What follows belongs to an exercise in optimizing a design on an open flow for small area and a short achievable clock period; a production flow would make more cautious choices.
Function was checked by simulation only, so behaviour that the tests miss may differ from the original.
The series may have gaps, and a smaller design here may also do less where the tests do not look.
Power figures rest on the tool's default switching activity, not on a simulated workload.

==> flow/design.v <==
module adder #(parameter WIDTH = 32) (
    input       [WIDTH-1:0] a, b,
    output      [WIDTH-1:0] sum
);
assign sum = a + b;
endmodule
module mux2 #(parameter WIDTH = 8) (
    input       [WIDTH-1:0] d0, d1,
    input       sel,
    output      [WIDTH-1:0] y
);
assign y = sel ? d1 : d0;
endmodule
module mux4 #(parameter WIDTH = 8) (
    input       [WIDTH-1:0] d0, d1, d2, d3,
    input       [1:0] sel,
    output      [WIDTH-1:0] y
);
assign y = sel[1] ? (sel[0] ? d3 : d2) : (sel[0] ? d1 : d0);
endmodule
module reset_ff #(parameter WIDTH = 8) (
    input       clk, rst,
    input       [WIDTH-1:0] d,
    output reg  [WIDTH-1:0] q
);
always @(posedge clk or posedge rst) begin
    if (rst) q <= 0;
    else     q <= d;
end
endmodule
module alu #(parameter WIDTH = 32) (
    input       [WIDTH-1:0] a, b,        
    input       [3:0] alu_ctrl,          
    output reg  [WIDTH-1:0] alu_out,     
    output      zero                     
);
always @(a, b, alu_ctrl) begin
    case (alu_ctrl)
        4'b0000:  alu_out <= a + b;        
        4'b0001:  alu_out <= a + ~b + 1;   
        4'b0010:  alu_out <= a & b;        
        4'b0011:  alu_out <= a | b;        
        4'b0100:  alu_out <= a ^ b;        
        4'b0101:  begin                    
                     if (a[31] != b[31]) alu_out <= a[31] ? 1 : 0;
                     else alu_out <= a < b ? 1 : 0;
                 end
		  4'b0111:  alu_out <= a >> b[4:0];  
        4'b1001: alu_out <= $signed(a) >>> b[4:0]; 
        4'b0110:  alu_out <= a << b[4:0];  
        4'b1000: alu_out <= a < b ? 1 : 0; 
        default: alu_out = 0;
    endcase
end
assign zero = (alu_out == 0) ? 1'b1 : 1'b0;
endmodule
module imm_extend (
    input  [31:7]     instr,
    input  [ 1:0]     immsrc,
    output reg [31:0] immext
);
always @(*) begin
    case(immsrc)
        2'b00:   immext = {{20{instr[31]}}, instr[31:20]};
        2'b01:   immext = {{20{instr[31]}}, instr[31:25], instr[11:7]};
        2'b10:   immext = {{20{instr[31]}}, instr[7], instr[30:25], instr[11:8], 1'b0};
        2'b11:   immext = {{12{instr[31]}}, instr[19:12], instr[20], instr[30:21], 1'b0};
        default: immext = 32'bx;  
    endcase
end
endmodule
module reg_file #(parameter DATA_WIDTH = 32) (
    input       clk,
    input       wr_en,
    input       [4:0] rd_addr1, rd_addr2, wr_addr,
    input       [DATA_WIDTH-1:0] wr_data,
    output      [DATA_WIDTH-1:0] rd_data1, rd_data2
);
reg [DATA_WIDTH-1:0] reg_file_arr [0:31];
always @(posedge clk) begin
    if (wr_en) reg_file_arr[wr_addr] <= wr_data;
end
assign rd_data1 = ( rd_addr1 != 0 ) ? reg_file_arr[rd_addr1] : 0;
assign rd_data2 = ( rd_addr2 != 0 ) ? reg_file_arr[rd_addr2] : 0;
endmodule
module alu_decoder (
    input            opb5,
    input [2:0]      funct3,
    input            funct7b5,
    input [1:0]      ALUOp,
    output reg [3:0] ALUControl
);
always @(*) begin
    case (ALUOp)
        2'b00: ALUControl = 4'b0000;              
        2'b01: ALUControl = 4'b0001;              
        default:
            case (funct3)  
                3'b000: begin
                    if   (funct7b5 & opb5) ALUControl = 4'b0001;  
                    else ALUControl = 4'b0000;  
                end
                3'b010:  ALUControl = 4'b0101;  
					 3'b011:  ALUControl = 4'b1000;  
                3'b110:  ALUControl = 4'b0011;  
                3'b111:  ALUControl = 4'b0010;  
					 3'b100:  ALUControl = 4'b0100;  
                3'b001:  ALUControl = 4'b0110;  
                3'b101: begin if (funct7b5 == 0) ALUControl =  4'b0111; 
                        else ALUControl = 4'b1001;  
                        end
                default: ALUControl = 4'bxxxx;  
            endcase
    endcase
end
endmodule
module main_decoder (
    input  [6:0] op,
	 input [2:0] funct3,
	 input 		 Zero,LtS,LtU,
    output [1:0] ResultSrc,
    output       MemWrite, Branch, ALUSrc,
    output       RegWrite, Jump,Jalr,
    output [1:0] ImmSrc,
    output [1:0] ALUOp
);
reg [10:0] controls;
reg TakeBranch;
always @(*) begin
	 TakeBranch=0;
    casez (op)
        7'b0000011: controls = 11'b1_00_1_0_01_00_0_0;  
        7'b0100011: controls = 11'b0_01_1_1_00_00_0_0;  
        7'b0110011: controls = 11'b1_xx_0_0_00_10_0_0;  
        7'b1100011: begin  
				controls = 11'b0_10_0_0_00_01_0_0;
				case (funct3)
					3'b000:TakeBranch=Zero;
					3'b001:TakeBranch=!Zero;
					3'b100:TakeBranch=LtS;
					3'b101:TakeBranch=!LtS;
					3'b110:TakeBranch=LtU;
					3'b111:TakeBranch=!LtU;
				endcase
				end
        7'b0010011: controls = 11'b1_00_1_0_00_10_0_0;  
        7'b1101111: controls = 11'b1_11_0_0_10_00_1_0;  
		  7'b1100111: controls = 11'b1_00_1_0_10_00_0_1;  
		  7'b0?10111: controls = 11'b1_xx_x_0_11_xx_0_0;  
        default:    controls = 11'bx_xx_x_x_xx_xx_x_x;  
    endcase
end
assign Branch =TakeBranch;
assign {RegWrite, ImmSrc, ALUSrc, MemWrite, ResultSrc, ALUOp, Jump,Jalr} = controls;
endmodule
module controller (
    input [6:0]  op,
    input [2:0]  funct3,
    input        funct7b5,
    input        Zero,LtS,LtU,
    output       [1:0] ResultSrc,
    output       MemWrite,
    output       PCSrc, ALUSrc,
    output       RegWrite, Jump, Jalr,
    output [1:0] ImmSrc,
    output [3:0] ALUControl
);
wire [1:0] ALUOp;
wire       Branch;
main_decoder    md (op, funct3,Zero,LtS,LtU, ResultSrc, MemWrite, Branch,
                    ALUSrc, RegWrite, Jump,Jalr, ImmSrc, ALUOp);
alu_decoder     ad (op[5], funct3, funct7b5, ALUOp, ALUControl);
assign PCSrc = Branch  | Jump;
endmodule
module datapath (
    input         clk, reset,
    input [1:0]   ResultSrc,
    input         PCSrc, ALUSrc,
    input         RegWrite,
    input [1:0]   ImmSrc,
    input [3:0]   ALUControl,
	 input 			Jalr,
    output        Zero,LtS,LtU,
    output [31:0] PC,
    input  [31:0] Instr,
    output [31:0] Mem_WrAddr, Mem_WrData,
    input  [31:0] ReadData,
    output [31:0] Result
);
wire [31:0] PCNext,PCJalr, PCPlus4, PCTarget,AuiPC,lAuiPC;
wire [31:0] ImmExt, SrcA, SrcB, WriteData, ALUResult;
mux2 #(32)     pcmux(PCPlus4, PCTarget, PCSrc, PCNext);
mux2 #(32)     jalrmux(PCNext, ALUResult, Jalr, PCJalr);
reset_ff #(32) pcreg(clk, reset, PCJalr, PC);
adder          pcadd4(PC, 32'd4, PCPlus4);
adder          pcaddbranch(PC, ImmExt, PCTarget);
reg_file       rf (clk, RegWrite & ~reset, Instr[19:15], Instr[24:20], Instr[11:7], Result, SrcA, WriteData);
imm_extend     ext (Instr[31:7], ImmSrc, ImmExt);
mux2 #(32)     srcbmux(WriteData, ImmExt, ALUSrc, SrcB);
alu            alu (SrcA, SrcB, ALUControl, ALUResult, Zero);
adder #(32) auipcadder ({Instr[31:12],12'b0},PC,AuiPC);
mux2 #(32) lauipcmux (AuiPC,{Instr[31:12],12'b0}, Instr[5], lAuiPC);
mux4 #(32)     resultmux(ALUResult, ReadData, PCPlus4,lAuiPC, ResultSrc, Result);
assign LtS = $signed(SrcA) < $signed(SrcB);
assign LtU = SrcA < SrcB;
assign Mem_WrData = WriteData;
assign Mem_WrAddr = ALUResult;
endmodule
module riscv_cpu (
    input         clk, reset,
    output [31:0] PC,
    input  [31:0] Instr,
    output        MemWrite,
    output [31:0] Mem_WrAddr, Mem_WrData,
    input  [31:0] ReadData,
    output [31:0] Result
);
wire        ALUSrc, RegWrite, Jump,Jalr, Zero , LtS, LtU, PCSrc;
wire [1:0]  ResultSrc, ImmSrc;
wire [3:0]  ALUControl;
controller  c   (Instr[6:0], Instr[14:12], Instr[30], Zero,LtS,LtU,
                ResultSrc, MemWrite, PCSrc, ALUSrc, RegWrite, Jump, Jalr,
                ImmSrc, ALUControl);
datapath    dp  (clk, reset, ResultSrc, PCSrc,
                ALUSrc, RegWrite, ImmSrc, ALUControl,Jalr,
                Zero, LtS,LtU,PC, Instr, Mem_WrAddr, Mem_WrData, ReadData, Result);
endmodule
module data_mem #(parameter DATA_WIDTH = 32, ADDR_WIDTH = 32, MEM_SIZE = 64) (
    input       clk, wr_en,
    input 		 [2:0] funct3,
    input       [ADDR_WIDTH-1:0] wr_addr, wr_data,
    output   reg   [DATA_WIDTH-1:0] rd_data_mem
);
reg [DATA_WIDTH-1:0] data_ram [0:MEM_SIZE-1];
wire [ADDR_WIDTH-1:0] word_addr = wr_addr[DATA_WIDTH-1:2]%64;
always @(posedge clk) begin
    if (wr_en) begin
	   case (funct3) 
			3'b000: begin  
					  case (wr_addr[1:0])
							2'b00:data_ram[word_addr][7:0] =wr_data[7:0];
							2'b01:data_ram[word_addr][15:8] =wr_data[7:0];
							2'b10:data_ram[word_addr][23:16] =wr_data[7:0];
							2'b11:data_ram[word_addr][31:24] =wr_data[7:0];
					  endcase
					  end
			3'b010: data_ram[word_addr] <= wr_data;  
			3'b001: begin  
                case (wr_addr[1:0])
                    2'b00: data_ram[word_addr][15:0] = wr_data[15:0]; 
                    2'b10: data_ram[word_addr][31:16] = wr_data[15:0];  
                endcase
                end
		endcase
	end
end
always @ (*) begin
	rd_data_mem = 32'b0;
	case (funct3)
		3'b000: begin  
				case (wr_addr[1:0])
					2'b00:rd_data_mem = {{24{data_ram[word_addr][7]}},data_ram[word_addr][7:0]};
					2'b01:rd_data_mem = {{24{data_ram[word_addr][15]}},data_ram[word_addr][15:8]};
					2'b10:rd_data_mem = {{24{data_ram[word_addr][23]}},data_ram[word_addr][23:16]};
					2'b11:rd_data_mem = {{24{data_ram[word_addr][31]}},data_ram[word_addr][31:24]};
				endcase
				end
		3'b100:begin  
				case (wr_addr[1:0])
					2'b00:rd_data_mem = {24'b0,data_ram[word_addr][7:0]};
					2'b01:rd_data_mem = {24'b0,data_ram[word_addr][15:8]};
					2'b10:rd_data_mem = {24'b0,data_ram[word_addr][23:16]};
					2'b11:rd_data_mem = {24'b0,data_ram[word_addr][31:24]};
					default: rd_data_mem = 32'b0;
				endcase
				end
		3'b010:rd_data_mem=data_ram[word_addr]; 
		3'b001: begin  
            case (wr_addr[1:0])
                2'b00: rd_data_mem = {{16{data_ram[word_addr][15]}}, data_ram[word_addr][15:0]};   
                2'b10: rd_data_mem = {{16{data_ram[word_addr][31]}}, data_ram[word_addr][31:16]};   
                default: rd_data_mem = 32'b0;
            endcase
        end
		3'b101:begin  
				case(wr_addr[1:0])
					2'b00: rd_data_mem = {16'b0,data_ram[word_addr][15:0]};
					2'b10: rd_data_mem = {16'b0,data_ram[word_addr][31:16]};
					default: rd_data_mem=32'b0;
				endcase
				end
		endcase
end
endmodule
module top_riscv_cpu (
    input         clk, reset,
    input         Ext_MemWrite,
    input  [31:0] Ext_WriteData, Ext_DataAdr,
    input  [31:0] Instr,
    output        MemWrite,
    output [31:0] WriteData, DataAdr, ReadData,
    output [31:0] PC, Result
);
wire [31:0] DataAdr_rv32, WriteData_rv32;
wire        MemWrite_rv32;
riscv_cpu rvcpu    (clk, reset, PC, Instr,
                    MemWrite_rv32, DataAdr_rv32,
                    WriteData_rv32, ReadData, Result);
data_mem  datamem  (clk, MemWrite, reset ? 3'b010 : Instr [14:12], DataAdr, WriteData, ReadData);
assign MemWrite  = reset ? Ext_MemWrite : MemWrite_rv32;
assign WriteData = (Ext_MemWrite && reset) ? Ext_WriteData : WriteData_rv32;
assign DataAdr   = reset ? Ext_DataAdr : DataAdr_rv32;
endmodule
==> flow/run.sh <==
#!/bin/bash
# synth_recipe.tcl (not shown) runs the flow's synth.tcl, then flattens the netlist and writes it again
# the make line also repeats each setting of config.mk as NAME=value (left out here)
make -C /OpenROAD-flow-scripts/flow DESIGN_CONFIG=/design/flow/config.mk WORK_HOME=/design/flow/orfs CLKGATE_MAP_FILE= SYNTH_SCRIPT=/design/flow/synth_recipe.tcl finish
==> flow/config.mk <==
export PLATFORM = sky130hd
export DESIGN_NAME = top_riscv_cpu
export DESIGN_NICKNAME = top_riscv_cpu
export VERILOG_FILES = /design/flow/design.v
export SDC_FILE = /design/flow/constraint.sdc
export NUM_CORES = 4
export LEC_CHECK = 0
export CAP_MARGIN = 20
export CORE_MARGIN = 2
export CORE_UTILIZATION = 40
export SETUP_SLACK_MARGIN = 0.3
export SLEW_MARGIN = 20
==> flow/constraint.sdc <==
create_clock -name core_clock -period 15.0 [get_ports {clk}]
set_input_delay 3.0000 -clock core_clock [delete_from_list [all_inputs] [get_ports {clk}]]
set_output_delay 3.0000 -clock core_clock [all_outputs]
set_load 0.01 [all_outputs]
Fig. 1: run 1, routed clock nets over the placement
Drawn at 1 px/micron.
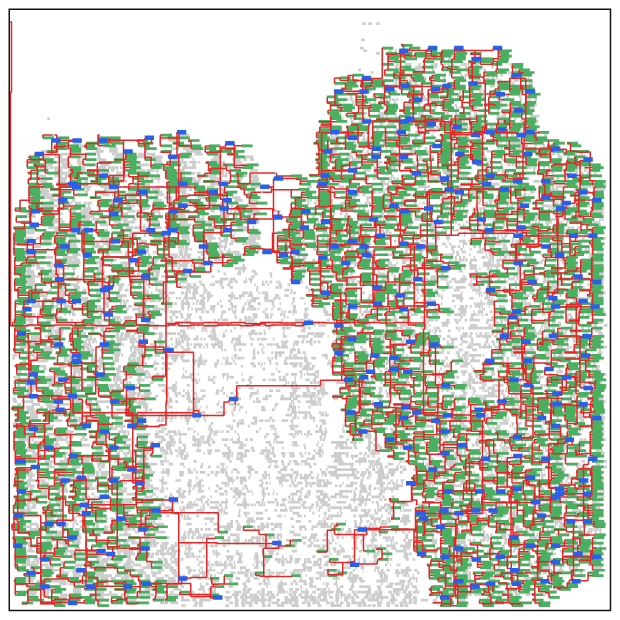
- flip-flops: green (count 3104)
- clock wires: red (length 36.4 mm)
- cells driving clock nets: blue (count 327)
- flops lie: widely spread
- routed clock nets: 328
clock share of power: 32.9%
clock group power: 8.06 mW
Clk Latency, worst-skew pair: 0.99 ns

Fig. 2: run 1, routing view
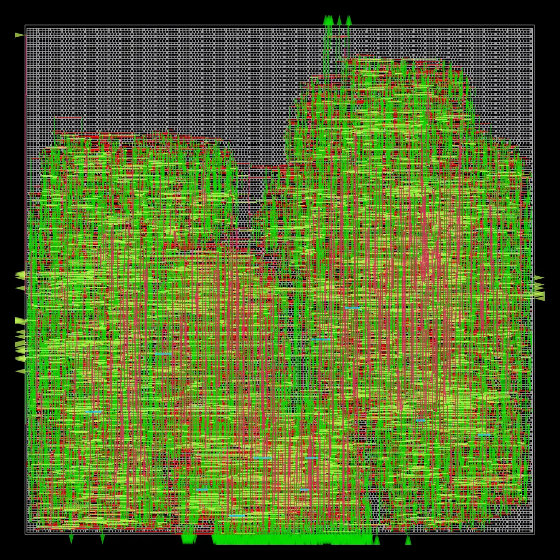
top layer in use: met5
Total GRT Usage: 32.7%
routed wl met2: 277000 microns

==> results.sh, run 1 <==
export IMPL_syn_to_final_growth_pct=19.6
export IMPL_bufAreaShareNonClock_pct=7.94
export IMPL_yosysTopAreaCellShare_pct=65.0
export IMPL_start_kind="primary input"
export IMPL_yosysSeqAreaShare_pct=65.6
export IMPL_outcome="complete, no violations"
export IMPL_cpMostUsedCell="buf_4"
export IMPL_crit_arrival_ns=11.68
export IMPL_busiest_layer="met2"
export IMPL_dp_cells=15100
export IMPL_synth_edf_count=3072
export IMPL_cpMaxStageDelayCell="clkdlybuf4s50_1"
export IMPL_synthTopCellsByCount="edfxtp_1, o22ai_1, nor2_1, nand2_1, mux2i_1"
export IMPL_place_ws_ns=-0.735
export IMPL_cp_end_kind="output port"
export IMPL_antenna_found_initial=38
export IMPL_grt_ovfl_total=0
export IMPL_grt_max_degree=85
export IMPL_core_area_sq_um=353000
export IMPL_wl_per_cell_microns=38.3
export IMPL_grt_pass1_vias=99100
export IMPL_yosys_area_share_simple_pct=6.92
export IMPL_fmax_mhz=68.1
export IMPL_antenna_cells=26
export IMPL_hp_class="flop to flop"
export IMPL_fin_crit_sh_pct=97.9
export IMPL_synth_top_cells_by_area="edfxtp_1, mux4_2, o22ai_1"
export IMPL_clk_pin_slew_ns=0.07
export IMPL_cts_root_buf="clkbuf_16"
export IMPL_seq_cell_count=3104
export IMPL_globalRouteMet3Util_pct=7.17
export IMPL_cp_required_ns=12.00
export IMPL_fin_skew_ns=0.102
export IMPL_vias_per_cell=6.55
export IMPL_drc=0
export IMPL_finalSetupTns_ns=0
export IMPL_cts_buffers=327
export IMPL_ant_nets=0
export IMPL_yosysMostFrequentCell="edfxtp_1"
export IMPL_synth_warnings=7
export IMPL_clk_path_buf_depth=4
export IMPL_met1_usage_pct=40.8
export IMPL_synth_fa_ha_area_share_pct=1.36
export IMPL_cts_tree="yes"
export IMPL_muxShareOfSynthArea_pct=10.7
export IMPL_grtUsageMet2_pct=51.4
export IMPL_post_dp_hpwl_microns=422000
export IMPL_drt_initial_drc_count=14800
export IMPL_syn_cell_area_sq_um=142000
export IMPL_multi_input_comb_area_sq_um=46100
export IMPL_dr_total_vias=103000
export IMPL_tightest_slew_ns=1.28
export IMPL_inverters=161
export IMPL_cp_num_buf_inv=11
export IMPL_synth_cells=9652
export IMPL_ctsResizeCount=31
export IMPL_seqAreaFraction_pct=54.8
export IMPL_grt_setup_unrepaired="true"
export IMPL_ys_seq_elements=3104
export IMPL_finalHoldViolCount=0
export IMPL_nFillCells=30500
export IMPL_postCtsSetupRepairBufs=8
export IMPL_postSynthAreaPerCell_sq_um=14.7
export IMPL_htree_levels=5
export IMPL_drive_gt1_share_pct=22.7
export IMPL_period_needed_ns=14.68
export IMPL_synth_distinct_cells=131
export IMPL_synth_compound_area_share_pct=12.1
export IMPL_fp_dieW_microns=600
export IMPL_clk_share_pct=6.19
export IMPL_instances_no_fill=15800
export IMPL_slew_headroom_pct=14.9
export IMPL_buffers_excl_clock=1447
export IMPL_crit_type="primary input to output port"
export IMPL_drv_slew=0
export IMPL_yosys_most_used_dff="edfxtp_1"
export IMPL_async_flop_share_pct=1.03
export IMPL_io_pins=260
export IMPL_total_power_mw=24.5
export IMPL_multi_input_area_share_pct=27.2
export IMPL_cap_viol_max_count=0
export IMPL_setup_ws_ns=0.316
export IMPL_yosys_area_top_type="edfxtp_1"
export IMPL_critPathMaxStageDelay_ns=0.94
export IMPL_start_util_pct=40.2
export IMPL_grt_pass1_wl_microns=817000
export IMPL_cts_hold_buf=0
export IMPL_drt_met1_wl_microns=219000
export IMPL_dieArea_sq_um=360000
export IMPL_clock_sinks=3104
export IMPL_dr_pass1_iters=9
export IMPL_num_multi_input_gates=5707
export IMPL_clock_buffers=399
export IMPL_vdd_drop_max_mv=0.119
export IMPL_drt_total_wl_microns=604000
export IMPL_fp_dieH_microns=600
export IMPL_largest_class="sequential cells"
export IMPL_seq_area_sq_um=93000
export IMPL_crit_family="buffers and inverters"
export IMPL_wl_met3_microns=60600
export IMPL_synthXorXnorAreaFrac_pct=0.494
export IMPL_power_leakage_nw=58.3
export IMPL_rows=218
export IMPL_fin_nets=11000
export IMPL_cp_max_fo=42
export IMPL_setup_violations=0
export IMPL_io_buffers=259
export IMPL_timing_hold_ws_ns=0.739
export IMPL_routabilityCongestion=1.06
export IMPL_nWellTaps=4730
export IMPL_synth_top_family_by_area="compound AO/OA/AOI/OAI gates"
export IMPL_powerDensity_nw_per_um2=144
Fig. 3: run 1, I/O pins on the die edge
Pins as bars across the die edge, other pins in gray.
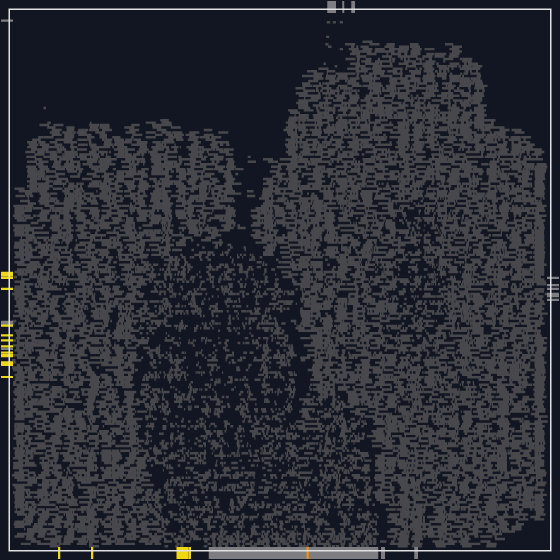
- MemWrite: orange (pins 1; direction output; edge bottom)
- Result: yellow (pins 32; direction output; edge 16 bottom, 16 left)
- all pins by edge: 223 bottom, 21 left, 9 top, 7 right

## run 1: report_power, final
part	internal, mW	switching, mW	leakage, nW
Combinational	2.25	4.01	24.0
Clock	4.57	3.48	5.09
Sequential	10.0	0.139	29.2
Total	16.8	7.64	58.3
## run 1: worst reg2reg max path: cells and delay by family (launching register included)
kind	cells	cell delay [ns]
AOI/OAI and AO/OA	14	4.09
buffers and inverters	9	2.05
and+or+nand+nor	6	1.65
adders and majority gates	2	0.63
muxes	2	0.56
DFF	1	0.40
## run 1: sequential cells by signal, indices dropped and copies added, names as in the netlist
| signal | cells |
|---|---|
| datamem.data_ram | 2048 |
| rvcpu.dp.rf.reg_file_arr | 1024 |
| rvcpu.dp.pcreg.q | 32 |
## run 1: cells in the final DEF, fill, tap and decap left out, types with 77 or more instances in the layout
cell	instances
o221ai_1	90
a21oi_1	298
o22ai_1	740
ha_1	148
clkbuf_16	339
mux2_2	77
clkinv_1	78
clkdlybuf4s50_1	242
inv_1	139
nor3_1	178
mux4_2	433
o21ai_0	236
buf_12	130
nand2_1	557
mux2i_1	437
nor2_1	524
a22oi_1	147
edfxtp_1	3072
a211oi_1	95
buf_4	1038
nand3_1	165
## run 1: path summary, 6_finish.rpt
| check | start | endpoint | slack [ns] | depth (start not counted) |
|---|---|---|---|---|
| setup / recovery | Instr[12] | Result[25] | 0.32 | 27 |
| hold / removal | rvcpu.dp.pcreg.q[0]$_DFFE_PP0P_ | rvcpu.dp.pcreg.q[0]$_DFFE_PP0P_ | 0.74 | 2 |
| min in group asynchronous | reset | rvcpu.dp.pcreg.q[3]$_DFF_PP0_ | 2.81 | 3 |
| hold reg to reg | rvcpu.dp.pcreg.q[0]$_DFFE_PP0P_ | rvcpu.dp.pcreg.q[0]$_DFFE_PP0P_ | 0.74 | 2 |
| max in group asynchronous | reset | rvcpu.dp.pcreg.q[18]$_DFF_PP0_ | 11.10 | 4 |
| setup reg to reg | rvcpu.dp.rf.reg_file_arr[3][0]$_DFFE_PP_ | datamem.data_ram[34][0]$_DFFE_PP_ | 5.18 | 33 |
## run 1: per-stage QoR
| step | instance area, sq um | utilization [%] |
|---|---|---|
| after floorplan | 142000 | - |
| after global placement | 158000 | 44.9 |
| after detailed placement | 158000 | 44.9 |
| after CTS | 169000 | 47.9 |
| after global routing | 170000 | 48.1 |
| final | 170000 | 48.1 |
Fig. 4: run 1, placement density heat map
Drawn at 0.5 px/micron. The die is cut into 30 by 30 equal tiles; dark blue is low, red is high, 0 to 100% covered.
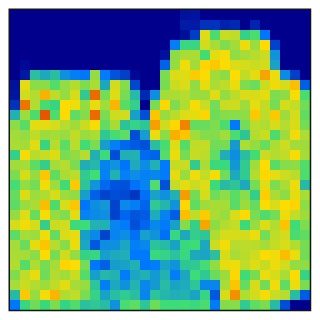

--- run 2 (changed files replaced; the others as in run 1) ---
==> flow/design.v <==
module top_riscv_cpu (
    input         clk, reset,
    input         Ext_MemWrite,
    input  [31:0] Ext_WriteData, Ext_DataAdr,
    input  [31:0] Instr,
    output        MemWrite,
    output [31:0] WriteData, DataAdr, ReadData,
    output [31:0] PC, Result
);
wire [2:0] f3 = Instr[14:12];
wire [4:0] rd = Instr[11:7];
wire [4:0] a1 = Instr[19:15];
wire [4:0] a2 = Instr[24:20];
wire i2 = Instr[2], i3 = Instr[3], i4 = Instr[4], i5 = Instr[5], i6 = Instr[6];
wire is_load   = ~i6 & ~i4 & ~i5;
wire is_store  = ~i6 & ~i4 &  i5;
wire is_alu    = ~i6 &  i4 & ~i2;           
wire is_op     = is_alu & i5;
wire is_lui    = ~i6 &  i4 &  i2 &  i5;
wire is_auipc  = ~i6 &  i4 &  i2 & ~i5;
wire is_branch =  i6 & ~i2;
wire is_jal    =  i6 &  i3;
wire is_jalr   =  i6 &  i2 & ~i3;
wire is_jump   =  i6 &  i2;
wire reg_write = ~is_store & ~is_branch;
wire [31:0] imm_i = {{20{Instr[31]}}, Instr[31:20]};
wire [31:0] imm_s = {{20{Instr[31]}}, Instr[31:25], Instr[11:7]};
wire [31:0] imm_b = {{20{Instr[31]}}, Instr[7], Instr[30:25], Instr[11:8], 1'b0};
wire [31:0] imm_j = {{12{Instr[31]}}, Instr[19:12], Instr[20], Instr[30:21], 1'b0};
wire [31:0] imm_u = {Instr[31:12], 12'b0};
wire [31:0] imm_ls = is_store ? imm_s : imm_i;
reg  [31:0] pc_q;
reg  [31:0] rf   [1:31];
reg  [31:0] dmem [0:63];
wire [31:0] rs1, rs2;
wire [31:1] sel1, sel2;
genvar r, b, w, k;
generate
    for (r = 1; r < 32; r = r + 1) begin : g_rsel
        assign sel1[r] = (a1 == r);
        assign sel2[r] = (a2 == r);
    end
    for (b = 0; b < 32; b = b + 1) begin : g_rread
        wire [31:1] t1, t2;
        for (r = 1; r < 32; r = r + 1) begin : g_t
            assign t1[r] = sel1[r] & rf[r][b];
            assign t2[r] = sel2[r] & rf[r][b];
        end
        assign rs1[b] = |t1;
        assign rs2[b] = |t2;
    end
endgenerate
wire use_rs2 = (i5 & i4) | is_branch;
wire [31:0] opb = use_rs2 ? rs2 : imm_ls;
wire sub = (is_alu & ((f3[2:1] == 2'b01) | (i5 & (f3 == 3'b000) & Instr[30]))) | is_branch;
wire [32:0] sum33 = {1'b0, rs1} + {1'b0, opb ^ {32{sub}}} + {32'b0, sub};
wire [31:0] sum = sum33[31:0];
wire ltu = ~sum33[32];
wire lts = (rs1[31] ^ opb[31]) ? rs1[31] : ltu;
wire eq  = (sum == 32'b0);
wire        sll = ~f3[2];
wire [4:0]  shamt = opb[4:0];
wire [31:0] rs1_rev;
generate
    for (b = 0; b < 32; b = b + 1) begin : g_rev
        assign rs1_rev[b] = rs1[31-b];
    end
endgenerate
wire [31:0] sh_in = sll ? rs1_rev : rs1;
wire        sh_fill = ~sll & Instr[30] & rs1[31];
wire [63:0] sh_ext = {{32{sh_fill}}, sh_in};
wire [31:0] sh_r = sh_ext >> shamt;
wire [31:0] sh_rev;
generate
    for (b = 0; b < 32; b = b + 1) begin : g_rev2
        assign sh_rev[b] = sh_r[31-b];
    end
endgenerate
wire [31:0] sh_out = sll ? sh_rev : sh_r;
reg [31:0] alu_out;
always @(*) begin
    case (f3)
        3'b000: alu_out = sum;
        3'b001: alu_out = sh_out;
        3'b010: alu_out = {31'b0, lts};
        3'b011: alu_out = {31'b0, ltu};
        3'b100: alu_out = rs1 ^ opb;
        3'b101: alu_out = sh_out;
        3'b110: alu_out = rs1 | opb;
        default: alu_out = rs1 & opb;
    endcase
end
wire [31:0] pc4     = pc_q + 32'd4;
wire [31:0] imm_pc  = i2 ? (i3 ? imm_j : imm_u) : imm_b;
wire [31:0] pc_imm  = pc_q + imm_pc;
wire        cmp     = f3[2] ? (f3[1] ? ltu : lts) : eq;
wire        taken   = is_jal | (is_branch & (cmp ^ f3[0]));
wire [31:0] pc_next = is_jalr ? sum : (taken ? pc_imm : pc4);
always @(posedge clk or posedge reset) begin
    if (reset) pc_q <= 32'b0;
    else       pc_q <= pc_next;
end
wire [1:0] alo = rs1[1:0];
wire [1:0] blo = imm_ls[1:0];
wire [1:0] byte_off = alo + blo;
wire       c2 = (alo[1] & blo[1]) | ((alo[1] ^ blo[1]) & alo[0] & blo[0]);
wire [5:0] A = rs1[7:2];
wire [5:0] B = imm_ls[7:2];
wire [63:0] rsel;
generate
    for (w = 0; w < 64; w = w + 1) begin : g_sam
        localparam [5:0] K = w;
        wire [5:0] ok;
        assign ok[0] = (A[0] ^ B[0] ^ K[0]) == c2;
        for (k = 1; k < 6; k = k + 1) begin : g_b
            assign ok[k] = (A[k] ^ B[k] ^ K[k]) ==
                           ((A[k-1] & B[k-1]) | ((A[k-1] | B[k-1]) & ~K[k-1]));
        end
        assign rsel[w] = &ok;
    end
endgenerate
wire [31:0] word;
generate
    for (b = 0; b < 32; b = b + 1) begin : g_mread
        wire [63:0] t;
        for (w = 0; w < 64; w = w + 1) begin : g_t
            assign t[w] = rsel[w] & dmem[w][b];
        end
        assign word[b] = |t;
    end
endgenerate
reg [7:0] ld_byte;
always @(*) begin
    case (byte_off)
        2'b00: ld_byte = word[7:0];
        2'b01: ld_byte = word[15:8];
        2'b10: ld_byte = word[23:16];
        default: ld_byte = word[31:24];
    endcase
end
wire [15:0] ld_half = byte_off[1] ? word[31:16] : word[15:0];
wire        sgn = ~f3[2];
reg  [31:0] ld_data;
always @(*) begin
    if (f3[1])      ld_data = word;
    else if (f3[0]) ld_data = byte_off[0] ? 32'b0 : {{16{sgn & ld_half[15]}}, ld_half};
    else            ld_data = {{24{sgn & ld_byte[7]}}, ld_byte};
end
wire [31:0] wdata = reset ? Ext_WriteData : rs2;
wire [7:0]  lane0 = wdata[7:0];
wire [7:0]  lane1 = (f3[1] | f3[0] | reset) ? wdata[15:8] : wdata[7:0];
wire [7:0]  lane2 = (f3[1] | reset) ? wdata[23:16] : wdata[7:0];
wire [7:0]  lane3 = (f3[1] | reset) ? wdata[31:24] : ((f3[0]) ? wdata[15:8] : wdata[7:0]);
wire [3:0] be_core = f3[1] ? 4'b1111 :
                     f3[0] ? (byte_off == 2'b00 ? 4'b0011 : byte_off == 2'b10 ? 4'b1100 : 4'b0000) :
                             (4'b0001 << byte_off);
wire [5:0] ext_w = Ext_DataAdr[7:2];
generate
    for (w = 0; w < 64; w = w + 1) begin : g_mwrite
        wire wsel_ext  = reset & Ext_MemWrite & (ext_w == w);
        wire wsel_core = ~reset & is_store & rsel[w];
        always @(posedge clk) begin
            if (wsel_ext | (wsel_core & be_core[0])) dmem[w][7:0]   <= lane0;
            if (wsel_ext | (wsel_core & be_core[1])) dmem[w][15:8]  <= lane1;
            if (wsel_ext | (wsel_core & be_core[2])) dmem[w][23:16] <= lane2;
            if (wsel_ext | (wsel_core & be_core[3])) dmem[w][31:24] <= lane3;
        end
    end
endgenerate
reg [31:0] res;
always @(*) begin
    if (is_load)       res = ld_data;
    else if (is_alu)   res = alu_out;
    else if (is_lui)   res = imm_u;
    else if (is_auipc) res = pc_imm;
    else               res = pc4;
end
generate
    for (r = 1; r < 32; r = r + 1) begin : g_rwrite
        always @(posedge clk) begin
            if (~reset & reg_write & (rd == r)) rf[r] <= res;
        end
    end
endgenerate
assign PC        = pc_q;
assign Result    = res;
assign ReadData  = ld_data;
assign MemWrite  = reset ? Ext_MemWrite : is_store;
assign DataAdr   = reset ? Ext_DataAdr : sum;
assign WriteData = reset ? Ext_WriteData : rs2;
endmodule
Fig. 5: run 2, placement density heat map
Drawn at 0.5 px/micron. The die is cut into 29 by 29 equal tiles; dark blue is low, red is high, 0 to 100% covered.
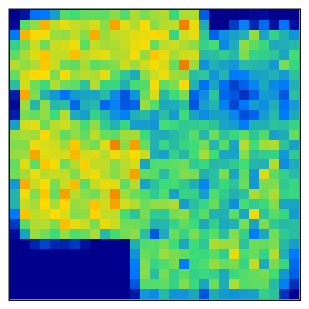
- emptiest ninth of the die: lower left
- fullest tile: 86%
- nearly empty tiles: 9.3%
- mean over tiles: 46%
- tiles over 75% full: 4.2%
utilization after layout: 48.1%
Initial Util: 40.1%
core box area: 330000 sq um

Fig. 6: run 2, I/O pins on the die edge
Pins as bars across the die edge, other pins in gray.
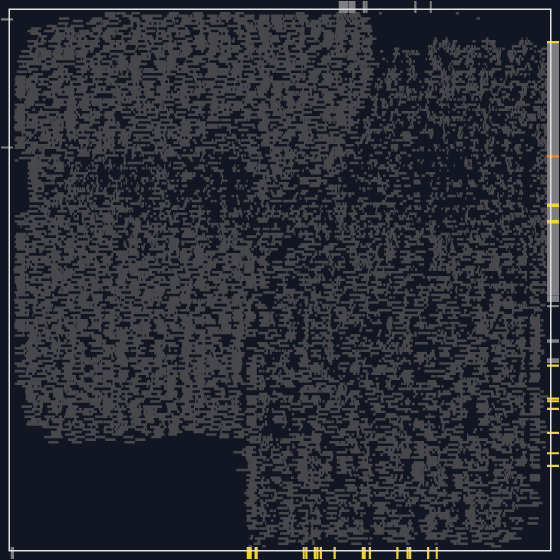
- Result: yellow (pins 32; direction output; edge 20 bottom, 12 right)
- MemWrite: orange (pins 1; direction output; edge right)
- all pins by edge: 217 right, 22 bottom, 19 top, 2 left

==> results.sh, run 2 <==
export IMPL_drive_gt1_share_pct=19.1
export IMPL_cts_root_buf="clkbuf_16"
export IMPL_synth_warnings=3
export IMPL_drc=0
export IMPL_dp_cells=14200
export IMPL_ys_seq_elements=3072
export IMPL_finish_instance_area_sq_um=159000
export IMPL_synth_distinct_cells=97
export IMPL_clock_sinks=3072
export IMPL_largest_register_ffs=2048
export IMPL_grtUsageTotal_pct=41.0
export IMPL_crit_type="primary input to output port"
export IMPL_power_leakage_nw=53.3
export IMPL_min_from="pc_q[0]$_DFFE_PP0P_"
export IMPL_synth_top_cells_by_area="edfxtp_1, a22oi_1, a22o_1"
export IMPL_grt_setup_unrepaired="false"
export IMPL_grt_pass1_vias=97900
export IMPL_synth_edf_count=3040
export IMPL_layout_commonest_cell="edfxtp_1"
export IMPL_largestRegisters="dmem (2048), rf (992), pc_q (32)"
export IMPL_clk_path_buf_depth=4
export IMPL_postCtsSetupRepairBufs=0
export IMPL_nFillCells=28600
export IMPL_io_buffers=257
export IMPL_syn_cell_area_sq_um=132000
export IMPL_routabilityCongestion=1.02
export IMPL_crit_arrival_ns=12.01
export IMPL_top_register="dmem"
export IMPL_cts_hold_buf=0
export IMPL_async_flop_share_pct=1.04
export IMPL_fin_crit_sh_pct=100
export IMPL_tightest_slew_ns=1.26
export IMPL_fp_dieH_microns=579
export IMPL_vias_per_cell=7.21
export IMPL_timing_hold_ws_ns=0.619
export IMPL_cap_viol_max_count=0
export IMPL_fp_dieW_microns=579
export IMPL_outcome="complete, but fails checks"
export IMPL_antenna_found_initial=71
export IMPL_multi_input_comb_area_sq_um=38900
export IMPL_finalSetupTns_ns=-0.00964
export IMPL_instances_no_fill=14800
export IMPL_yosys_most_used_dff="edfxtp_1"
export IMPL_dr_pass1_iters=9
export IMPL_dieArea_sq_um=335000
export IMPL_grt_pass1_wl_microns=917000
export IMPL_cp_required_ns=12.00
export IMPL_ctsResizeCount=13
export IMPL_postPlaceCellArea_sq_um=148000
export IMPL_dr_total_vias=107000
export IMPL_ff2ff_setup_slack_ns=6.95
export IMPL_start_kind="primary input"
export IMPL_cp_end_kind="output port"
export IMPL_cp_max_fo=22
export IMPL_total_power_mw=25.0
export IMPL_synth_cells=9220
export IMPL_r2r_end="pc_q[7]$_DFF_PP0_"
export IMPL_ant_nets=0
export IMPL_period_needed_ns=15.01
export IMPL_postSynthAreaPerCell_sq_um=14.3
export IMPL_slew_headroom_pct=15.7
export IMPL_grt_max_degree=66
export IMPL_mostFrequentLayoutCells="edfxtp_1, buf_4, a22oi_1"
export IMPL_clk_pin_slew_ns=0.06
export IMPL_hp_class="flop to flop"
export IMPL_ff2ff_path_depth=28
export IMPL_cts_buffers=330
export IMPL_drt_initial_drc_count=22000
export IMPL_setup_ws_ns=-0.00964
export IMPL_drv_slew=0
export IMPL_yosysMostFrequentCell="edfxtp_1"
export IMPL_powerDensity_nw_per_um2=158
export IMPL_post_dp_hpwl_microns=470000
export IMPL_seq_area_sq_um=92100
export IMPL_cp_startpoint="Instr[16]"
export IMPL_yosys_area_top_type="edfxtp_1"
export IMPL_place_ws_ns=-0.0461
export IMPL_syn_to_final_growth_pct=20.0
export IMPL_synthTopCellsByCount="edfxtp_1, a22oi_1, nand2_1, clkbuf_1, o21ai_0"
export IMPL_finalHoldViolCount=0
export IMPL_cts_tree="yes"
export IMPL_htree_levels=5
export IMPL_setup_violations=1
export IMPL_wl_per_cell_microns=47.6
export IMPL_vdd_drop_max_mv=0.114
export IMPL_insertion_delay_ns=0.99
export IMPL_io_pins=260
export IMPL_worstHoldEndpoint="pc_q[0]$_DFFE_PP0P_"
export IMPL_grt_ovfl_total=0
export IMPL_rr_startpoint="rf[30][1]$_DFFE_PP_"
export IMPL_rows=211
export IMPL_drt_total_wl_microns=705000
export IMPL_so_faults="negative setup slack"
export IMPL_yosysSeqAreaShare_pct=69.7
export IMPL_yosysTopAreaCellShare_pct=69.1
export IMPL_fin_nets=10400
export IMPL_fmax_mhz=66.6
export IMPL_worstHoldPathCells=1
export IMPL_endpoint="Result[8]"
Fig. 7: run 2, routed clock nets over the placement
Drawn at 1 px/micron.
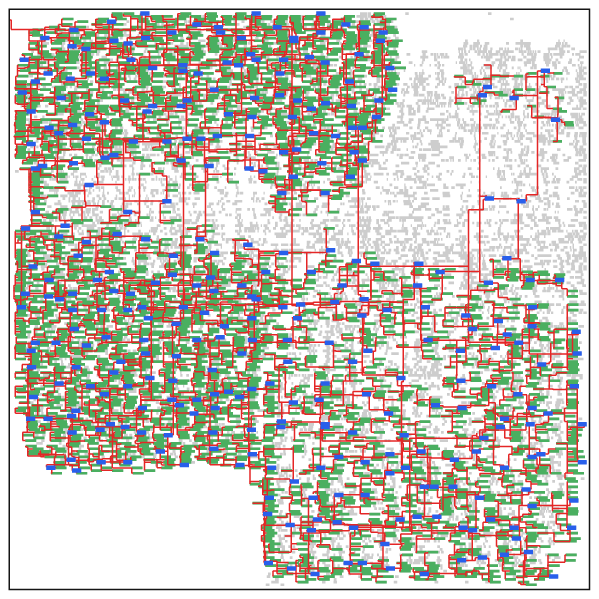
- clock wires: red (length 37.4 mm)
- cells driving clock nets: blue (count 330)
- flip-flops: green (count 3072)
- routed clock nets: 331
skew final: 0.0908 ns
clock group power: 8.01 mW
clock share of power: 32.1%

## run 2: cell count changes in the layout (fill, tap and decap cells not counted), sizes merged, moves of 255 or more
| cell | delta |
|---|---|
| a221oi | +258 |
| a22o | +291 |
| a22oi | +587 |
| mux2i | -349 |
| mux4 | -403 |
| nand3 | +255 |
| nor2 | -341 |
| o22ai | -736 |
## run 2: kinds of logic (layout without fill, tap and decap cells)
| logic type | after synthesis | count (layout) | share of synthesized area [%] |
|---|---|---|---|
| multiplexers | 191 | 191 | 1.80 |
| adder cells (fa/ha/maj) | 140 | 140 | 1.34 |
| other | 0 | 26 | 0 |
| buffers and inverters | 791 | 1978 | 2.39 |
| flip-flops | 3072 | 3072 | 69.7 |
| XOR/XNOR | 135 | 135 | 0.936 |
| AND/OR/NAND/NOR | 2185 | 2185 | 8.53 |
| AO/OA/AOI/OAI | 2706 | 2706 | 15.3 |
## run 2: worst max-delay path, cell delays in order
cell and delay, ns:
clkdlybuf4s50_1 0.72, buf_4 0.25, and3b_2 0.50, and2_1 0.22
buf_4 0.62, a22oi_1 0.15, nand3_1 0.17, or4_1 0.43
inv_1 0.18, ha_1 0.59, xor2_2 0.48, buf_4 0.32
nand2_1 0.21, nor2_2 0.46, nand2_1 0.11, mux4_2 0.59
nand4_1 0.14, nor4_1 0.06, nand4_1 0.13, buf_4 0.21
o22ai_2 0.14, nor4_2 0.37, a31oi_4 0.05, nor4bb_1 0.17
buf_4 0.18, a311oi_4 0.74, clkdlybuf4s50_1 0.74
## run 2: metal layers
metal	track usage, %	share of wire [%]	vias up
li1	-	-	40000
met5	0	0.045	-
met4	26.7	8.0	32
met2	58.5	41	10500
met3	13.2	15	2106
met1	53.6	36	54100
## run 2: layout make-up
| class | instances | area share, % |
|---|---|---|
| clock inverters | 191 | 1.05 |
| diodes | 26 | 0.0410 |
| repair buffers | 1280 | 7.13 |
| inverters | 110 | 0.262 |
| clock buffers | 397 | 5.43 |
| well taps | 4366 | 3.44 |
| flip-flops and latches | 3072 | 58.1 |
| multi-input cells | 5357 | 24.6 |
## run 2: power by group
part / total, mW / switching (mW) / leakage, nW / internal, mW
sequential: 10.2 / 0.123 / 27.8 / 10.1
clock: 8.01 / 3.56 / 5.02 / 4.45
combinational: 6.76 / 4.69 / 20.5 / 2.07
total: 25.0 / 8.38 / 53.3 / 16.6
Fig. 8: run 2, routing view
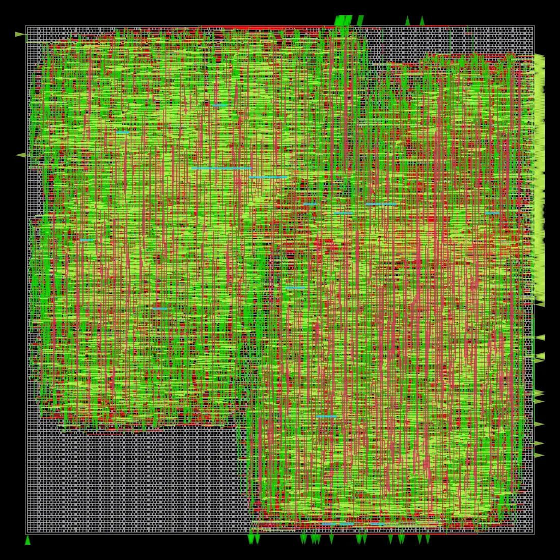

--- run 3 (diff from run 2) ---
--- a/flow/config.mk
+++ b/flow/config.mk
@@ -10,3 +10,3 @@
 export CORE_UTILIZATION = 40
-export SETUP_SLACK_MARGIN = 0.3
+export SETUP_SLACK_MARGIN = 5
 export SLEW_MARGIN = 20
Fig. 9: run 3, routing view
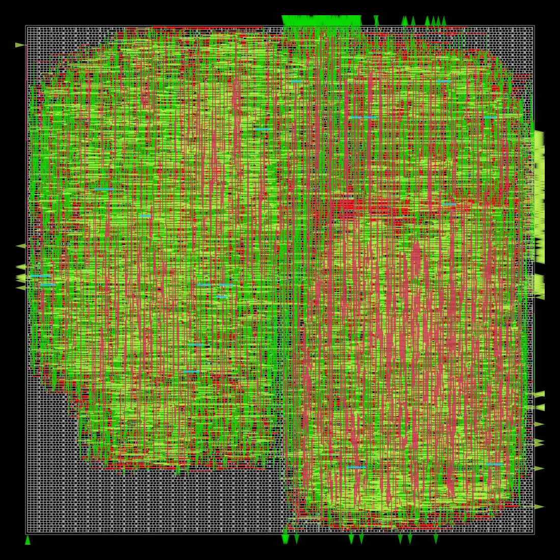
routed wire length: 736000 microns
routed wl met2: 313000 microns
Total GRT Usage: 42.8%

Fig. 10: run 3, placement density heat map
Drawn at 0.5 px/micron. The die is cut into 29 by 29 equal tiles; dark blue is low, red is high, 0 to 100% covered.
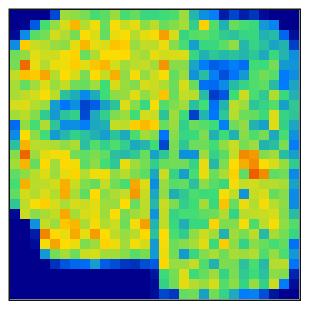
- fullest tile: 89%
- mean over tiles: 50%
- nearly empty tiles: 8.2%
- emptiest ninth of the die: lower left
- tiles over 75% full: 7.0%
utilization after layout: 52.7%

==> results.sh, run 3 <==
export IMPL_outcome="complete, no violations"
export IMPL_min_from="pc_q[0]$_DFFE_PP0P_"
export IMPL_top_register="dmem"
export IMPL_synth_top_cells_by_area="edfxtp_1, a22oi_1, a22o_1"
export IMPL_crit_type="primary input to output port"
export IMPL_hp_class="flop to flop"
export IMPL_cap_viol_max_count=0
export IMPL_syn_to_final_growth_pct=31.5
export IMPL_vdd_drop_max_mv=0.116
export IMPL_htree_levels=5
export IMPL_fmax_mhz=79.9
export IMPL_clk_pin_slew_ns=0.07
export IMPL_grt_pass1_wl_microns=958000
export IMPL_highest_signal_layer="met5"
export IMPL_cp_num_buf_inv=14
export IMPL_ys_seq_elements=3072
export IMPL_postSynthAreaPerCell_sq_um=14.3
export IMPL_crit_family="simple AND/OR/NAND/NOR gates"
export IMPL_power_leakage_nw=60.1
export IMPL_powerDensity_nw_per_um2=155
export IMPL_slew_headroom_pct=14.7
export IMPL_ant_nets=0
export IMPL_fin_crit_sh_pct=83.4
export IMPL_ff2ff_setup_slack_ns=7.29
export IMPL_yosys_most_used_dff="edfxtp_1"
export IMPL_crit_arrival_ns=9.51
export IMPL_cpMaxStageDelayCell="or4_4"
export IMPL_start_util_pct=40.1
export IMPL_start_kind="primary input"
export IMPL_r2r_end="pc_q[31]$_DFF_PP0_"
export IMPL_layout_commonest_cell="edfxtp_1"
export IMPL_yosysTopAreaCellShare_pct=69.1
export IMPL_dieArea_sq_um=335000
export IMPL_worstHoldEndpoint="pc_q[0]$_DFFE_PP0P_"
export IMPL_critPathMaxStageDelay_ns=0.61
export IMPL_largestRegisters="dmem (2048), rf (992), pc_q (32)"
export IMPL_io_pins=260
export IMPL_cts_buffers=329
export IMPL_ff2ff_path_depth=31
export IMPL_core_area_sq_um=330000
export IMPL_synth_edf_count=3040
export IMPL_cp_end_kind="output port"
export IMPL_drive_gt1_share_pct=31.0
export IMPL_fp_dieH_microns=579
export IMPL_cts_root_buf="clkbuf_16"
export IMPL_rows=211
export IMPL_synth_cells=9220
export IMPL_finish_instance_area_sq_um=174000
export IMPL_insertion_delay_ns=1.00
export IMPL_cp_startpoint="Instr[18]"
export IMPL_grt_setup_unrepaired="true"
export IMPL_vias_per_cell=7.14
export IMPL_drv_slew=0
export IMPL_clk_path_buf_depth=4
export IMPL_fin_skew_ns=0.0820
export IMPL_cp_max_fo=5
export IMPL_largest_register_ffs=2048
export IMPL_total_power_mw=27.0
export IMPL_grt_pass1_vias=102000
export IMPL_finalSetupTns_ns=0
export IMPL_dr_pass1_iters=14
export IMPL_wl_met3_microns=99100
export IMPL_fin_nets=11200
export IMPL_yosysSeqAreaShare_pct=69.7
export IMPL_synth_distinct_cells=97
export IMPL_drc=0
export IMPL_synthTopCellsByCount="edfxtp_1, a22oi_1, nand2_1, clkbuf_1, o21ai_0"
export IMPL_synth_warnings=3
export IMPL_syn_cell_area_sq_um=132000
export IMPL_clock_sinks=3072
export IMPL_cpMostUsedCell="buf_6"
export IMPL_setup_violations=0
export IMPL_dr_total_vias=111000
export IMPL_rr_startpoint="rf[1][0]$_DFFE_PP_"
export IMPL_wl_per_cell_microns=47.2
export IMPL_finalHoldViolCount=0
export IMPL_tightest_slew_ns=1.27
export IMPL_post_dp_hpwl_microns=476000
export IMPL_postPlaceCellArea_sq_um=149000
export IMPL_drt_initial_drc_count=22100
export IMPL_drt_met1_wl_microns=250000
export IMPL_cts_tree="yes"
export IMPL_period_needed_ns=12.51
export IMPL_io_buffers=257
export IMPL_yosys_area_top_type="edfxtp_1"
export IMPL_grt_ovfl_total=0
export IMPL_nFillCells=27100
export IMPL_antenna_found_initial=50
export IMPL_yosysMostFrequentCell="edfxtp_1"
export IMPL_async_flop_share_pct=1.04
export IMPL_fp_dieW_microns=579
export IMPL_cts_hold_buf=0
export IMPL_worstHoldPathCells=1
export IMPL_grt_max_degree=65
export IMPL_cp_required_ns=12.00
export IMPL_mostFrequentLayoutCells="edfxtp_1, buf_4, a22oi_1"
export IMPL_routabilityCongestion=1.00
Fig. 11: run 3, routed clock nets over the placement
Drawn at 1 px/micron.
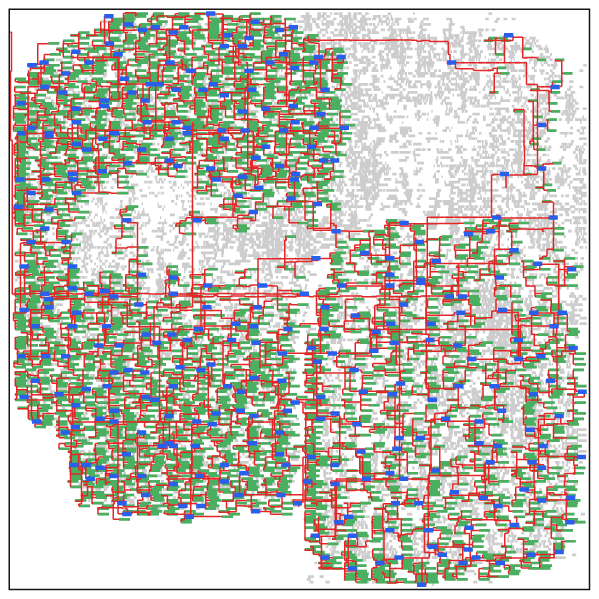
- cells driving clock nets: blue (count 329)
- flip-flops: green (count 3072)
- clock wires: red (length 37.6 mm)
- flops lie: widely spread

run 3: changes by cell type in the layout (fill, tap and decap cells not counted), sizes merged, moves of 4 or more:
cell / before / now
diode: 26 / 31
bufbuf: 0 / 15
buf: 1029 / 1878
clkdlybuf4s50: 244 / 149
inv: 128 / 120
clkbuf: 399 / 392
dlymetal6s2s: 4 / 0
bufinv: 20 / 33
run 3: repair_timing:
action	4_1_cts	5_1_grt
hold endpoints to repair	0	0
setup endpoints to repair	1151	112
pin swaps	352	227
gates resized for setup	1382	325
buffers inserted	645	130
cloned	37	3
run 3: metal layers:
layer,GRT usage (%),vias up
met4,33.7,36
met5,0,-
met2,63.0,10900
met3,12.2,2866
li1,-,41600
met1,52.9,55900
run 3: kinds of logic (layout without fill, tap and decap cells):
group                      Yosys count  count (layout)  share of synthesized area (%)
adders and majority gates          140             140                           1.34
muxes                              191             191                           1.80
and+or+nand+nor                   2185            2194                           8.53
xor gates and xnor gates           135             135                          0.936
DFF                               3072            3072                           69.7
other                                0              31                              0
buffers and inverters              791            2749                           2.39
AOI/OAI and AO/OA                 2706            2706                           15.3
run 3: through the flow:
stage / setup WS [ns] / instances / hold slack [ns]
6_report: 2.49 / 15600 / 0.573
5_1_grt: 2.53 / 15600 / 0.597
4_1_cts: 2.74 / 15400 / 0.567
3_5_place_dp: 0.213 / 14200 / 0.553
3_3_place_gp: 0.217 / 14100 / 0.555
2_1_floorplan: 3.62 / 9220 / 0.572
run 3: layout make-up:
class	count	area (sq um)	area share, %
clock buffers	387	8560	4.92
clock inverters	200	2010	1.16
flip-flops and latches	3072	92100	53.0
multi-input cells	5366	43800	25.2
inverters	110	447	0.257
diodes	31	77.6	0.0446
well taps	4366	5460	3.14
repair buffers	2052	21300	12.3
run 3: how the worst max path moves through the flow:
| stage | endpoint | slack (ns) | depth (start not counted) |
|---|---|---|---|
| after global placement | Result[28] | 0.22 | 25 |
| after CTS | Result[8] | 2.74 | 29 |
| after floorplan | Result[28] | 3.62 | 27 |
| after global routing | Result[12] | 2.53 | 34 |
| after detailed placement | Result[8] | 0.21 | 24 |
| final | Result[12] | 2.49 | 33 |
run 3: power breakdown:
part | leakage, nW | internal (mW) | switching, mW
registers | 27.8 | 10.1 | 0.108
logic | 27.1 | 3.25 | 5.28
clock network | 5.15 | 4.66 | 3.57
total | 60.1 | 18.0 | 8.96
Fig. 12: run 3, I/O pins on the die edge
Pins as bars across the die edge, other pins in gray.
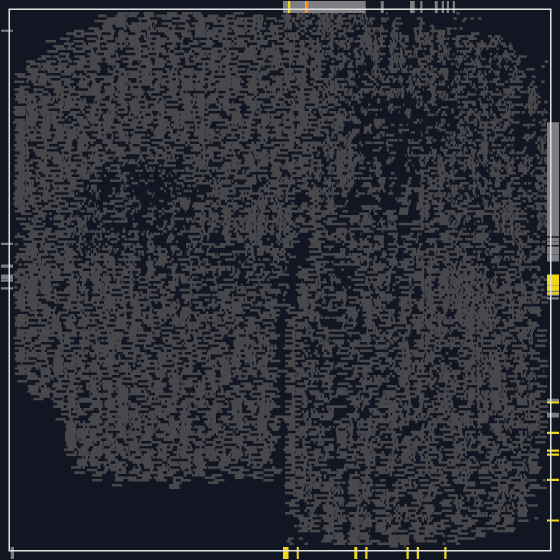

--- run 4: outline of the changes from run 3 ---
flow/design.v: 191 -> 892 lines; modules unchanged: 0
  top_riscv_cpu: edited, 191 -> 235 lines
  g_nor2: new, 3 lines
  g_aoi222: new, 3 lines
  g_nand4: new, 3 lines
  g_nand3: new, 3 lines
  g_nor3: new, 3 lines
  g_nand2: new, 3 lines
  sel31: new, 16 lines
  sel64: new, 14 lines
  ao8: new, 3 lines
  g_aoi22: new, 3 lines
  g_aoi221: new, 3 lines
  g_aoi21: new, 3 lines
  g_oai21: new, 3 lines
  g_and2: new, 3 lines
  g_or2: new, 3 lines
  g_xor2: new, 3 lines
  g_xnor2: new, 3 lines
  g_inv: new, 3 lines
  g_maj3: new, 3 lines
  add32: new, 336 lines
  sam64: new, 231 lines
  g_mux2i: new, 3 lines
  sam_lo: new, 6 lines
==> module g_nand3 as of run 4 <==
module g_nand3 (input a, b, c, output y);
assign y = ~(a & b & c);
endmodule
==> module g_aoi22 as of run 4 <==
module g_aoi22 (input a, b, c, d, output y);
assign y = ~((a & b) | (c & d));
endmodule
==> module g_or2 as of run 4 <==
module g_or2 (input a, b, output y);
assign y = a | b;
endmodule
==> module g_nor3 as of run 4 <==
module g_nor3 (input a, b, c, output y);
assign y = ~(a | b | c);
endmodule
==> module sel31 as of run 4 <==
module sel31 (input [31:1] sel, input [31:1] d, output yn);
wire [10:0] p;
wire [2:0]  q;
genvar i;
generate
    for (i = 0; i < 10; i = i + 1) begin : g_p
        g_aoi222 u (.a(sel[3*i+1]), .b(d[3*i+1]), .c(sel[3*i+2]), .d(d[3*i+2]),
                    .e(sel[3*i+3]), .f(d[3*i+3]), .y(p[i]));
    end
endgenerate
g_nand2 u_p10 (.a(sel[31]), .b(d[31]), .y(p[10]));
g_nand4 u_q0 (.a(p[0]), .b(p[1]), .c(p[2]), .d(p[3]), .y(q[0]));
g_nand4 u_q1 (.a(p[4]), .b(p[5]), .c(p[6]), .d(p[7]), .y(q[1]));
g_nand3 u_q2 (.a(p[8]), .b(p[9]), .c(p[10]), .y(q[2]));
g_nor3  u_o  (.a(q[0]), .b(q[1]), .c(q[2]), .y(yn));
endmodule
==> module g_nand2 as of run 4 <==
module g_nand2 (input a, b, output y);
assign y = ~(a & b);
endmodule
==> module g_aoi221 as of run 4 <==
module g_aoi221 (input a1, a2, b1, b2, c1, output y);
assign y = ~((a1 & a2) | (b1 & b2) | c1);
endmodule
==> module sam_lo as of run 4 <==
module sam_lo (input [2:0] an, input [2:0] b, output [1:0] ok);
wire [2:0] a = ~an;
wire c2 = (a[1] & b[1]) | ((a[1] | b[1]) & a[0] & b[0]);
assign ok[0] = ~(a[2] ^ b[2] ^ c2);
assign ok[1] =  (a[2] ^ b[2] ^ c2);
endmodule
==> module g_nor2 as of run 4 <==
module g_nor2 (input a, b, output y);
assign y = ~(a | b);
endmodule
==> module g_and2 as of run 4 <==
module g_and2 (input a, b, output y);
assign y = a & b;
endmodule
==> module g_oai21 as of run 4 <==
module g_oai21 (input a1, a2, b1, output y);
assign y = ~((a1 | a2) & b1);
endmodule
==> module g_aoi222 as of run 4 <==
module g_aoi222 (input a, b, c, d, e, f, output y);
assign y = ~((a & b) | (c & d) | (e & f));
endmodule
==> module g_xor2 as of run 4 <==
module g_xor2 (input a, b, output y);
assign y = a ^ b;
endmodule
==> module g_maj3 as of run 4 <==
module g_maj3 (input a, b, c, output y);
assign y = (a & b) | (a & c) | (b & c);
endmodule
==> module sel64 as of run 4 <==
module sel64 (input [63:0] sel, input [63:0] d, output y);
wire [7:0] q;
wire [3:0] n;
genvar i;
generate
    for (i = 0; i < 8; i = i + 1) begin : g_q
        ao8 u (.s(sel[8*i+7:8*i]), .d(d[8*i+7:8*i]), .y(q[i]));
    end
    for (i = 0; i < 4; i = i + 1) begin : g_n
        g_nor2 u (.a(q[2*i]), .b(q[2*i+1]), .y(n[i]));
    end
endgenerate
g_nand4 u_o (.a(n[0]), .b(n[1]), .c(n[2]), .d(n[3]), .y(y));
endmodule
==> module g_inv as of run 4 <==
module g_inv (input a, output y);
assign y = ~a;
endmodule
==> module g_xnor2 as of run 4 <==
module g_xnor2 (input a, b, output y);
assign y = ~(a ^ b);
endmodule
==> module top_riscv_cpu as of run 4 <==
module top_riscv_cpu (
    input         clk, reset,
    input         Ext_MemWrite,
    input  [31:0] Ext_WriteData, Ext_DataAdr,
    input  [31:0] Instr,
    output        MemWrite,
    output [31:0] WriteData, DataAdr, ReadData,
    output [31:0] PC, Result
);
wire [2:0] f3 = Instr[14:12];
wire [4:0] rd = Instr[11:7];
wire [4:0] a1 = Instr[19:15];
wire [4:0] a2 = Instr[24:20];
wire i2 = Instr[2], i3 = Instr[3], i4 = Instr[4], i5 = Instr[5], i6 = Instr[6];
wire is_load   = ~i6 & ~i4 & ~i5;
wire is_store  = ~i6 & ~i4 &  i5;
wire is_alu    = ~i6 &  i4 & ~i2;           
wire is_op     = is_alu & i5;
wire is_lui    = ~i6 &  i4 &  i2 &  i5;
wire is_auipc  = ~i6 &  i4 &  i2 & ~i5;
wire is_branch =  i6 & ~i2;
wire is_jal    =  i6 &  i3;
wire is_jalr   =  i6 &  i2 & ~i3;
wire is_jump   =  i6 &  i2;
wire reg_write = ~is_store & ~is_branch;
wire [31:0] imm_i = {{20{Instr[31]}}, Instr[31:20]};
wire [31:0] imm_s = {{20{Instr[31]}}, Instr[31:25], Instr[11:7]};
wire [31:0] imm_b = {{20{Instr[31]}}, Instr[7], Instr[30:25], Instr[11:8], 1'b0};
wire [31:0] imm_j = {{12{Instr[31]}}, Instr[19:12], Instr[20], Instr[30:21], 1'b0};
wire [31:0] imm_u = {Instr[31:12], 12'b0};
wire [31:0] imm_ls = is_store ? imm_s : imm_i;
reg  [31:0] pc_q;
reg  [31:0] rf   [1:31];
reg  [31:0] dmem [0:63];
wire [31:0] rs1, rs2;
wire [7:0]  rs1n_lo;      
wire [31:1] sel1, sel2;
genvar r, b, w, k;
generate
    for (r = 1; r < 32; r = r + 1) begin : g_rsel
        assign sel1[r] = (a1 == r);
        assign sel2[r] = (a2 == r);
    end
    for (b = 0; b < 32; b = b + 1) begin : g_rread
        wire [31:1] c;
        wire n1, n2;
        for (r = 1; r < 32; r = r + 1) begin : g_c
            assign c[r] = rf[r][b];
        end
        sel31 u2 (.sel(sel2), .d(c), .yn(n2));
        assign rs2[b] = ~n2;
        if (b < 8) begin : g_fast
            wire [15:0] l1;
            wire [7:0]  l2;
            wire [3:0]  l3;
            wire [1:0]  l4;
            for (k = 0; k < 16; k = k + 1) begin : g_l1
                g_mux2i u (.d0(k == 0 ? 1'b0 : c[(k == 0) ? 1 : 2*k]), .d1(c[2*k+1]), .s(a1[0]), .y(l1[k]));
            end
            for (k = 0; k < 8; k = k + 1) begin : g_l2
                g_mux2i u (.d0(l1[2*k]), .d1(l1[2*k+1]), .s(a1[1]), .y(l2[k]));
            end
            for (k = 0; k < 4; k = k + 1) begin : g_l3
                g_mux2i u (.d0(l2[2*k]), .d1(l2[2*k+1]), .s(a1[2]), .y(l3[k]));
            end
            for (k = 0; k < 2; k = k + 1) begin : g_l4
                g_mux2i u (.d0(l3[2*k]), .d1(l3[2*k+1]), .s(a1[3]), .y(l4[k]));
            end
            g_mux2i u5 (.d0(l4[0]), .d1(l4[1]), .s(a1[4]), .y(rs1n_lo[b]));
            assign rs1[b] = ~rs1n_lo[b];
        end else begin : g_slow
            sel31 u1 (.sel(sel1), .d(c), .yn(n1));
            assign rs1[b] = ~n1;
        end
    end
endgenerate
wire use_rs2 = (i5 & i4) | is_branch;
wire [31:0] opb = use_rs2 ? rs2 : imm_ls;
wire sub = (is_alu & ((f3[2:1] == 2'b01) | (i5 & (f3 == 3'b000) & Instr[30]))) | is_branch;
wire [31:0] sum;
wire        cout;
add32 u_add (.a(rs1), .b(opb ^ {32{sub}}), .cin(sub), .s(sum), .cout(cout));
wire ltu = ~cout;
wire lts = (rs1[31] ^ opb[31]) ? rs1[31] : ltu;
wire eq  = (sum == 32'b0);
wire        sll = ~f3[2];
wire [4:0]  shamt = opb[4:0];
wire [31:0] rs1_rev;
generate
    for (b = 0; b < 32; b = b + 1) begin : g_rev
        assign rs1_rev[b] = rs1[31-b];
    end
endgenerate
wire [31:0] sh_in = sll ? rs1_rev : rs1;
wire        sh_fill = ~sll & Instr[30] & rs1[31];
wire [63:0] sh_ext = {{32{sh_fill}}, sh_in};
wire [31:0] sh_r = sh_ext >> shamt;
wire [31:0] sh_rev;
generate
    for (b = 0; b < 32; b = b + 1) begin : g_rev2
        assign sh_rev[b] = sh_r[31-b];
    end
endgenerate
wire [31:0] sh_out = sll ? sh_rev : sh_r;
wire sadd = is_alu & (f3 == 3'b000);
wire ssh  = is_alu & (f3[1:0] == 2'b01);
wire sslt = is_alu & (f3[2:1] == 2'b01);
wire lt   = f3[0] ? ltu : lts;
wire [31:0] pc4     = pc_q + 32'd4;
wire [31:0] imm_pc  = i2 ? (i3 ? imm_j : imm_u) : imm_b;
wire [31:0] pc_imm  = pc_q + imm_pc;
wire        cmp     = f3[2] ? (f3[1] ? ltu : lts) : eq;
wire        taken   = is_jal | (is_branch & (cmp ^ f3[0]));
wire [31:0] pc_next = is_jalr ? sum : (taken ? pc_imm : pc4);
always @(posedge clk or posedge reset) begin
    if (reset) pc_q <= 32'b0;
    else       pc_q <= pc_next;
end
wire [31:0] early = ({32{is_alu & (f3 == 3'b100)}} & (rs1 ^ opb)) |
                    ({32{is_alu & (f3 == 3'b110)}} & (rs1 | opb)) |
                    ({32{is_alu & (f3 == 3'b111)}} & (rs1 & opb)) |
                    ({32{is_lui}}   & imm_u) |
                    ({32{is_auipc}} & pc_imm) |
                    ({32{is_jump}}  & pc4);
wire [1:0] alo = rs1[1:0];
wire [1:0] blo = imm_ls[1:0];
wire [1:0] byte_off = alo + blo;
wire [5:0] A = rs1[7:2];
wire [5:0] B = imm_ls[7:2];
wire [63:0] rsel;
wire [1:0] ok0;
sam_lo u_samlo (.an(rs1n_lo[2:0]), .b(imm_ls[2:0]), .ok(ok0));
sam64 u_sam (.An(rs1n_lo[7:2]), .B(B), .Bn(~B), .ok0(ok0), .sel(rsel));
wire [31:0] word;
generate
    for (b = 0; b < 32; b = b + 1) begin : g_mread
        wire [63:0] c;
        for (w = 0; w < 64; w = w + 1) begin : g_c
            assign c[w] = dmem[w][b];
        end
        sel64 u (.sel(rsel), .d(c), .y(word[b]));
    end
endgenerate
wire [31:0] res;
wire        ld  = is_load;
wire        nld = ~is_load;
wire        lw  = ld & f3[1];
wire        lbs = ld & ~f3[1] & ~f3[0] & ~f3[2];    
wire        lhs = ld & ~f3[1] &  f3[0] & ~f3[2];    
wire        lb  = ld & ~f3[1] & ~f3[0];             
wire        lh  = ld & ~f3[1] &  f3[0];             
wire [3:0]  off = 4'b0001 << byte_off;
wire s_lo0 = lw | ((lb | lh) & off[0]);
wire s_lo1 = lb & off[1];
wire s_lo2 = (lb | lh) & off[2];
wire s_lo3 = lb & off[3];
wire s_mi0 = lw | (lh & off[0]);
wire s_mi2 = lh & off[2];
wire sb7  = lbs & off[0];
wire sb15 = lbs & off[1];
wire sb23 = lbs & off[2];
wire sb31 = lbs & off[3];
wire sg7  = lbs & off[0];
wire sg15 = (lbs & off[1]) | (lhs & off[0]);
wire sg23 = lbs & off[2];
wire sg31 = (lbs & off[3]) | (lhs & off[2]);
generate
    for (b = 0; b < 8; b = b + 1) begin : g_res0
        wire p0, p1, p2, p3;
        g_aoi22  u0 (.a(s_lo0), .b(word[b]),    .c(s_lo1), .d(word[8+b]),  .y(p0));
        g_aoi22  u1 (.a(s_lo2), .b(word[16+b]), .c(s_lo3), .d(word[24+b]), .y(p1));
        g_aoi221 u2 (.a1(sadd), .a2(sum[b]), .b1(ssh), .b2(sh_out[b]), .c1(early[b]), .y(p2));
        if (b == 0) begin : g_slt
            g_nand2 u3 (.a(sslt), .b(lt), .y(p3));
        end else begin : g_noslt
            assign p3 = 1'b1;
        end
        if (b == 0) begin : g_n4
            g_nand4 u4 (.a(p0), .b(p1), .c(p2), .d(p3), .y(res[b]));
        end else begin : g_n3
            g_nand3 u4 (.a(p0), .b(p1), .c(p2), .y(res[b]));
        end
    end
    for (b = 8; b < 16; b = b + 1) begin : g_res1
        wire p0, p1, p2, p3;
        g_aoi22  u0 (.a(s_mi0), .b(word[b]),  .c(s_mi2), .d(word[16+b]), .y(p0));
        g_aoi22  u1 (.a(sb7),   .b(word[7]),  .c(sb15),  .d(word[15]),   .y(p1));
        g_aoi22  u2 (.a(sb23),  .b(word[23]), .c(sb31),  .d(word[31]),   .y(p2));
        g_aoi221 u3 (.a1(sadd), .a2(sum[b]), .b1(ssh), .b2(sh_out[b]), .c1(early[b]), .y(p3));
        g_nand4  u4 (.a(p0), .b(p1), .c(p2), .d(p3), .y(res[b]));
    end
    for (b = 16; b < 32; b = b + 1) begin : g_res2
        wire p0, p1, p2, p3;
        g_aoi22 u0 (.a(lw),   .b(word[b]),  .c(sg7),  .d(word[7]),  .y(p0));
        g_aoi22 u1 (.a(sg15), .b(word[15]), .c(sg23), .d(word[23]), .y(p1));
        g_aoi22 u2 (.a(sg31), .b(word[31]), .c(ssh),  .d(sh_out[b]), .y(p2));
        g_aoi21 u3 (.a1(sadd), .a2(sum[b]), .b1(early[b]), .y(p3));
        g_nand4 u4 (.a(p0), .b(p1), .c(p2), .d(p3), .y(res[b]));
    end
endgenerate
wire [31:0] wdata = reset ? Ext_WriteData : rs2;
wire [7:0]  lane0 = wdata[7:0];
wire [7:0]  lane1 = (f3[1] | f3[0] | reset) ? wdata[15:8] : wdata[7:0];
wire [7:0]  lane2 = (f3[1] | reset) ? wdata[23:16] : wdata[7:0];
wire [7:0]  lane3 = (f3[1] | reset) ? wdata[31:24] : ((f3[0]) ? wdata[15:8] : wdata[7:0]);
wire [3:0] be_core = f3[1] ? 4'b1111 :
                     f3[0] ? (byte_off == 2'b00 ? 4'b0011 : byte_off == 2'b10 ? 4'b1100 : 4'b0000) :
                             (4'b0001 << byte_off);
wire [5:0] ext_w = Ext_DataAdr[7:2];
generate
    for (w = 0; w < 64; w = w + 1) begin : g_mwrite
        wire wsel_ext  = reset & Ext_MemWrite & (ext_w == w);
        wire wsel_core = ~reset & is_store & rsel[w];
        always @(posedge clk) begin
            if (wsel_ext | (wsel_core & be_core[0])) dmem[w][7:0]   <= lane0;
            if (wsel_ext | (wsel_core & be_core[1])) dmem[w][15:8]  <= lane1;
            if (wsel_ext | (wsel_core & be_core[2])) dmem[w][23:16] <= lane2;
            if (wsel_ext | (wsel_core & be_core[3])) dmem[w][31:24] <= lane3;
        end
    end
endgenerate
generate
    for (r = 1; r < 32; r = r + 1) begin : g_rwrite
        always @(posedge clk) begin
            if (~reset & reg_write & (rd == r)) rf[r] <= res;
        end
    end
endgenerate
assign PC        = pc_q;
assign Result    = res;
assign ReadData  = res;          
assign MemWrite  = reset ? Ext_MemWrite : is_store;
assign DataAdr   = reset ? Ext_DataAdr : sum;
assign WriteData = reset ? Ext_WriteData : rs2;
endmodule
==> module g_nand4 as of run 4 <==
module g_nand4 (input a, b, c, d, output y);
assign y = ~(a & b & c & d);
endmodule
==> module g_aoi21 as of run 4 <==
module g_aoi21 (input a1, a2, b1, output y);
assign y = ~((a1 & a2) | b1);
endmodule
==> module g_mux2i as of run 4 <==
module g_mux2i (input d0, d1, s, output y);
assign y = ~(s ? d1 : d0);
endmodule
==> module ao8 as of run 4 <==
module ao8 (input [7:0] s, input [7:0] d, output y);
assign y = |(s & d);
endmodule
==> flow/flow/run.sh (new file) <==
#!/bin/bash
# Standard ORFS layout (standard.sh) with three changes:
#  - ports buffered with buf_2 instead of the default delay-buffer cell,
#  - CTS with larger sink clusters and no dummy loads,
#  - resizer free to swap cells of different footprints.
set -uo pipefail
cat >> config.mk <<'EOF'
export BUFFER_PORTS_ARGS = -buffer_cell sky130_fd_sc_hd__buf_2
export CTS_ARGS = -sink_clustering_enable -repair_clock_nets -dont_use_dummy_load -buf_list sky130_fd_sc_hd__clkbuf_16 -sink_clustering_size 20 -sink_clustering_max_diameter 100
EOF
sed -E 's#"\$\{@:-finish\}"#MATCH_CELL_FOOTPRINT=0 "${@:-finish}"#' standard.sh > my_standard.sh
bash my_standard.sh > flow_make.log 2>&1
==> flow/standard.sh (new file) <==
#!/bin/bash
# synth_recipe.tcl (not shown) runs the flow's synth.tcl, then flattens the netlist and writes it again
# the make line also repeats each setting of config.mk as NAME=value (left out here)
make -C /OpenROAD-flow-scripts/flow DESIGN_CONFIG=/design/flow/config.mk WORK_HOME=/design/flow/orfs CLKGATE_MAP_FILE= SYNTH_SCRIPT=/design/flow/synth_recipe.tcl "${@:-finish}"
--- a/flow/config.mk
+++ b/flow/config.mk
@@ -8,5 +8,8 @@
 export CAP_MARGIN = 20
 export CORE_MARGIN = 2
-export CORE_UTILIZATION = 40
+export CORE_UTILIZATION = 55
 export SETUP_SLACK_MARGIN = 5
 export SLEW_MARGIN = 20
+export SYNTH_HIERARCHICAL = 1
+export BUFFER_PORTS_ARGS = -buffer_cell sky130_fd_sc_hd__buf_2
+export CTS_ARGS = -sink_clustering_enable -repair_clock_nets -dont_use_dummy_load -buf_list sky130_fd_sc_hd__clkbuf_16 -sink_clustering_size 20 -sink_clustering_max_diameter 100
removed: flow/run.sh
Fig. 13: run 4, I/O pins on the die edge
Drawn at 1 px/micron. Pins as bars across the die edge, other pins in gray.
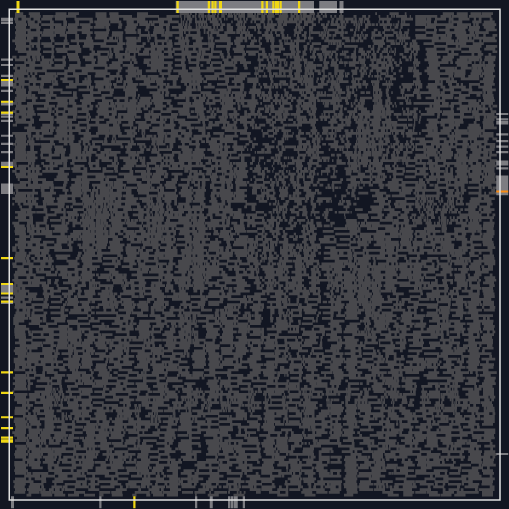
- MemWrite: orange (pins 1; direction output; edge right)
- Result: yellow (pins 32; direction output; edge 16 top, 15 left, 1 bottom)
- all pins by edge: 169 top, 52 left, 27 right, 12 bottom
DIE HEIGHT: 489 microns
die width: 489 microns

Fig. 14: run 4, routed clock nets over the placement
Drawn at 1.5 px/micron.
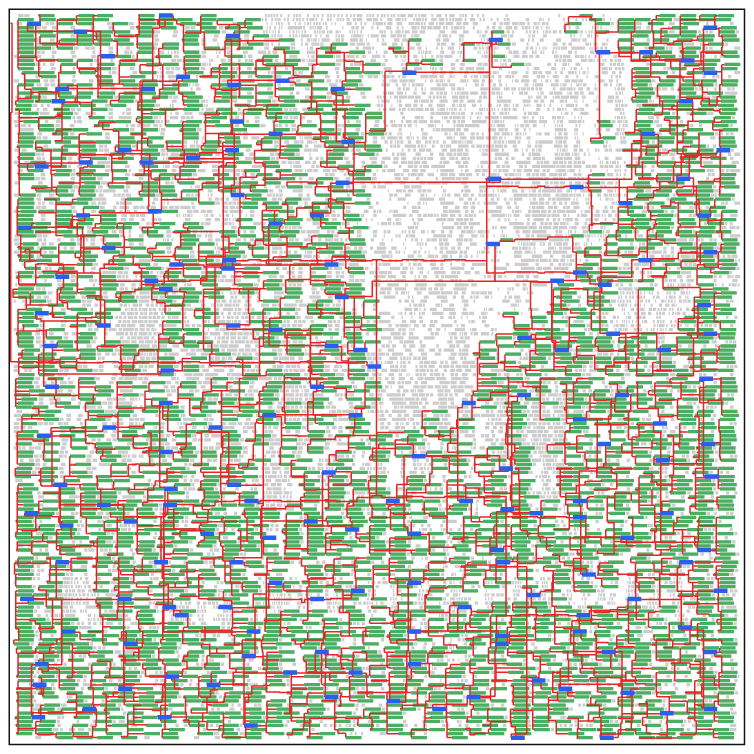
- clock wires: red (length 30.9 mm)
- cells driving clock nets: blue (count 174)
- flip-flops: green (count 3072)
- flops lie: widely spread

Fig. 15: run 4, placement density heat map
The die is cut into 24 by 24 equal tiles; dark blue is low, red is high, 0 to 100% covered.
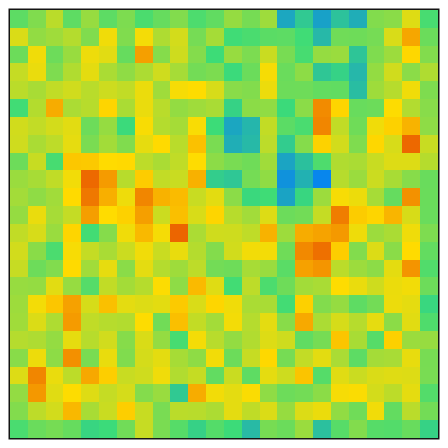
- fullest tile: 89%
- tiles over 75% full: 13%
- mean over tiles: 64%

==> results.sh, run 4 <==
export IMPL_outcome="complete, no violations"
export IMPL_cpMaxStageDelayCell="a22oi_2"
export IMPL_internal_power_mw=14.6
export IMPL_clk_pin_slew_ns=0.08
export IMPL_fin_skew_ns=0.138
export IMPL_endpoint="ReadData[19]"
export IMPL_synth_distinct_cells=85
export IMPL_insertion_delay_ns=0.91
export IMPL_grt_setup_unrepaired="true"
export IMPL_grt_max_degree=70
export IMPL_ff2ff_path_depth=53
export IMPL_ff2ff_setup_slack_ns=5.91
export IMPL_vdd_drop_max_mv=0.124
export IMPL_period_needed_ns=11.22
export IMPL_power_frac_comb_pct=33.4
export IMPL_io_buffers=257
export IMPL_cts_tree="yes"
export IMPL_syn_cell_area_sq_um=129000
export IMPL_routabilityCongestion=1.03
export IMPL_yosys_area_top_type="edfxtp_1"
export IMPL_clock_sinks=3072
export IMPL_ys_seq_elements=3072
export IMPL_crit_type="primary input to output port"
export IMPL_grt_pass1_wl_microns=706000
export IMPL_total_power_mw=22.2
export IMPL_drv_slew=0
export IMPL_yosys_most_used_dff="edfxtp_1"
export IMPL_setup_ws_ns=3.78
export IMPL_layout_commonest_cell="edfxtp_1"
export IMPL_core_area_sq_um=235000
export IMPL_yosysMostFrequentCell="edfxtp_1"
export IMPL_cts_buffers=174
export IMPL_drt_total_wl_microns=524000
export IMPL_yosysTopAreaCellShare_pct=70.5
export IMPL_synth_edf_count=3040
export IMPL_dieArea_sq_um=239000
export IMPL_grt_ovfl_total=0
export IMPL_finish_instance_area_sq_um=158000
export IMPL_ant_nets=0
export IMPL_cap_viol_max_count=0
export IMPL_io_pins=260
export IMPL_clockPowerShare_pct=21.2
export IMPL_start_kind="primary input"
export IMPL_critPathMaxStageDelay_ns=0.64
export IMPL_slew_headroom_pct=15.2
export IMPL_dr_pass1_iters=13
export IMPL_r2r_end="rf[6][3]$_DFFE_PP_"
export IMPL_synth_cells=8434
export IMPL_drc=0
export IMPL_cp_end_kind="output port"
export IMPL_synth_top_cells_by_area="edfxtp_1, a22oi_1, a222oi_1"
export IMPL_post_dp_hpwl_microns=334000
export IMPL_setup_violations=0
export IMPL_postCtsSetupRepairBufs=646
export IMPL_synth_warnings=9
export IMPL_rows=178
export IMPL_fin_nets=10300
export IMPL_nFillCells=16600
export IMPL_powerDensity_nw_per_um2=140
export IMPL_power_leakage_nw=52.5
export IMPL_htree_levels=4
export IMPL_start_util_pct=55.2
export IMPL_p_seq_share_pct=45.4
export IMPL_clk_path_buf_depth=3
export IMPL_path_cells="buf_16, buf_12, mux2i_1, mux2i_1, mux2i_1, mux2i_4, nor2b_4, maj3_4, xor2_4, clkbuf_16, buf_4, nand3_1, nor2_4, buf_4, a22oi_1, nand4_1, nor2_1, nand4_1, buf_6, buf_12, a22oi_2, nand4_1, buf_6, buf_2"
export IMPL_vias_per_cell=7.33
export IMPL_grt_pass1_vias=89300
export IMPL_antenna_found_initial=47
export IMPL_finalHoldViolCount=0
export IMPL_largest_register_ffs=2048
export IMPL_postPlaceCellArea_sq_um=140000
export IMPL_async_flop_share_pct=1.04
export IMPL_crit_arrival_ns=8.22
export IMPL_wl_per_cell_microns=39.5
export IMPL_fin_util_pct=67.4
export IMPL_cp_max_fo=7
export IMPL_drive_gt1_share_pct=28.5
export IMPL_top_register="dmem"
export IMPL_power_switching_mw=7.56
export IMPL_place_ws_ns=1.46
export IMPL_synthTopCellsByCount="edfxtp_1, a22oi_1, a222oi_1, nand2_1, nor2_1"
export IMPL_fin_crit_sh_pct=74.8
export IMPL_finalSetupTns_ns=0
export IMPL_drt_initial_drc_count=18600
export IMPL_postSynthAreaPerCell_sq_um=15.4
export IMPL_grtUsageTotal_pct=42.8
export IMPL_rr_startpoint="rf[19][1]$_DFFE_PP_"
export IMPL_cp_required_ns=12.00
export IMPL_cts_root_buf="clkbuf_16"
export IMPL_cp_startpoint="Instr[16]"
export IMPL_tightest_slew_ns=1.27
export IMPL_cts_hold_buf=0
export IMPL_cp_num_buf_inv=9
export IMPL_cp_depth=24
export IMPL_crit_family="buffers and inverters"
export IMPL_mostFrequentLayoutCells="edfxtp_1, buf_4, a22oi_1"
export IMPL_largestRegisters="dmem (2048), rf (992), pc_q (32)"
export IMPL_syn_to_final_growth_pct=22.2
export IMPL_swShare_pct=34.1
export IMPL_hp_class="flop to flop"
export IMPL_dr_total_vias=97200
export IMPL_ctsResizeCount=1066
export IMPL_fmax_mhz=89.1
export IMPL_yosysSeqAreaShare_pct=71.1
==> run 4: cell types whose count changed after synthesis, sizes merged, moves of 243 or more <==
cell,change
a22o,-315
clkbuf,-355
a221oi,-290
a222oi,+441
mux2i,+243
a22oi,+390
==> run 4: power by group through the flow <==
stage / Combinational (mW) / Sequential [mW] / Clock (mW)
2_1_floorplan: 2.50 / 10.3 / 0
5_1_grt: 7.48 / 10.1 / 4.97
3_5_place_dp: 5.03 / 10.2 / 0
6_report: 7.41 / 10.0 / 4.70
3_3_place_gp: 4.96 / 10.2 / 0
4_1_cts: 6.68 / 10.0 / 4.70
==> run 4: final cells by class <==
cell class	instances	area (sq um)	area share, %
inverters	108	460	0.291
flip-flops and latches	3072	92100	58.2
multi-input cells	5099	42300	26.7
repair inverters	3	25.0	0.0158
clock buffers	174	4350	2.75
well taps	3150	3940	2.49
diodes	42	105	0.0664
repair buffers	1618	15000	9.49
==> run 4: routing by layer <==
metal | track usage [%] | vias up | wire length, microns
met3 | 14.1 | 1434 | 78400
met2 | 60.8 | 7615 | 220000
li1 | - | 39100 | -
met4 | 21.9 | 34 | 34400
met5 | 0.201 | - | 280
met1 | 58.9 | 49100 | 190000
==> run 4: how the worst min path moves through the flow <==
stage               cells past startpoint  slack, ns                start                  end
floorplan                               1       0.56  pc_q[0]$_DFFE_PP0P_  pc_q[0]$_DFFE_PP0P_
global route                            1       0.63  pc_q[0]$_DFFE_PP0P_  pc_q[0]$_DFFE_PP0P_
finish                                  2       0.62  pc_q[1]$_DFFE_PP0P_  pc_q[1]$_DFFE_PP0P_
detailed placement                      2       0.60  pc_q[1]$_DFFE_PP0P_  pc_q[1]$_DFFE_PP0P_
global placement                        2       0.58  pc_q[1]$_DFFE_PP0P_  pc_q[1]$_DFFE_PP0P_
CTS                                     2       0.62  pc_q[1]$_DFFE_PP0P_  pc_q[1]$_DFFE_PP0P_
==> run 4: cell families after synthesis <==
family / count (synthesis) / synth area share [%]
simple gates: 1837 / 7.00
compound gates: 2556 / 15.5
flops: 3072 / 71.1
buf+inv: 293 / 0.992
fa+ha+maj: 100 / 0.970
mux: 393 / 3.19
other cells: 1 / 0.00290
xor+xnor: 182 / 1.23
==> run 4: stage by stage <==
step                      std cells  hold slack (ns)
final                         13300            0.621
after floorplan                8441            0.565
after global routing          13200            0.634
after detailed placement      12200            0.605
after CTS                     13100            0.618
after global placement        12200            0.580
Fig. 16: run 4, routing view
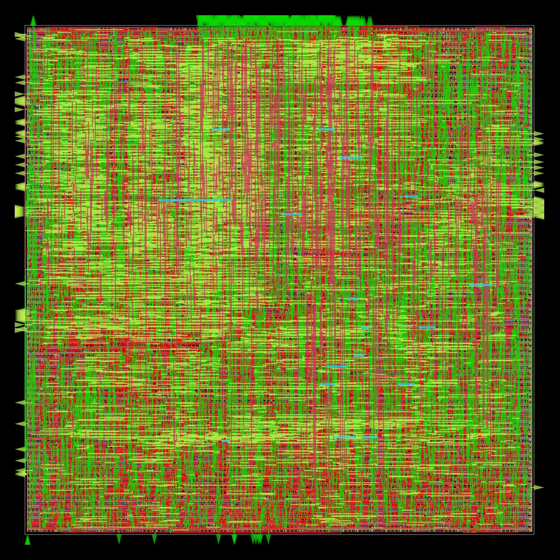

--- run 5 (diff from run 4) ---
--- a/flow/flow/run.sh
+++ b/flow/flow/run.sh
@@ -8,3 +8,3 @@
 export BUFFER_PORTS_ARGS = -buffer_cell sky130_fd_sc_hd__buf_2
-export CTS_ARGS = -sink_clustering_enable -repair_clock_nets -dont_use_dummy_load -buf_list sky130_fd_sc_hd__clkbuf_16 -sink_clustering_size 20 -sink_clustering_max_diameter 100
+export CTS_ARGS = -sink_clustering_enable -repair_clock_nets -dont_use_dummy_load -buf_list sky130_fd_sc_hd__clkbuf_16 -sink_clustering_size 24 -sink_clustering_max_diameter 110
 EOF
--- a/flow/config.mk
+++ b/flow/config.mk
@@ -14,2 +14,2 @@
 export BUFFER_PORTS_ARGS = -buffer_cell sky130_fd_sc_hd__buf_2
-export CTS_ARGS = -sink_clustering_enable -repair_clock_nets -dont_use_dummy_load -buf_list sky130_fd_sc_hd__clkbuf_16 -sink_clustering_size 20 -sink_clustering_max_diameter 100
+export CTS_ARGS = -sink_clustering_enable -repair_clock_nets -dont_use_dummy_load -buf_list sky130_fd_sc_hd__clkbuf_16 -sink_clustering_size 24 -sink_clustering_max_diameter 110
Fig. 17: run 5, routing view
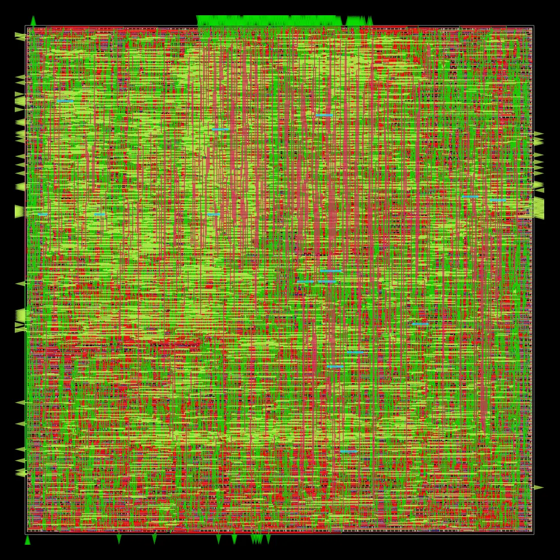
routed wl met3: 78000 microns
routed wire length: 516000 microns
DRT met1 WL: 188000 microns

Fig. 18: run 5, I/O pins on the die edge
Drawn at 1 px/micron. Pins as bars across the die edge, other pins in gray.
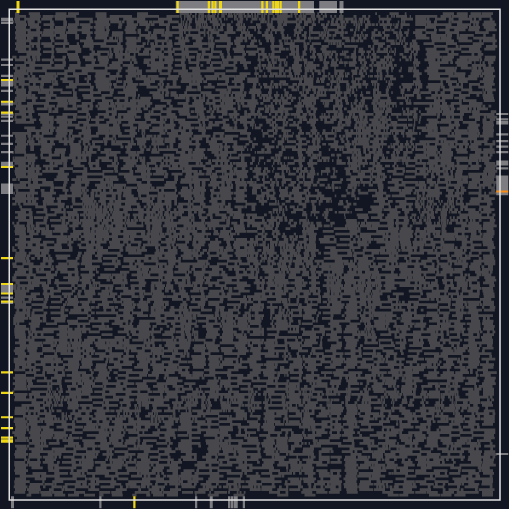
- MemWrite: orange (pins 1; direction output; edge right)
- Result: yellow (pins 32; direction output; edge 16 top, 15 left, 1 bottom)
- all pins by edge: 169 top, 52 left, 27 right, 12 bottom

==> results.sh, run 5 <==
export IMPL_outcome="complete, no violations"
export IMPL_syn_cell_area_sq_um=129000
export IMPL_synth_compound_area_share_pct=15.5
export IMPL_fin_crit_sh_pct=76.2
export IMPL_cts_tree="yes"
export IMPL_synth_edf_count=3040
export IMPL_powerDensity_nw_per_um2=138
export IMPL_drt_initial_drc_count=17800
export IMPL_fin_util_pct=66.3
export IMPL_fp_dieW_microns=489
export IMPL_seq_area_sq_um=92100
export IMPL_crit_family="compound AO/OA/AOI/OAI gates"
export IMPL_synth_warnings=9
export IMPL_power_leakage_nw=51.2
export IMPL_fmax_mhz=87.5
export IMPL_cp_required_ns=12.00
export IMPL_multi_input_comb_area_sq_um=41900
export IMPL_ff2ff_setup_slack_ns=7.59
export IMPL_crit_arrival_ns=8.43
export IMPL_swShare_pct=34.3
export IMPL_grtUsageTotal_pct=42.2
export IMPL_ant_nets=0
export IMPL_synth_cells=8434
export IMPL_synth_top_cells_by_area="edfxtp_1, a22oi_1, a222oi_1"
export IMPL_comb_cell_power_mw=7.16
export IMPL_start_kind="primary input"
export IMPL_powerSeq_mw=10.0
export IMPL_fin_nets=10100
export IMPL_cpMostUsedCell="buf_12"
export IMPL_cp_end_kind="output port"
export IMPL_finalHoldViolCount=0
export IMPL_yosysTopAreaCellShare_pct=70.5
export IMPL_yosys_area_top_type="edfxtp_1"
export IMPL_largestRegisters="dmem (2048), rf (992), pc_q (32)"
export IMPL_power_frac_comb_pct=33.3
export IMPL_drv_slew=0
export IMPL_core_area_sq_um=235000
export IMPL_slew_headroom_pct=15.7
export IMPL_synthTopCellsByCount="edfxtp_1, a22oi_1, a222oi_1, nand2_1, nor2_1"
export IMPL_cp_num_buf_inv=8
export IMPL_cap_viol_max_count=0
export IMPL_mostFrequentLayoutCells="edfxtp_1, a22oi_1, buf_4"
export IMPL_cts_root_buf="clkbuf_16"
export IMPL_yosys_most_used_dff="edfxtp_1"
export IMPL_synth_top_family_by_area="compound AO/OA/AOI/OAI gates"
export IMPL_rows=178
export IMPL_grt_pass1_vias=88200
export IMPL_yosysSeqAreaShare_pct=71.1
export IMPL_ys_seq_elements=3072
export IMPL_routabilityCongestion=1.03
export IMPL_top_register="dmem"
export IMPL_vdd_drop_max_mv=0.128
export IMPL_vias_per_cell=7.34
export IMPL_setup_violations=0
export IMPL_drive_gt1_share_pct=26.9
export IMPL_synth_distinct_cells=85
export IMPL_insertion_delay_ns=0.87
export IMPL_tightest_slew_ns=1.26
export IMPL_grt_max_degree=70
export IMPL_async_flop_share_pct=1.04
export IMPL_power_switching_mw=7.37
export IMPL_postSynthAreaPerCell_sq_um=15.4
export IMPL_antenna_found_initial=48
export IMPL_finalSetupTns_ns=0
export IMPL_io_buffers=257
export IMPL_nFillCells=16800
export IMPL_start_util_pct=55.2
export IMPL_synthXorXnorAreaFrac_pct=1.23
export IMPL_syn_to_final_growth_pct=20.3
export IMPL_fin_skew_ns=0.110
export IMPL_period_needed_ns=11.43
export IMPL_layout_commonest_cell="edfxtp_1"
export IMPL_dr_pass1_iters=14
export IMPL_clock_sinks=3072
export IMPL_largest_register_ffs=2048
export IMPL_fp_dieH_microns=489
export IMPL_cts_buffers=147
export IMPL_io_pins=260
export IMPL_htree_levels=4
export IMPL_wl_per_cell_microns=39.4
export IMPL_power_leader="sequential cells"
export IMPL_post_dp_hpwl_microns=334000
export IMPL_cpMaxStageDelayCell="a221oi_4"
export IMPL_grt_setup_unrepaired="true"
export IMPL_cp_max_fo=5
export IMPL_dieArea_sq_um=239000
export IMPL_muxShareOfSynthArea_pct=3.19
export IMPL_dr_total_vias=96200
export IMPL_synth_fa_ha_area_share_pct=0.970
export IMPL_grt_ovfl_total=0
export IMPL_internal_power_mw=14.1
export IMPL_clk_path_buf_depth=3
export IMPL_crit_type="primary input to output port"
export IMPL_drc=0
export IMPL_hp_class="flop to flop"
export IMPL_grt_pass1_wl_microns=698000
export IMPL_yosys_area_share_simple_pct=7.00
export IMPL_p_seq_share_pct=46.7
export IMPL_clk_pin_slew_ns=0.10
export IMPL_critPathMaxStageDelay_ns=0.70
export IMPL_yosysMostFrequentCell="edfxtp_1"
Fig. 19: run 5, routed clock nets over the placement
Drawn at 1.5 px/micron.
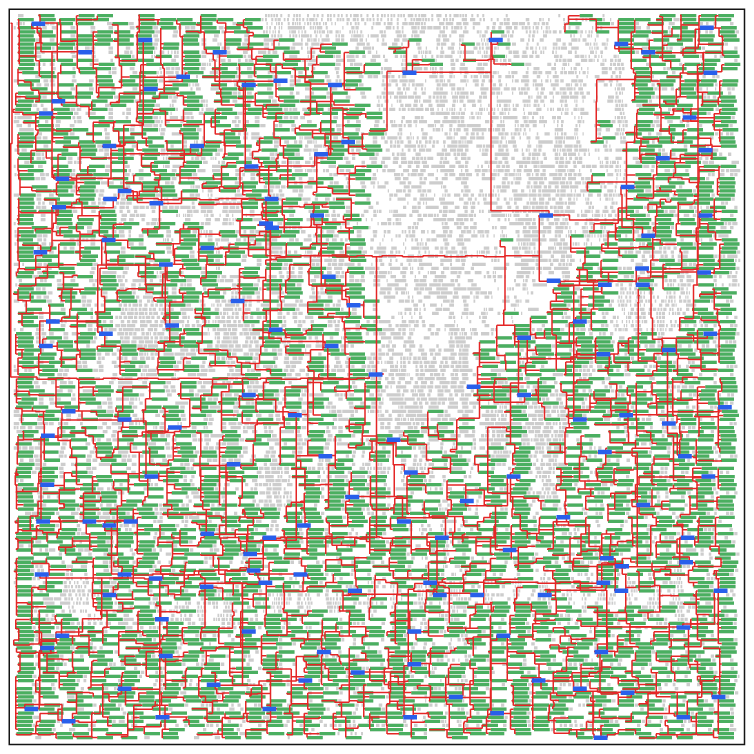
- flip-flops: green (count 3072)
- clock wires: red (length 29.6 mm)
- cells driving clock nets: blue (count 147)
- routed clock nets: 148
- flops lie: widely spread
clock group power: 4.30 mW
clock share of power: 20.0%

run 5: timing repair:
action	CTS	global route
hold buffers	0	0
cloned	61	1
endpoints found under the setup margin	176	95
gates resized for setup	963	154
hold endpoints to repair	0	0
buffers inserted	533	93
pin swaps	396	136
run 5: area by class of cell:
type / instances / area share, %
Tap cell: 3150 / 2.53
Clock buffer: 147 / 2.36
Timing Repair inverter: 3 / 0.0193
Inverter: 108 / 0.295
Timing Repair Buffer: 1481 / 8.69
Multi-Input combinational cell: 5099 / 26.9
Sequential cell: 3072 / 59.1
Antenna cell: 38 / 0.0611
run 5: per-layer routing:
layer | up-vias | GRT usage [%] | routed length [microns] | part of all wire [%]
met2 | 7565 | 59.8 | 217000 | 42
met1 | 48500 | 57.9 | 188000 | 36
met4 | 30 | 21.9 | 33400 | 6.5
met5 | - | 0 | 197 | 0.038
li1 | 38700 | - | - | -
met3 | 1336 | 14.5 | 78000 | 15
run 5: worst paths after layout:
check,end,startpoint,depth (start not counted)
max in group asynchronous,pc_q[26]$_DFF_PP0_,reset,4
min,pc_q[1]$_DFFE_PP0P_,pc_q[1]$_DFFE_PP0P_,2
min in group asynchronous,pc_q[16]$_DFF_PP0_,reset,4
max,Result[12],Instr[20],25
max reg2reg,pc_q[25]$_DFF_PP0_,rf[13][6]$_DFFE_PP_,29
min reg2reg,pc_q[1]$_DFFE_PP0P_,pc_q[1]$_DFFE_PP0P_,2
run 5: per-stage QoR:
| stage | setup WS (ns) | power (mW) | std cells | cell area, sq um | hold slack [ns] |
|---|---|---|---|---|---|
| 2_1_floorplan | 4.08 | 12.8 | 8441 | 131000 | 0.565 |
| 3_3_place_gp | 1.55 | 15.2 | 12200 | 140000 | 0.580 |
| 3_5_place_dp | 1.46 | 15.3 | 12200 | 140000 | 0.605 |
| 4_1_cts | 4.17 | 20.9 | 13000 | 154000 | 0.621 |
| 5_1_grt | 3.67 | 21.9 | 13100 | 156000 | 0.634 |
| 6_report | 3.57 | 21.5 | 13100 | 156000 | 0.628 |
run 5: per-module statistics from Yosys (local to each module, per instance), a selection:
module	flip-flops and latches	copies in the design	cell area [sq um]
g_aoi22	0	88	12.5
g_aoi221	0	16	15.0
g_aoi222	0	560	10.0
g_maj3	0	1	11.3
g_mux2i	0	248	10.0
g_nand2	0	116	3.75
g_oai21	0	54	5.00
sam_lo	0	1	55.1
Fig. 20: run 5, placement density heat map
The die is cut into 24 by 24 equal tiles; dark blue is low, red is high, 0 to 100% covered.
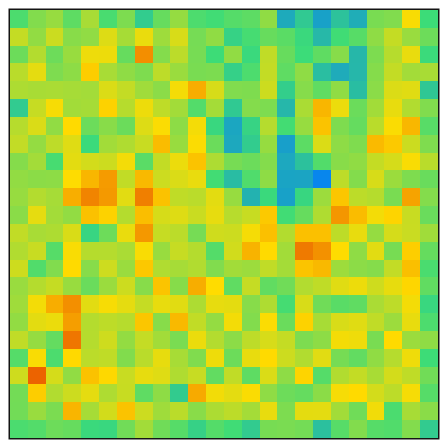

## Run 6: large edit since run 5, in outline
flow/design.v: 892 -> 939 lines; modules unchanged: 21
  top_riscv_cpu: edited, 235 -> 248 lines
  sel31: edited, 16 -> 8 lines
  sel64x: new, 16 lines
  sam64: edited, 231 -> 231 lines
  g_bsel: new, 3 lines
  dec31: new, 20 lines
  g_nor4: new, 3 lines
==> module sel31 as of run 6 <==
module sel31 (input [31:1] sel, input [31:1] d, output yn);
wire [3:0] q;
ao8 u0 (.s({sel[7:1], 1'b0}), .d({d[7:1], 1'b0}), .y(q[0]));
ao8 u1 (.s(sel[15:8]),  .d(d[15:8]),  .y(q[1]));
ao8 u2 (.s(sel[23:16]), .d(d[23:16]), .y(q[2]));
ao8 u3 (.s(sel[31:24]), .d(d[31:24]), .y(q[3]));
g_nor4 u_o (.a(q[0]), .b(q[1]), .c(q[2]), .d(q[3]), .y(yn));
endmodule
==> module g_nor4 as of run 6 <==
module g_nor4 (input a, b, c, d, output y);
assign y = ~(a | b | c | d);
endmodule
==> module dec31 as of run 6 <==
module dec31 (input [4:0] a, output [31:1] sel);
wire [4:0] an;
wire [3:0] ln;
wire [7:0] hn;
genvar i;
generate
    for (i = 0; i < 5; i = i + 1) begin : g_i
        g_inv u (.a(a[i]), .y(an[i]));
    end
    for (i = 0; i < 4; i = i + 1) begin : g_l
        g_nand2 u (.a((i % 2) ? a[0] : an[0]), .b(((i / 2) % 2) ? a[1] : an[1]), .y(ln[i]));
    end
    for (i = 0; i < 8; i = i + 1) begin : g_h
        g_nand3 u (.a((i % 2) ? a[2] : an[2]), .b(((i / 2) % 2) ? a[3] : an[3]), .c(((i / 4) % 2) ? a[4] : an[4]), .y(hn[i]));
    end
    for (i = 1; i < 32; i = i + 1) begin : g_s
        g_nor2 u (.a(ln[i % 4]), .b(hn[i / 4]), .y(sel[i]));
    end
endgenerate
endmodule
==> module g_bsel as of run 6 <==
module g_bsel (input s, yn, sub, d, output y);
assign y = s ? ~(yn ^ sub) : d;
endmodule
==> module sel64x as of run 6 <==
module sel64x (input [63:0] sel, input [63:0] d, output y, y2, y3);
wire [7:0] q;
wire [3:0] n;
genvar i;
generate
    for (i = 0; i < 8; i = i + 1) begin : g_q
        ao8 u (.s(sel[8*i+7:8*i]), .d(d[8*i+7:8*i]), .y(q[i]));
    end
    for (i = 0; i < 4; i = i + 1) begin : g_n
        g_nor2 u (.a(q[2*i]), .b(q[2*i+1]), .y(n[i]));
    end
endgenerate
g_nand4 u_o  (.a(n[0]), .b(n[1]), .c(n[2]), .d(n[3]), .y(y));
g_nand4 u_o2 (.a(n[0]), .b(n[1]), .c(n[2]), .d(n[3]), .y(y2));
g_nand4 u_o3 (.a(n[0]), .b(n[1]), .c(n[2]), .d(n[3]), .y(y3));
endmodule
--- a/flow/flow/run.sh
+++ b/flow/flow/run.sh
@@ -7,5 +7,5 @@
 cat >> config.mk <<'EOF'
 export BUFFER_PORTS_ARGS = -buffer_cell sky130_fd_sc_hd__buf_2
-export CTS_ARGS = -sink_clustering_enable -repair_clock_nets -dont_use_dummy_load -buf_list sky130_fd_sc_hd__clkbuf_16 -sink_clustering_size 24 -sink_clustering_max_diameter 110
+export CTS_ARGS = -sink_clustering_enable -repair_clock_nets -dont_use_dummy_load -buf_list sky130_fd_sc_hd__clkbuf_16 -sink_clustering_size 20 -sink_clustering_max_diameter 100
 EOF
 sed -E 's#"\$\{@:-finish\}"#MATCH_CELL_FOOTPRINT=0 "${@:-finish}"#' standard.sh > my_standard.sh
--- a/flow/config.mk
+++ b/flow/config.mk
@@ -13,3 +13,3 @@
 export SYNTH_HIERARCHICAL = 1
 export BUFFER_PORTS_ARGS = -buffer_cell sky130_fd_sc_hd__buf_2
-export CTS_ARGS = -sink_clustering_enable -repair_clock_nets -dont_use_dummy_load -buf_list sky130_fd_sc_hd__clkbuf_16 -sink_clustering_size 24 -sink_clustering_max_diameter 110
+export CTS_ARGS = -sink_clustering_enable -repair_clock_nets -dont_use_dummy_load -buf_list sky130_fd_sc_hd__clkbuf_16 -sink_clustering_size 20 -sink_clustering_max_diameter 100
Fig. 21: run 6, placement density heat map
The die is cut into 25 by 25 equal tiles; dark blue is low, red is high, 0 to 100% covered.
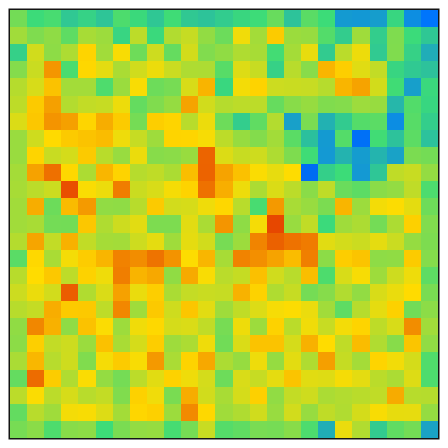
- fullest tile: 92%
- emptiest ninth of the die: upper right
- mean over tiles: 66%
- tiles over 75% full: 21%
utilization after layout: 68.7%
core box area: 238000 sq um
Initial Util: 55.4%

Fig. 22: run 6, routed clock nets over the placement
Drawn at 1.5 px/micron.
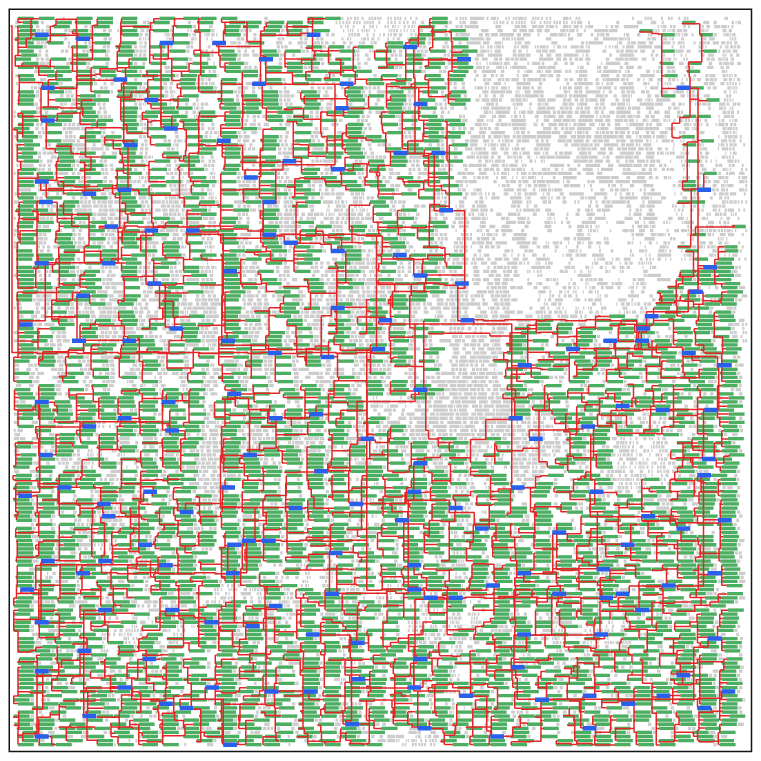
- clock wires: red (length 29.9 mm)
- cells driving clock nets: blue (count 173)
- flip-flops: green (count 3072)
- routed clock nets: 174
- flops lie: widely spread

Fig. 23: run 6, routing view
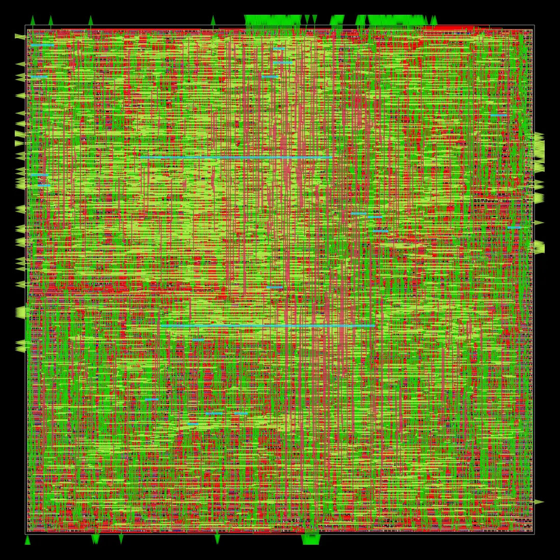
routed wl met3: 83800 microns
Vias: 99400
routed wire length: 530000 microns
Total GRT Usage: 42.1%

==> results.sh, run 6 <==
export IMPL_dieArea_sq_um=244000
export IMPL_place_ws_ns=0.966
export IMPL_cts_buffers=173
export IMPL_critPathMaxStageDelay_ns=0.49
export IMPL_drc=0
export IMPL_crit_arrival_ns=8.15
export IMPL_antenna_found_initial=53
export IMPL_yosysMostFrequentCell="edfxtp_1"
export IMPL_largest_register_ffs=2048
export IMPL_grt_ovfl_total=0
export IMPL_cpMaxStageDelayCell="nand4_1"
export IMPL_tightest_slew_ns=1.31
export IMPL_top_register="dmem"
export IMPL_crit_family="buffers and inverters"
export IMPL_cts_root_buf="clkbuf_16"
export IMPL_yosysTopAreaCellShare_pct=69.2
export IMPL_drive_gt1_share_pct=29.5
export IMPL_pg_clk_mw=4.66
export IMPL_power_leakage_nw=53.5
export IMPL_mostFrequentLayoutCells="edfxtp_1, a22oi_1, buf_4"
export IMPL_cts_hold_buf=0
export IMPL_cp_max_fo=7
export IMPL_setup_violations=0
export IMPL_postSynthAreaPerCell_sq_um=14.8
export IMPL_vias_per_cell=7.18
export IMPL_ys_seq_elements=3072
export IMPL_io_pins=260
export IMPL_dr_pass1_iters=8
export IMPL_rows=179
export IMPL_clockPowerShare_pct=20.9
export IMPL_fp_dieH_microns=494
export IMPL_synthTopCellsByCount="edfxtp_1, a22oi_1, nand4_1, nor2_1, o21ai_0"
export IMPL_crit_type="primary input to output port"
export IMPL_outcome="complete, no violations"
export IMPL_insertion_delay_ns=0.89
export IMPL_clk_path_buf_depth=3
export IMPL_fin_nets=10800
export IMPL_yosysSeqAreaShare_pct=69.8
export IMPL_grt_pass1_wl_microns=712000
export IMPL_fp_dieW_microns=494
export IMPL_vdd_drop_max_mv=0.119
export IMPL_start_kind="primary input"
export IMPL_layout_commonest_cell="edfxtp_1"
export IMPL_cts_tree="yes"
export IMPL_fmax_mhz=89.7
export IMPL_largestRegisters="dmem (2048), rf (992), pc_q (32)"
export IMPL_power_leader="sequential cells"
export IMPL_setup_ws_ns=3.85
export IMPL_synth_warnings=9
export IMPL_grt_max_degree=67
export IMPL_yosys_area_top_type="edfxtp_1"
export IMPL_synth_cells=8914
export IMPL_cp_num_buf_inv=10
export IMPL_drt_initial_drc_count=16800
export IMPL_io_buffers=257
export IMPL_synth_distinct_cells=91
export IMPL_syn_cell_area_sq_um=132000
export IMPL_finish_instance_area_sq_um=164000
export IMPL_fin_skew_ns=0.0990
export IMPL_cpMostUsedCell="mux2i_1"
export IMPL_synth_top_cells_by_area="edfxtp_1, a22oi_1, nand4_1"
export IMPL_grt_pass1_vias=91100
export IMPL_routabilityCongestion=1.03
export IMPL_clock_sinks=3072
export IMPL_syn_to_final_growth_pct=24.0
export IMPL_drv_slew=0
export IMPL_grt_setup_unrepaired="true"
export IMPL_timing_hold_ws_ns=0.579
export IMPL_cp_end_kind="output port"
export IMPL_cp_required_ns=12.00
export IMPL_powerDensity_nw_per_um2=136
export IMPL_clk_pin_slew_ns=0.07
export IMPL_wl_per_cell_microns=38.3
export IMPL_ant_nets=0
export IMPL_yosys_most_used_dff="edfxtp_1"
export IMPL_swShare_pct=34.7
export IMPL_finalSetupTns_ns=0
export IMPL_internal_power_mw=14.6
export IMPL_post_dp_hpwl_microns=342000
export IMPL_htree_levels=4
export IMPL_slew_headroom_pct=11.6
export IMPL_p_seq_share_pct=45.1
export IMPL_postPlaceCellArea_sq_um=143000
export IMPL_cap_viol_max_count=0
export IMPL_synth_edf_count=3040
export IMPL_async_flop_share_pct=1.04
export IMPL_hp_class="flop to flop"
export IMPL_finalHoldViolCount=0
export IMPL_powerSeq_mw=10.1
export IMPL_period_needed_ns=11.15
export IMPL_power_switching_mw=7.74
export IMPL_comb_cell_power_mw=7.58
export IMPL_power_frac_comb_pct=34.0
export IMPL_total_power_mw=22.3
export IMPL_fin_crit_sh_pct=74.3
[run 6: cell count changes after synthesis, sizes merged, moves of 56 or more]
cell and change:
a22oi +892, a222oi -561, nand4 +119, nand2 -90, nor3 -59, conb +56
[run 6: per-layer routing]
layer,GRT usage (%),part of all wire (%),vias up
met5,0.548,0.12,-
met4,16.8,5.2,40
met3,16.1,16,1259
met2,59.9,42,7494
met1,58.5,37,50200
li1,-,-,40400
[run 6: path summary, 6_finish.rpt]
path                                     startpoint                  end  slack [ns]  cells past startpoint
max in group asynchronous                     reset  pc_q[0]$_DFFE_PP0P_       11.67                      4
worst min register to register  pc_q[0]$_DFFE_PP0P_  pc_q[0]$_DFFE_PP0P_        0.58                      2
worst max-delay path                      Instr[15]            Result[1]        3.85                     25
worst max register to register  rf[10][0]$_DFFE_PP_   pc_q[18]$_DFF_PP0_        8.28                     28
worst min-delay path            pc_q[0]$_DFFE_PP0P_  pc_q[0]$_DFFE_PP0P_        0.58                      2
min in group asynchronous                     reset   pc_q[28]$_DFF_PP0_        2.92                      4
[run 6: cells by family (layout without fill, tap and decap cells)]
logic type | count (synthesis) | count (layout) | share of synthesized area [%]
other | 57 | 152 | 0.162
DFF | 3072 | 3072 | 69.8
adders and majority gates | 101 | 101 | 0.960
xor gates and xnor gates | 199 | 203 | 1.32
AOI/OAI and AO/OA | 2944 | 2944 | 16.3
muxes | 401 | 401 | 3.31
buffers and inverters | 292 | 1929 | 0.977
and+or+nand+nor | 1848 | 1867 | 7.21
[run 6: repair_timing]
item | CTS | global route
resized for setup | 1115 | 439
gates cloned | 63 | 18
buffers inserted | 591 | 193
pin swaps | 435 | 337
setup endpoints to repair | 564 | 92
[run 6: cell type report]
| type | count | area, sq um |
|---|---|---|
| diodes | 32 | 80.1 |
| clock buffers | 173 | 4330 |
| fillers | 16400 | 74600 |
| inverters | 114 | 533 |
| multi-input cells | 5636 | 46900 |
| flip-flops and latches | 3072 | 92100 |
| well taps | 3167 | 3960 |
| repair buffers | 1640 | 15800 |
| repair inverters | 2 | 15.0 |
[run 6: metrics by stage]
stage	std cells	util, %
6_report	13800	68.7
5_1_grt	13800	68.7
4_1_cts	13600	66.9
3_5_place_dp	12800	60.2
3_3_place_gp	12800	60.2
2_1_floorplan	8977	-
Fig. 24: run 6, I/O pins on the die edge
Drawn at 1 px/micron. Pins as bars across the die edge, other pins in gray.
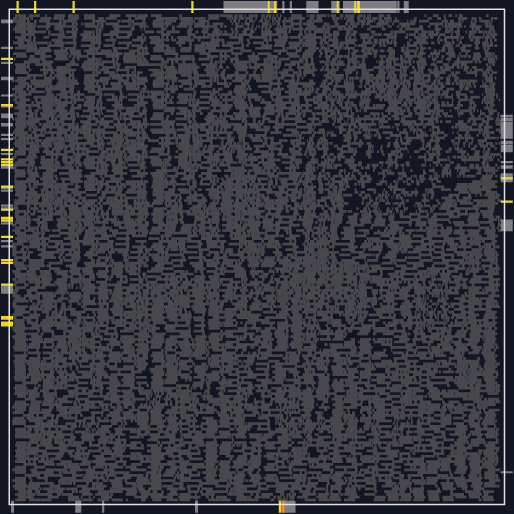

--- run 7 (diff from run 6) ---
--- a/flow/design.v
+++ b/flow/design.v
@@ -267,8 +267,16 @@
 module sel31 (input [31:1] sel, input [31:1] d, output yn);
-wire [3:0] q;
-ao8 u0 (.s({sel[7:1], 1'b0}), .d({d[7:1], 1'b0}), .y(q[0]));
-ao8 u1 (.s(sel[15:8]),  .d(d[15:8]),  .y(q[1]));
-ao8 u2 (.s(sel[23:16]), .d(d[23:16]), .y(q[2]));
-ao8 u3 (.s(sel[31:24]), .d(d[31:24]), .y(q[3]));
-g_nor4 u_o (.a(q[0]), .b(q[1]), .c(q[2]), .d(q[3]), .y(yn));
+wire [10:0] p;
+wire [2:0]  q;
+genvar i;
+generate
+    for (i = 0; i < 10; i = i + 1) begin : g_p
+        g_aoi222 u (.a(sel[3*i+1]), .b(d[3*i+1]), .c(sel[3*i+2]), .d(d[3*i+2]),
+                    .e(sel[3*i+3]), .f(d[3*i+3]), .y(p[i]));
+    end
+endgenerate
+g_nand2 u_p10 (.a(sel[31]), .b(d[31]), .y(p[10]));
+g_nand4 u_q0 (.a(p[0]), .b(p[1]), .c(p[2]), .d(p[3]), .y(q[0]));
+g_nand4 u_q1 (.a(p[4]), .b(p[5]), .c(p[6]), .d(p[7]), .y(q[1]));
+g_nand3 u_q2 (.a(p[8]), .b(p[9]), .c(p[10]), .y(q[2]));
+g_nor3  u_o  (.a(q[0]), .b(q[1]), .c(q[2]), .y(yn));
 endmodule
@@ -936,4 +944 @@
 endmodule
-module g_nor4 (input a, b, c, d, output y);
-assign y = ~(a | b | c | d);
-endmodule
Fig. 25: run 7, I/O pins on the die edge
Drawn at 1 px/micron. Pins as bars across the die edge, other pins in gray.
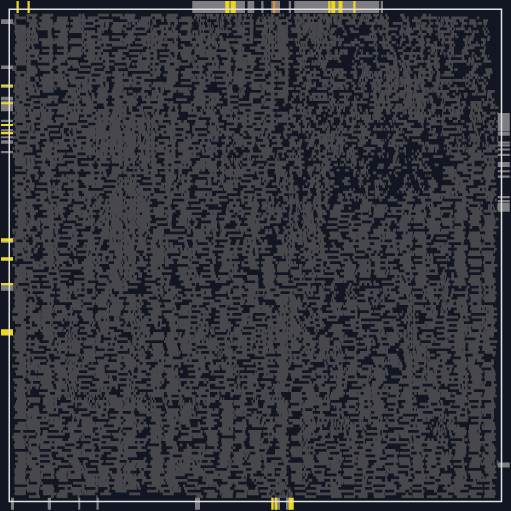
- MemWrite: orange (pins 1; direction output; edge top)
- Result: yellow (pins 32; direction output; edge 14 top, 13 left, 5 bottom)
- all pins by edge: 164 top, 38 left, 35 right, 23 bottom
DIE HEIGHT: 491 microns
die width: 491 microns
Buffers on Ports: 257

Fig. 26: run 7, routed clock nets over the placement
Drawn at 1.5 px/micron.
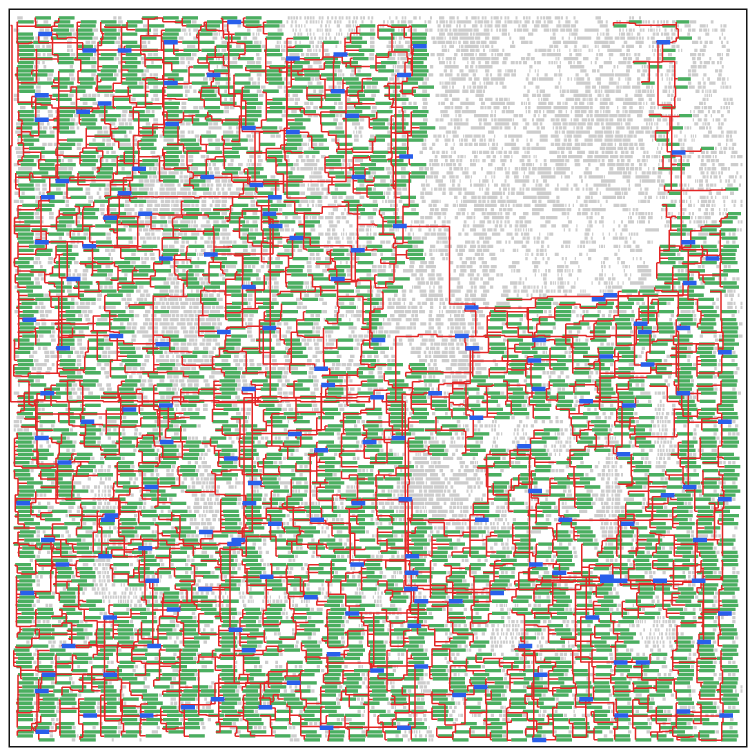
- cells driving clock nets: blue (count 174)
- flip-flops: green (count 3072)
- clock wires: red (length 30.1 mm)
- flops lie: widely spread
clock share of power: 21.4%
Clk Latency, worst-skew pair: 0.89 ns
clock group power: 4.67 mW
skew final: 0.129 ns

==> results.sh, run 7 <==
export IMPL_finalSetupTns_ns=0
export IMPL_nFillCells=16700
export IMPL_fmax_mhz=84.9
export IMPL_ff2ff_path_depth=26
export IMPL_syn_to_final_growth_pct=20.6
export IMPL_yosysSeqAreaShare_pct=70.7
export IMPL_rr_startpoint="rf[13][6]$_DFFE_PP_"
export IMPL_post_dp_hpwl_microns=340000
export IMPL_synth_distinct_cells=91
export IMPL_cpMaxStageDelayCell="a222oi_1"
export IMPL_cp_required_ns=12.00
export IMPL_min_from="pc_q[0]$_DFFE_PP0P_"
export IMPL_top_register="dmem"
export IMPL_largestRegisters="dmem (2048), rf (992), pc_q (32)"
export IMPL_comb_cell_power_mw=7.13
export IMPL_hp_class="flop to flop"
export IMPL_power_frac_comb_pct=32.6
export IMPL_synth_warnings=9
export IMPL_cp_max_fo=4
export IMPL_ant_nets=0
export IMPL_clk_path_buf_depth=3
export IMPL_slew_headroom_pct=4.56
export IMPL_crit_type="primary input to output port"
export IMPL_path_cells="buf_16, clkinvlp_4, nand3_4, nor2_4, a222oi_1, nand4_1, nor3_4, buf_6, xnor2_2, mux2_4, xor2_4, a21oi_4, o21ai_4, a21oi_4, o21ai_4, xor2_4, a221oi_4, nand4_1, buf_12, buf_6"
export IMPL_layout_commonest_cell="edfxtp_1"
export IMPL_core_area_sq_um=235000
export IMPL_outcome="complete, no violations"
export IMPL_drc=0
export IMPL_yosysTopAreaCellShare_pct=70.1
export IMPL_yosys_area_top_type="edfxtp_1"
export IMPL_ff2ff_setup_slack_ns=7.41
export IMPL_p_seq_share_pct=46.0
export IMPL_critPathMaxStageDelay_ns=1.08
export IMPL_dr_total_vias=97700
export IMPL_start_util_pct=55.3
export IMPL_synth_top_cells_by_area="edfxtp_1, a22oi_1, a222oi_1"
export IMPL_grtUsageTotal_pct=42.8
export IMPL_cts_tree="yes"
export IMPL_routabilityCongestion=1.00
export IMPL_worstHoldEndpoint="pc_q[0]$_DFFE_PP0P_"
export IMPL_r2r_end="pc_q[18]$_DFF_PP0_"
export IMPL_async_flop_share_pct=1.04
export IMPL_grt_pass1_vias=90000
export IMPL_grt_ovfl_total=0
export IMPL_tightest_slew_ns=1.42
export IMPL_start_kind="primary input"
export IMPL_vdd_drop_max_mv=0.112
export IMPL_antenna_found_initial=51
export IMPL_io_pins=260
export IMPL_dr_pass1_iters=14
export IMPL_internal_power_mw=14.3
export IMPL_grt_max_degree=79
export IMPL_cp_end_kind="output port"
export IMPL_syn_cell_area_sq_um=130000
export IMPL_drive_gt1_share_pct=26.6
export IMPL_cts_hold_buf=0
export IMPL_ys_seq_elements=3072
export IMPL_cap_viol_max_count=0
export IMPL_synth_cells=8522
export IMPL_setup_violations=0
export IMPL_synthTopCellsByCount="edfxtp_1, a22oi_1, a222oi_1, nor2_1, nand4_1"
export IMPL_drv_slew=0
export IMPL_crit_family="compound AO/OA/AOI/OAI gates"
export IMPL_vias_per_cell=7.42
export IMPL_clk_pin_slew_ns=0.08
export IMPL_cts_buffers=174
export IMPL_finalHoldViolCount=0
export IMPL_yosysMostFrequentCell="edfxtp_1"
export IMPL_htree_levels=4
export IMPL_cts_root_buf="clkbuf_16"
export IMPL_dieArea_sq_um=241000
export IMPL_wl_per_cell_microns=40.2
export IMPL_fin_nets=10200
export IMPL_fin_crit_sh_pct=78.5
export IMPL_drt_total_wl_microns=530000
export IMPL_worstHoldPathCells=2
export IMPL_powerSeq_mw=10.1
Fig. 27: run 7, placement density heat map
The die is cut into 25 by 25 equal tiles; dark blue is low, red is high, 0 to 100% covered.
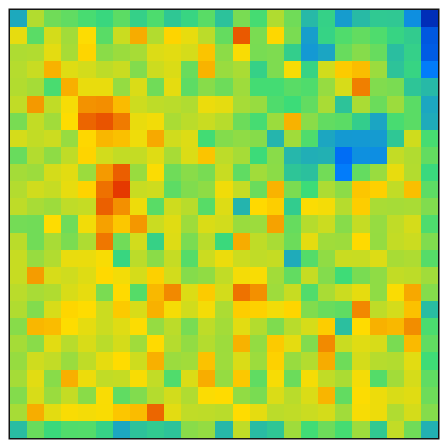
- emptiest ninth of the die: upper right
- tiles over 75% full: 14%
- fullest tile: 94%
- mean over tiles: 64%

[run 7: changes by cell type after synthesis, sizes merged]
| cell | delta |
|---|---|
| a22oi | -896 |
| a222oi | +560 |
| nand4 | -112 |
| conb | -56 |
| nand2 | +56 |
| nand3 | +56 |
| nor3 | +56 |
| nor4 | -56 |
[run 7: worst max path at each step]
stage / end / from / slack, ns / depth (start not counted)
3_3_place_gp: ReadData[14] / Instr[15] / 1.23 / 18
5_1_grt: Result[12] / Instr[24] / 3.44 / 22
2_1_floorplan: Result[15] / Instr[6] / 4.26 / 18
4_1_cts: Result[13] / Instr[21] / 3.91 / 20
6_report: Result[13] / Instr[24] / 3.22 / 20
3_5_place_dp: ReadData[14] / Instr[15] / 1.18 / 20
[run 7: cell type report]
type,count,area (sq um),share of cell area [%]
sequential,3072,92100,58.6
inverter,114,524,0.334
timing repair buffer,1427,12800,8.16
tap,3150,3940,2.51
antenna,23,57.6,0.0366
clock buffer,174,4350,2.77
timing repair inverter,1,5.00,0.00319
multi-input combinational,5201,43300,27.6
[run 7: stage by stage]
| step | power [mW] | setup WS [ns] | cell area, sq um | cells | hold WS [ns] |
|---|---|---|---|---|---|
| 2_1_floorplan | 12.9 | 4.26 | 132000 | 8529 | 0.527 |
| 4_1_cts | 21.2 | 3.91 | 155000 | 13000 | 0.581 |
| 6_report | 21.9 | 3.22 | 157000 | 13200 | 0.578 |
| 3_3_place_gp | 15.4 | 1.23 | 142000 | 12300 | 0.552 |
| 3_5_place_dp | 15.5 | 1.18 | 142000 | 12300 | 0.563 |
| 5_1_grt | 22.2 | 3.44 | 157000 | 13100 | 0.605 |
[run 7: logic make-up (layout without fill, tap and decap cells)]
group           count (synthesis)  in the layout  share of synthesized area [%]
buf+inv                       292           1716                          0.989
other cells                     1             31                        0.00288
mux                           401            401                           3.36
fa+ha+maj                     101            101                          0.973
xor+xnor                      199            205                           1.34
flops                        3072           3072                           70.7
compound gates               2608           2608                           15.6
simple gates                 1848           1878                           7.04
[run 7: routing by layer]
layer	track usage, %	share of wire, %	vias to the layer above
met5	0.139	0.12	-
met4	20.6	6.3	54
met2	58.5	40	8177
li1	-	-	39100
met3	17.5	17	1499
met1	59.4	36	48800
[run 7: what timing repair did]
action,4_1_cts,5_1_grt
cloned,56,2
endpoints found under the setup margin,412,94
resized for setup,811,167
endpoints found under the hold margin,0,0
buffers inserted,498,108
pin swaps,359,167

## separate check: timing with driven ports
In the flow no input, the clock included, has a driving cell. The finished layouts below were timed again as built, in two steps.
Step 1 assumes that a clkbuf_16 drives the clock port and a buf_2 every other input.
Step 2 adds t to the input delays and takes it off the output delays; t is the mean of the earliest and latest rising clock arrival at the registers after step 1. Input paths then give back, and output paths get back, about the clock's delay inside the block.
Three values: ideal, step 1, step 2; two values: the first two.
run | t, ns | setup WS [ns] | worst data-port slew with drivers (ns) | cell pins on the clock port's net
run 1 | 1.049 | 0.316 / -0.007 / -0.007 | 0.42 | 1
run 2 | 1.064 | -0.010 / -0.049 / -0.049 | 0.23 | 1
run 3 | 1.068 | 2.488 / 2.319 / 2.319 | 0.21 | 1
run 4 | 0.941 | 3.775 / 3.412 / 2.754 | 0.44 | 1
run 5 | 0.909 | 3.574 / 3.284 / 3.284 | 0.44 | 1
run 6 | 0.934 | 3.849 / 3.346 / 3.346 | 0.57 | 1
run 7 | 0.928 | 3.224 / 3.123 / 3.123 | 0.60 | 1
Met with ideal ports but missed after step 2: setup timing in run 1. The setup slack of run 4, which loses most, moves by -0.363 ns with the drivers and by -1.021 ns with both steps.
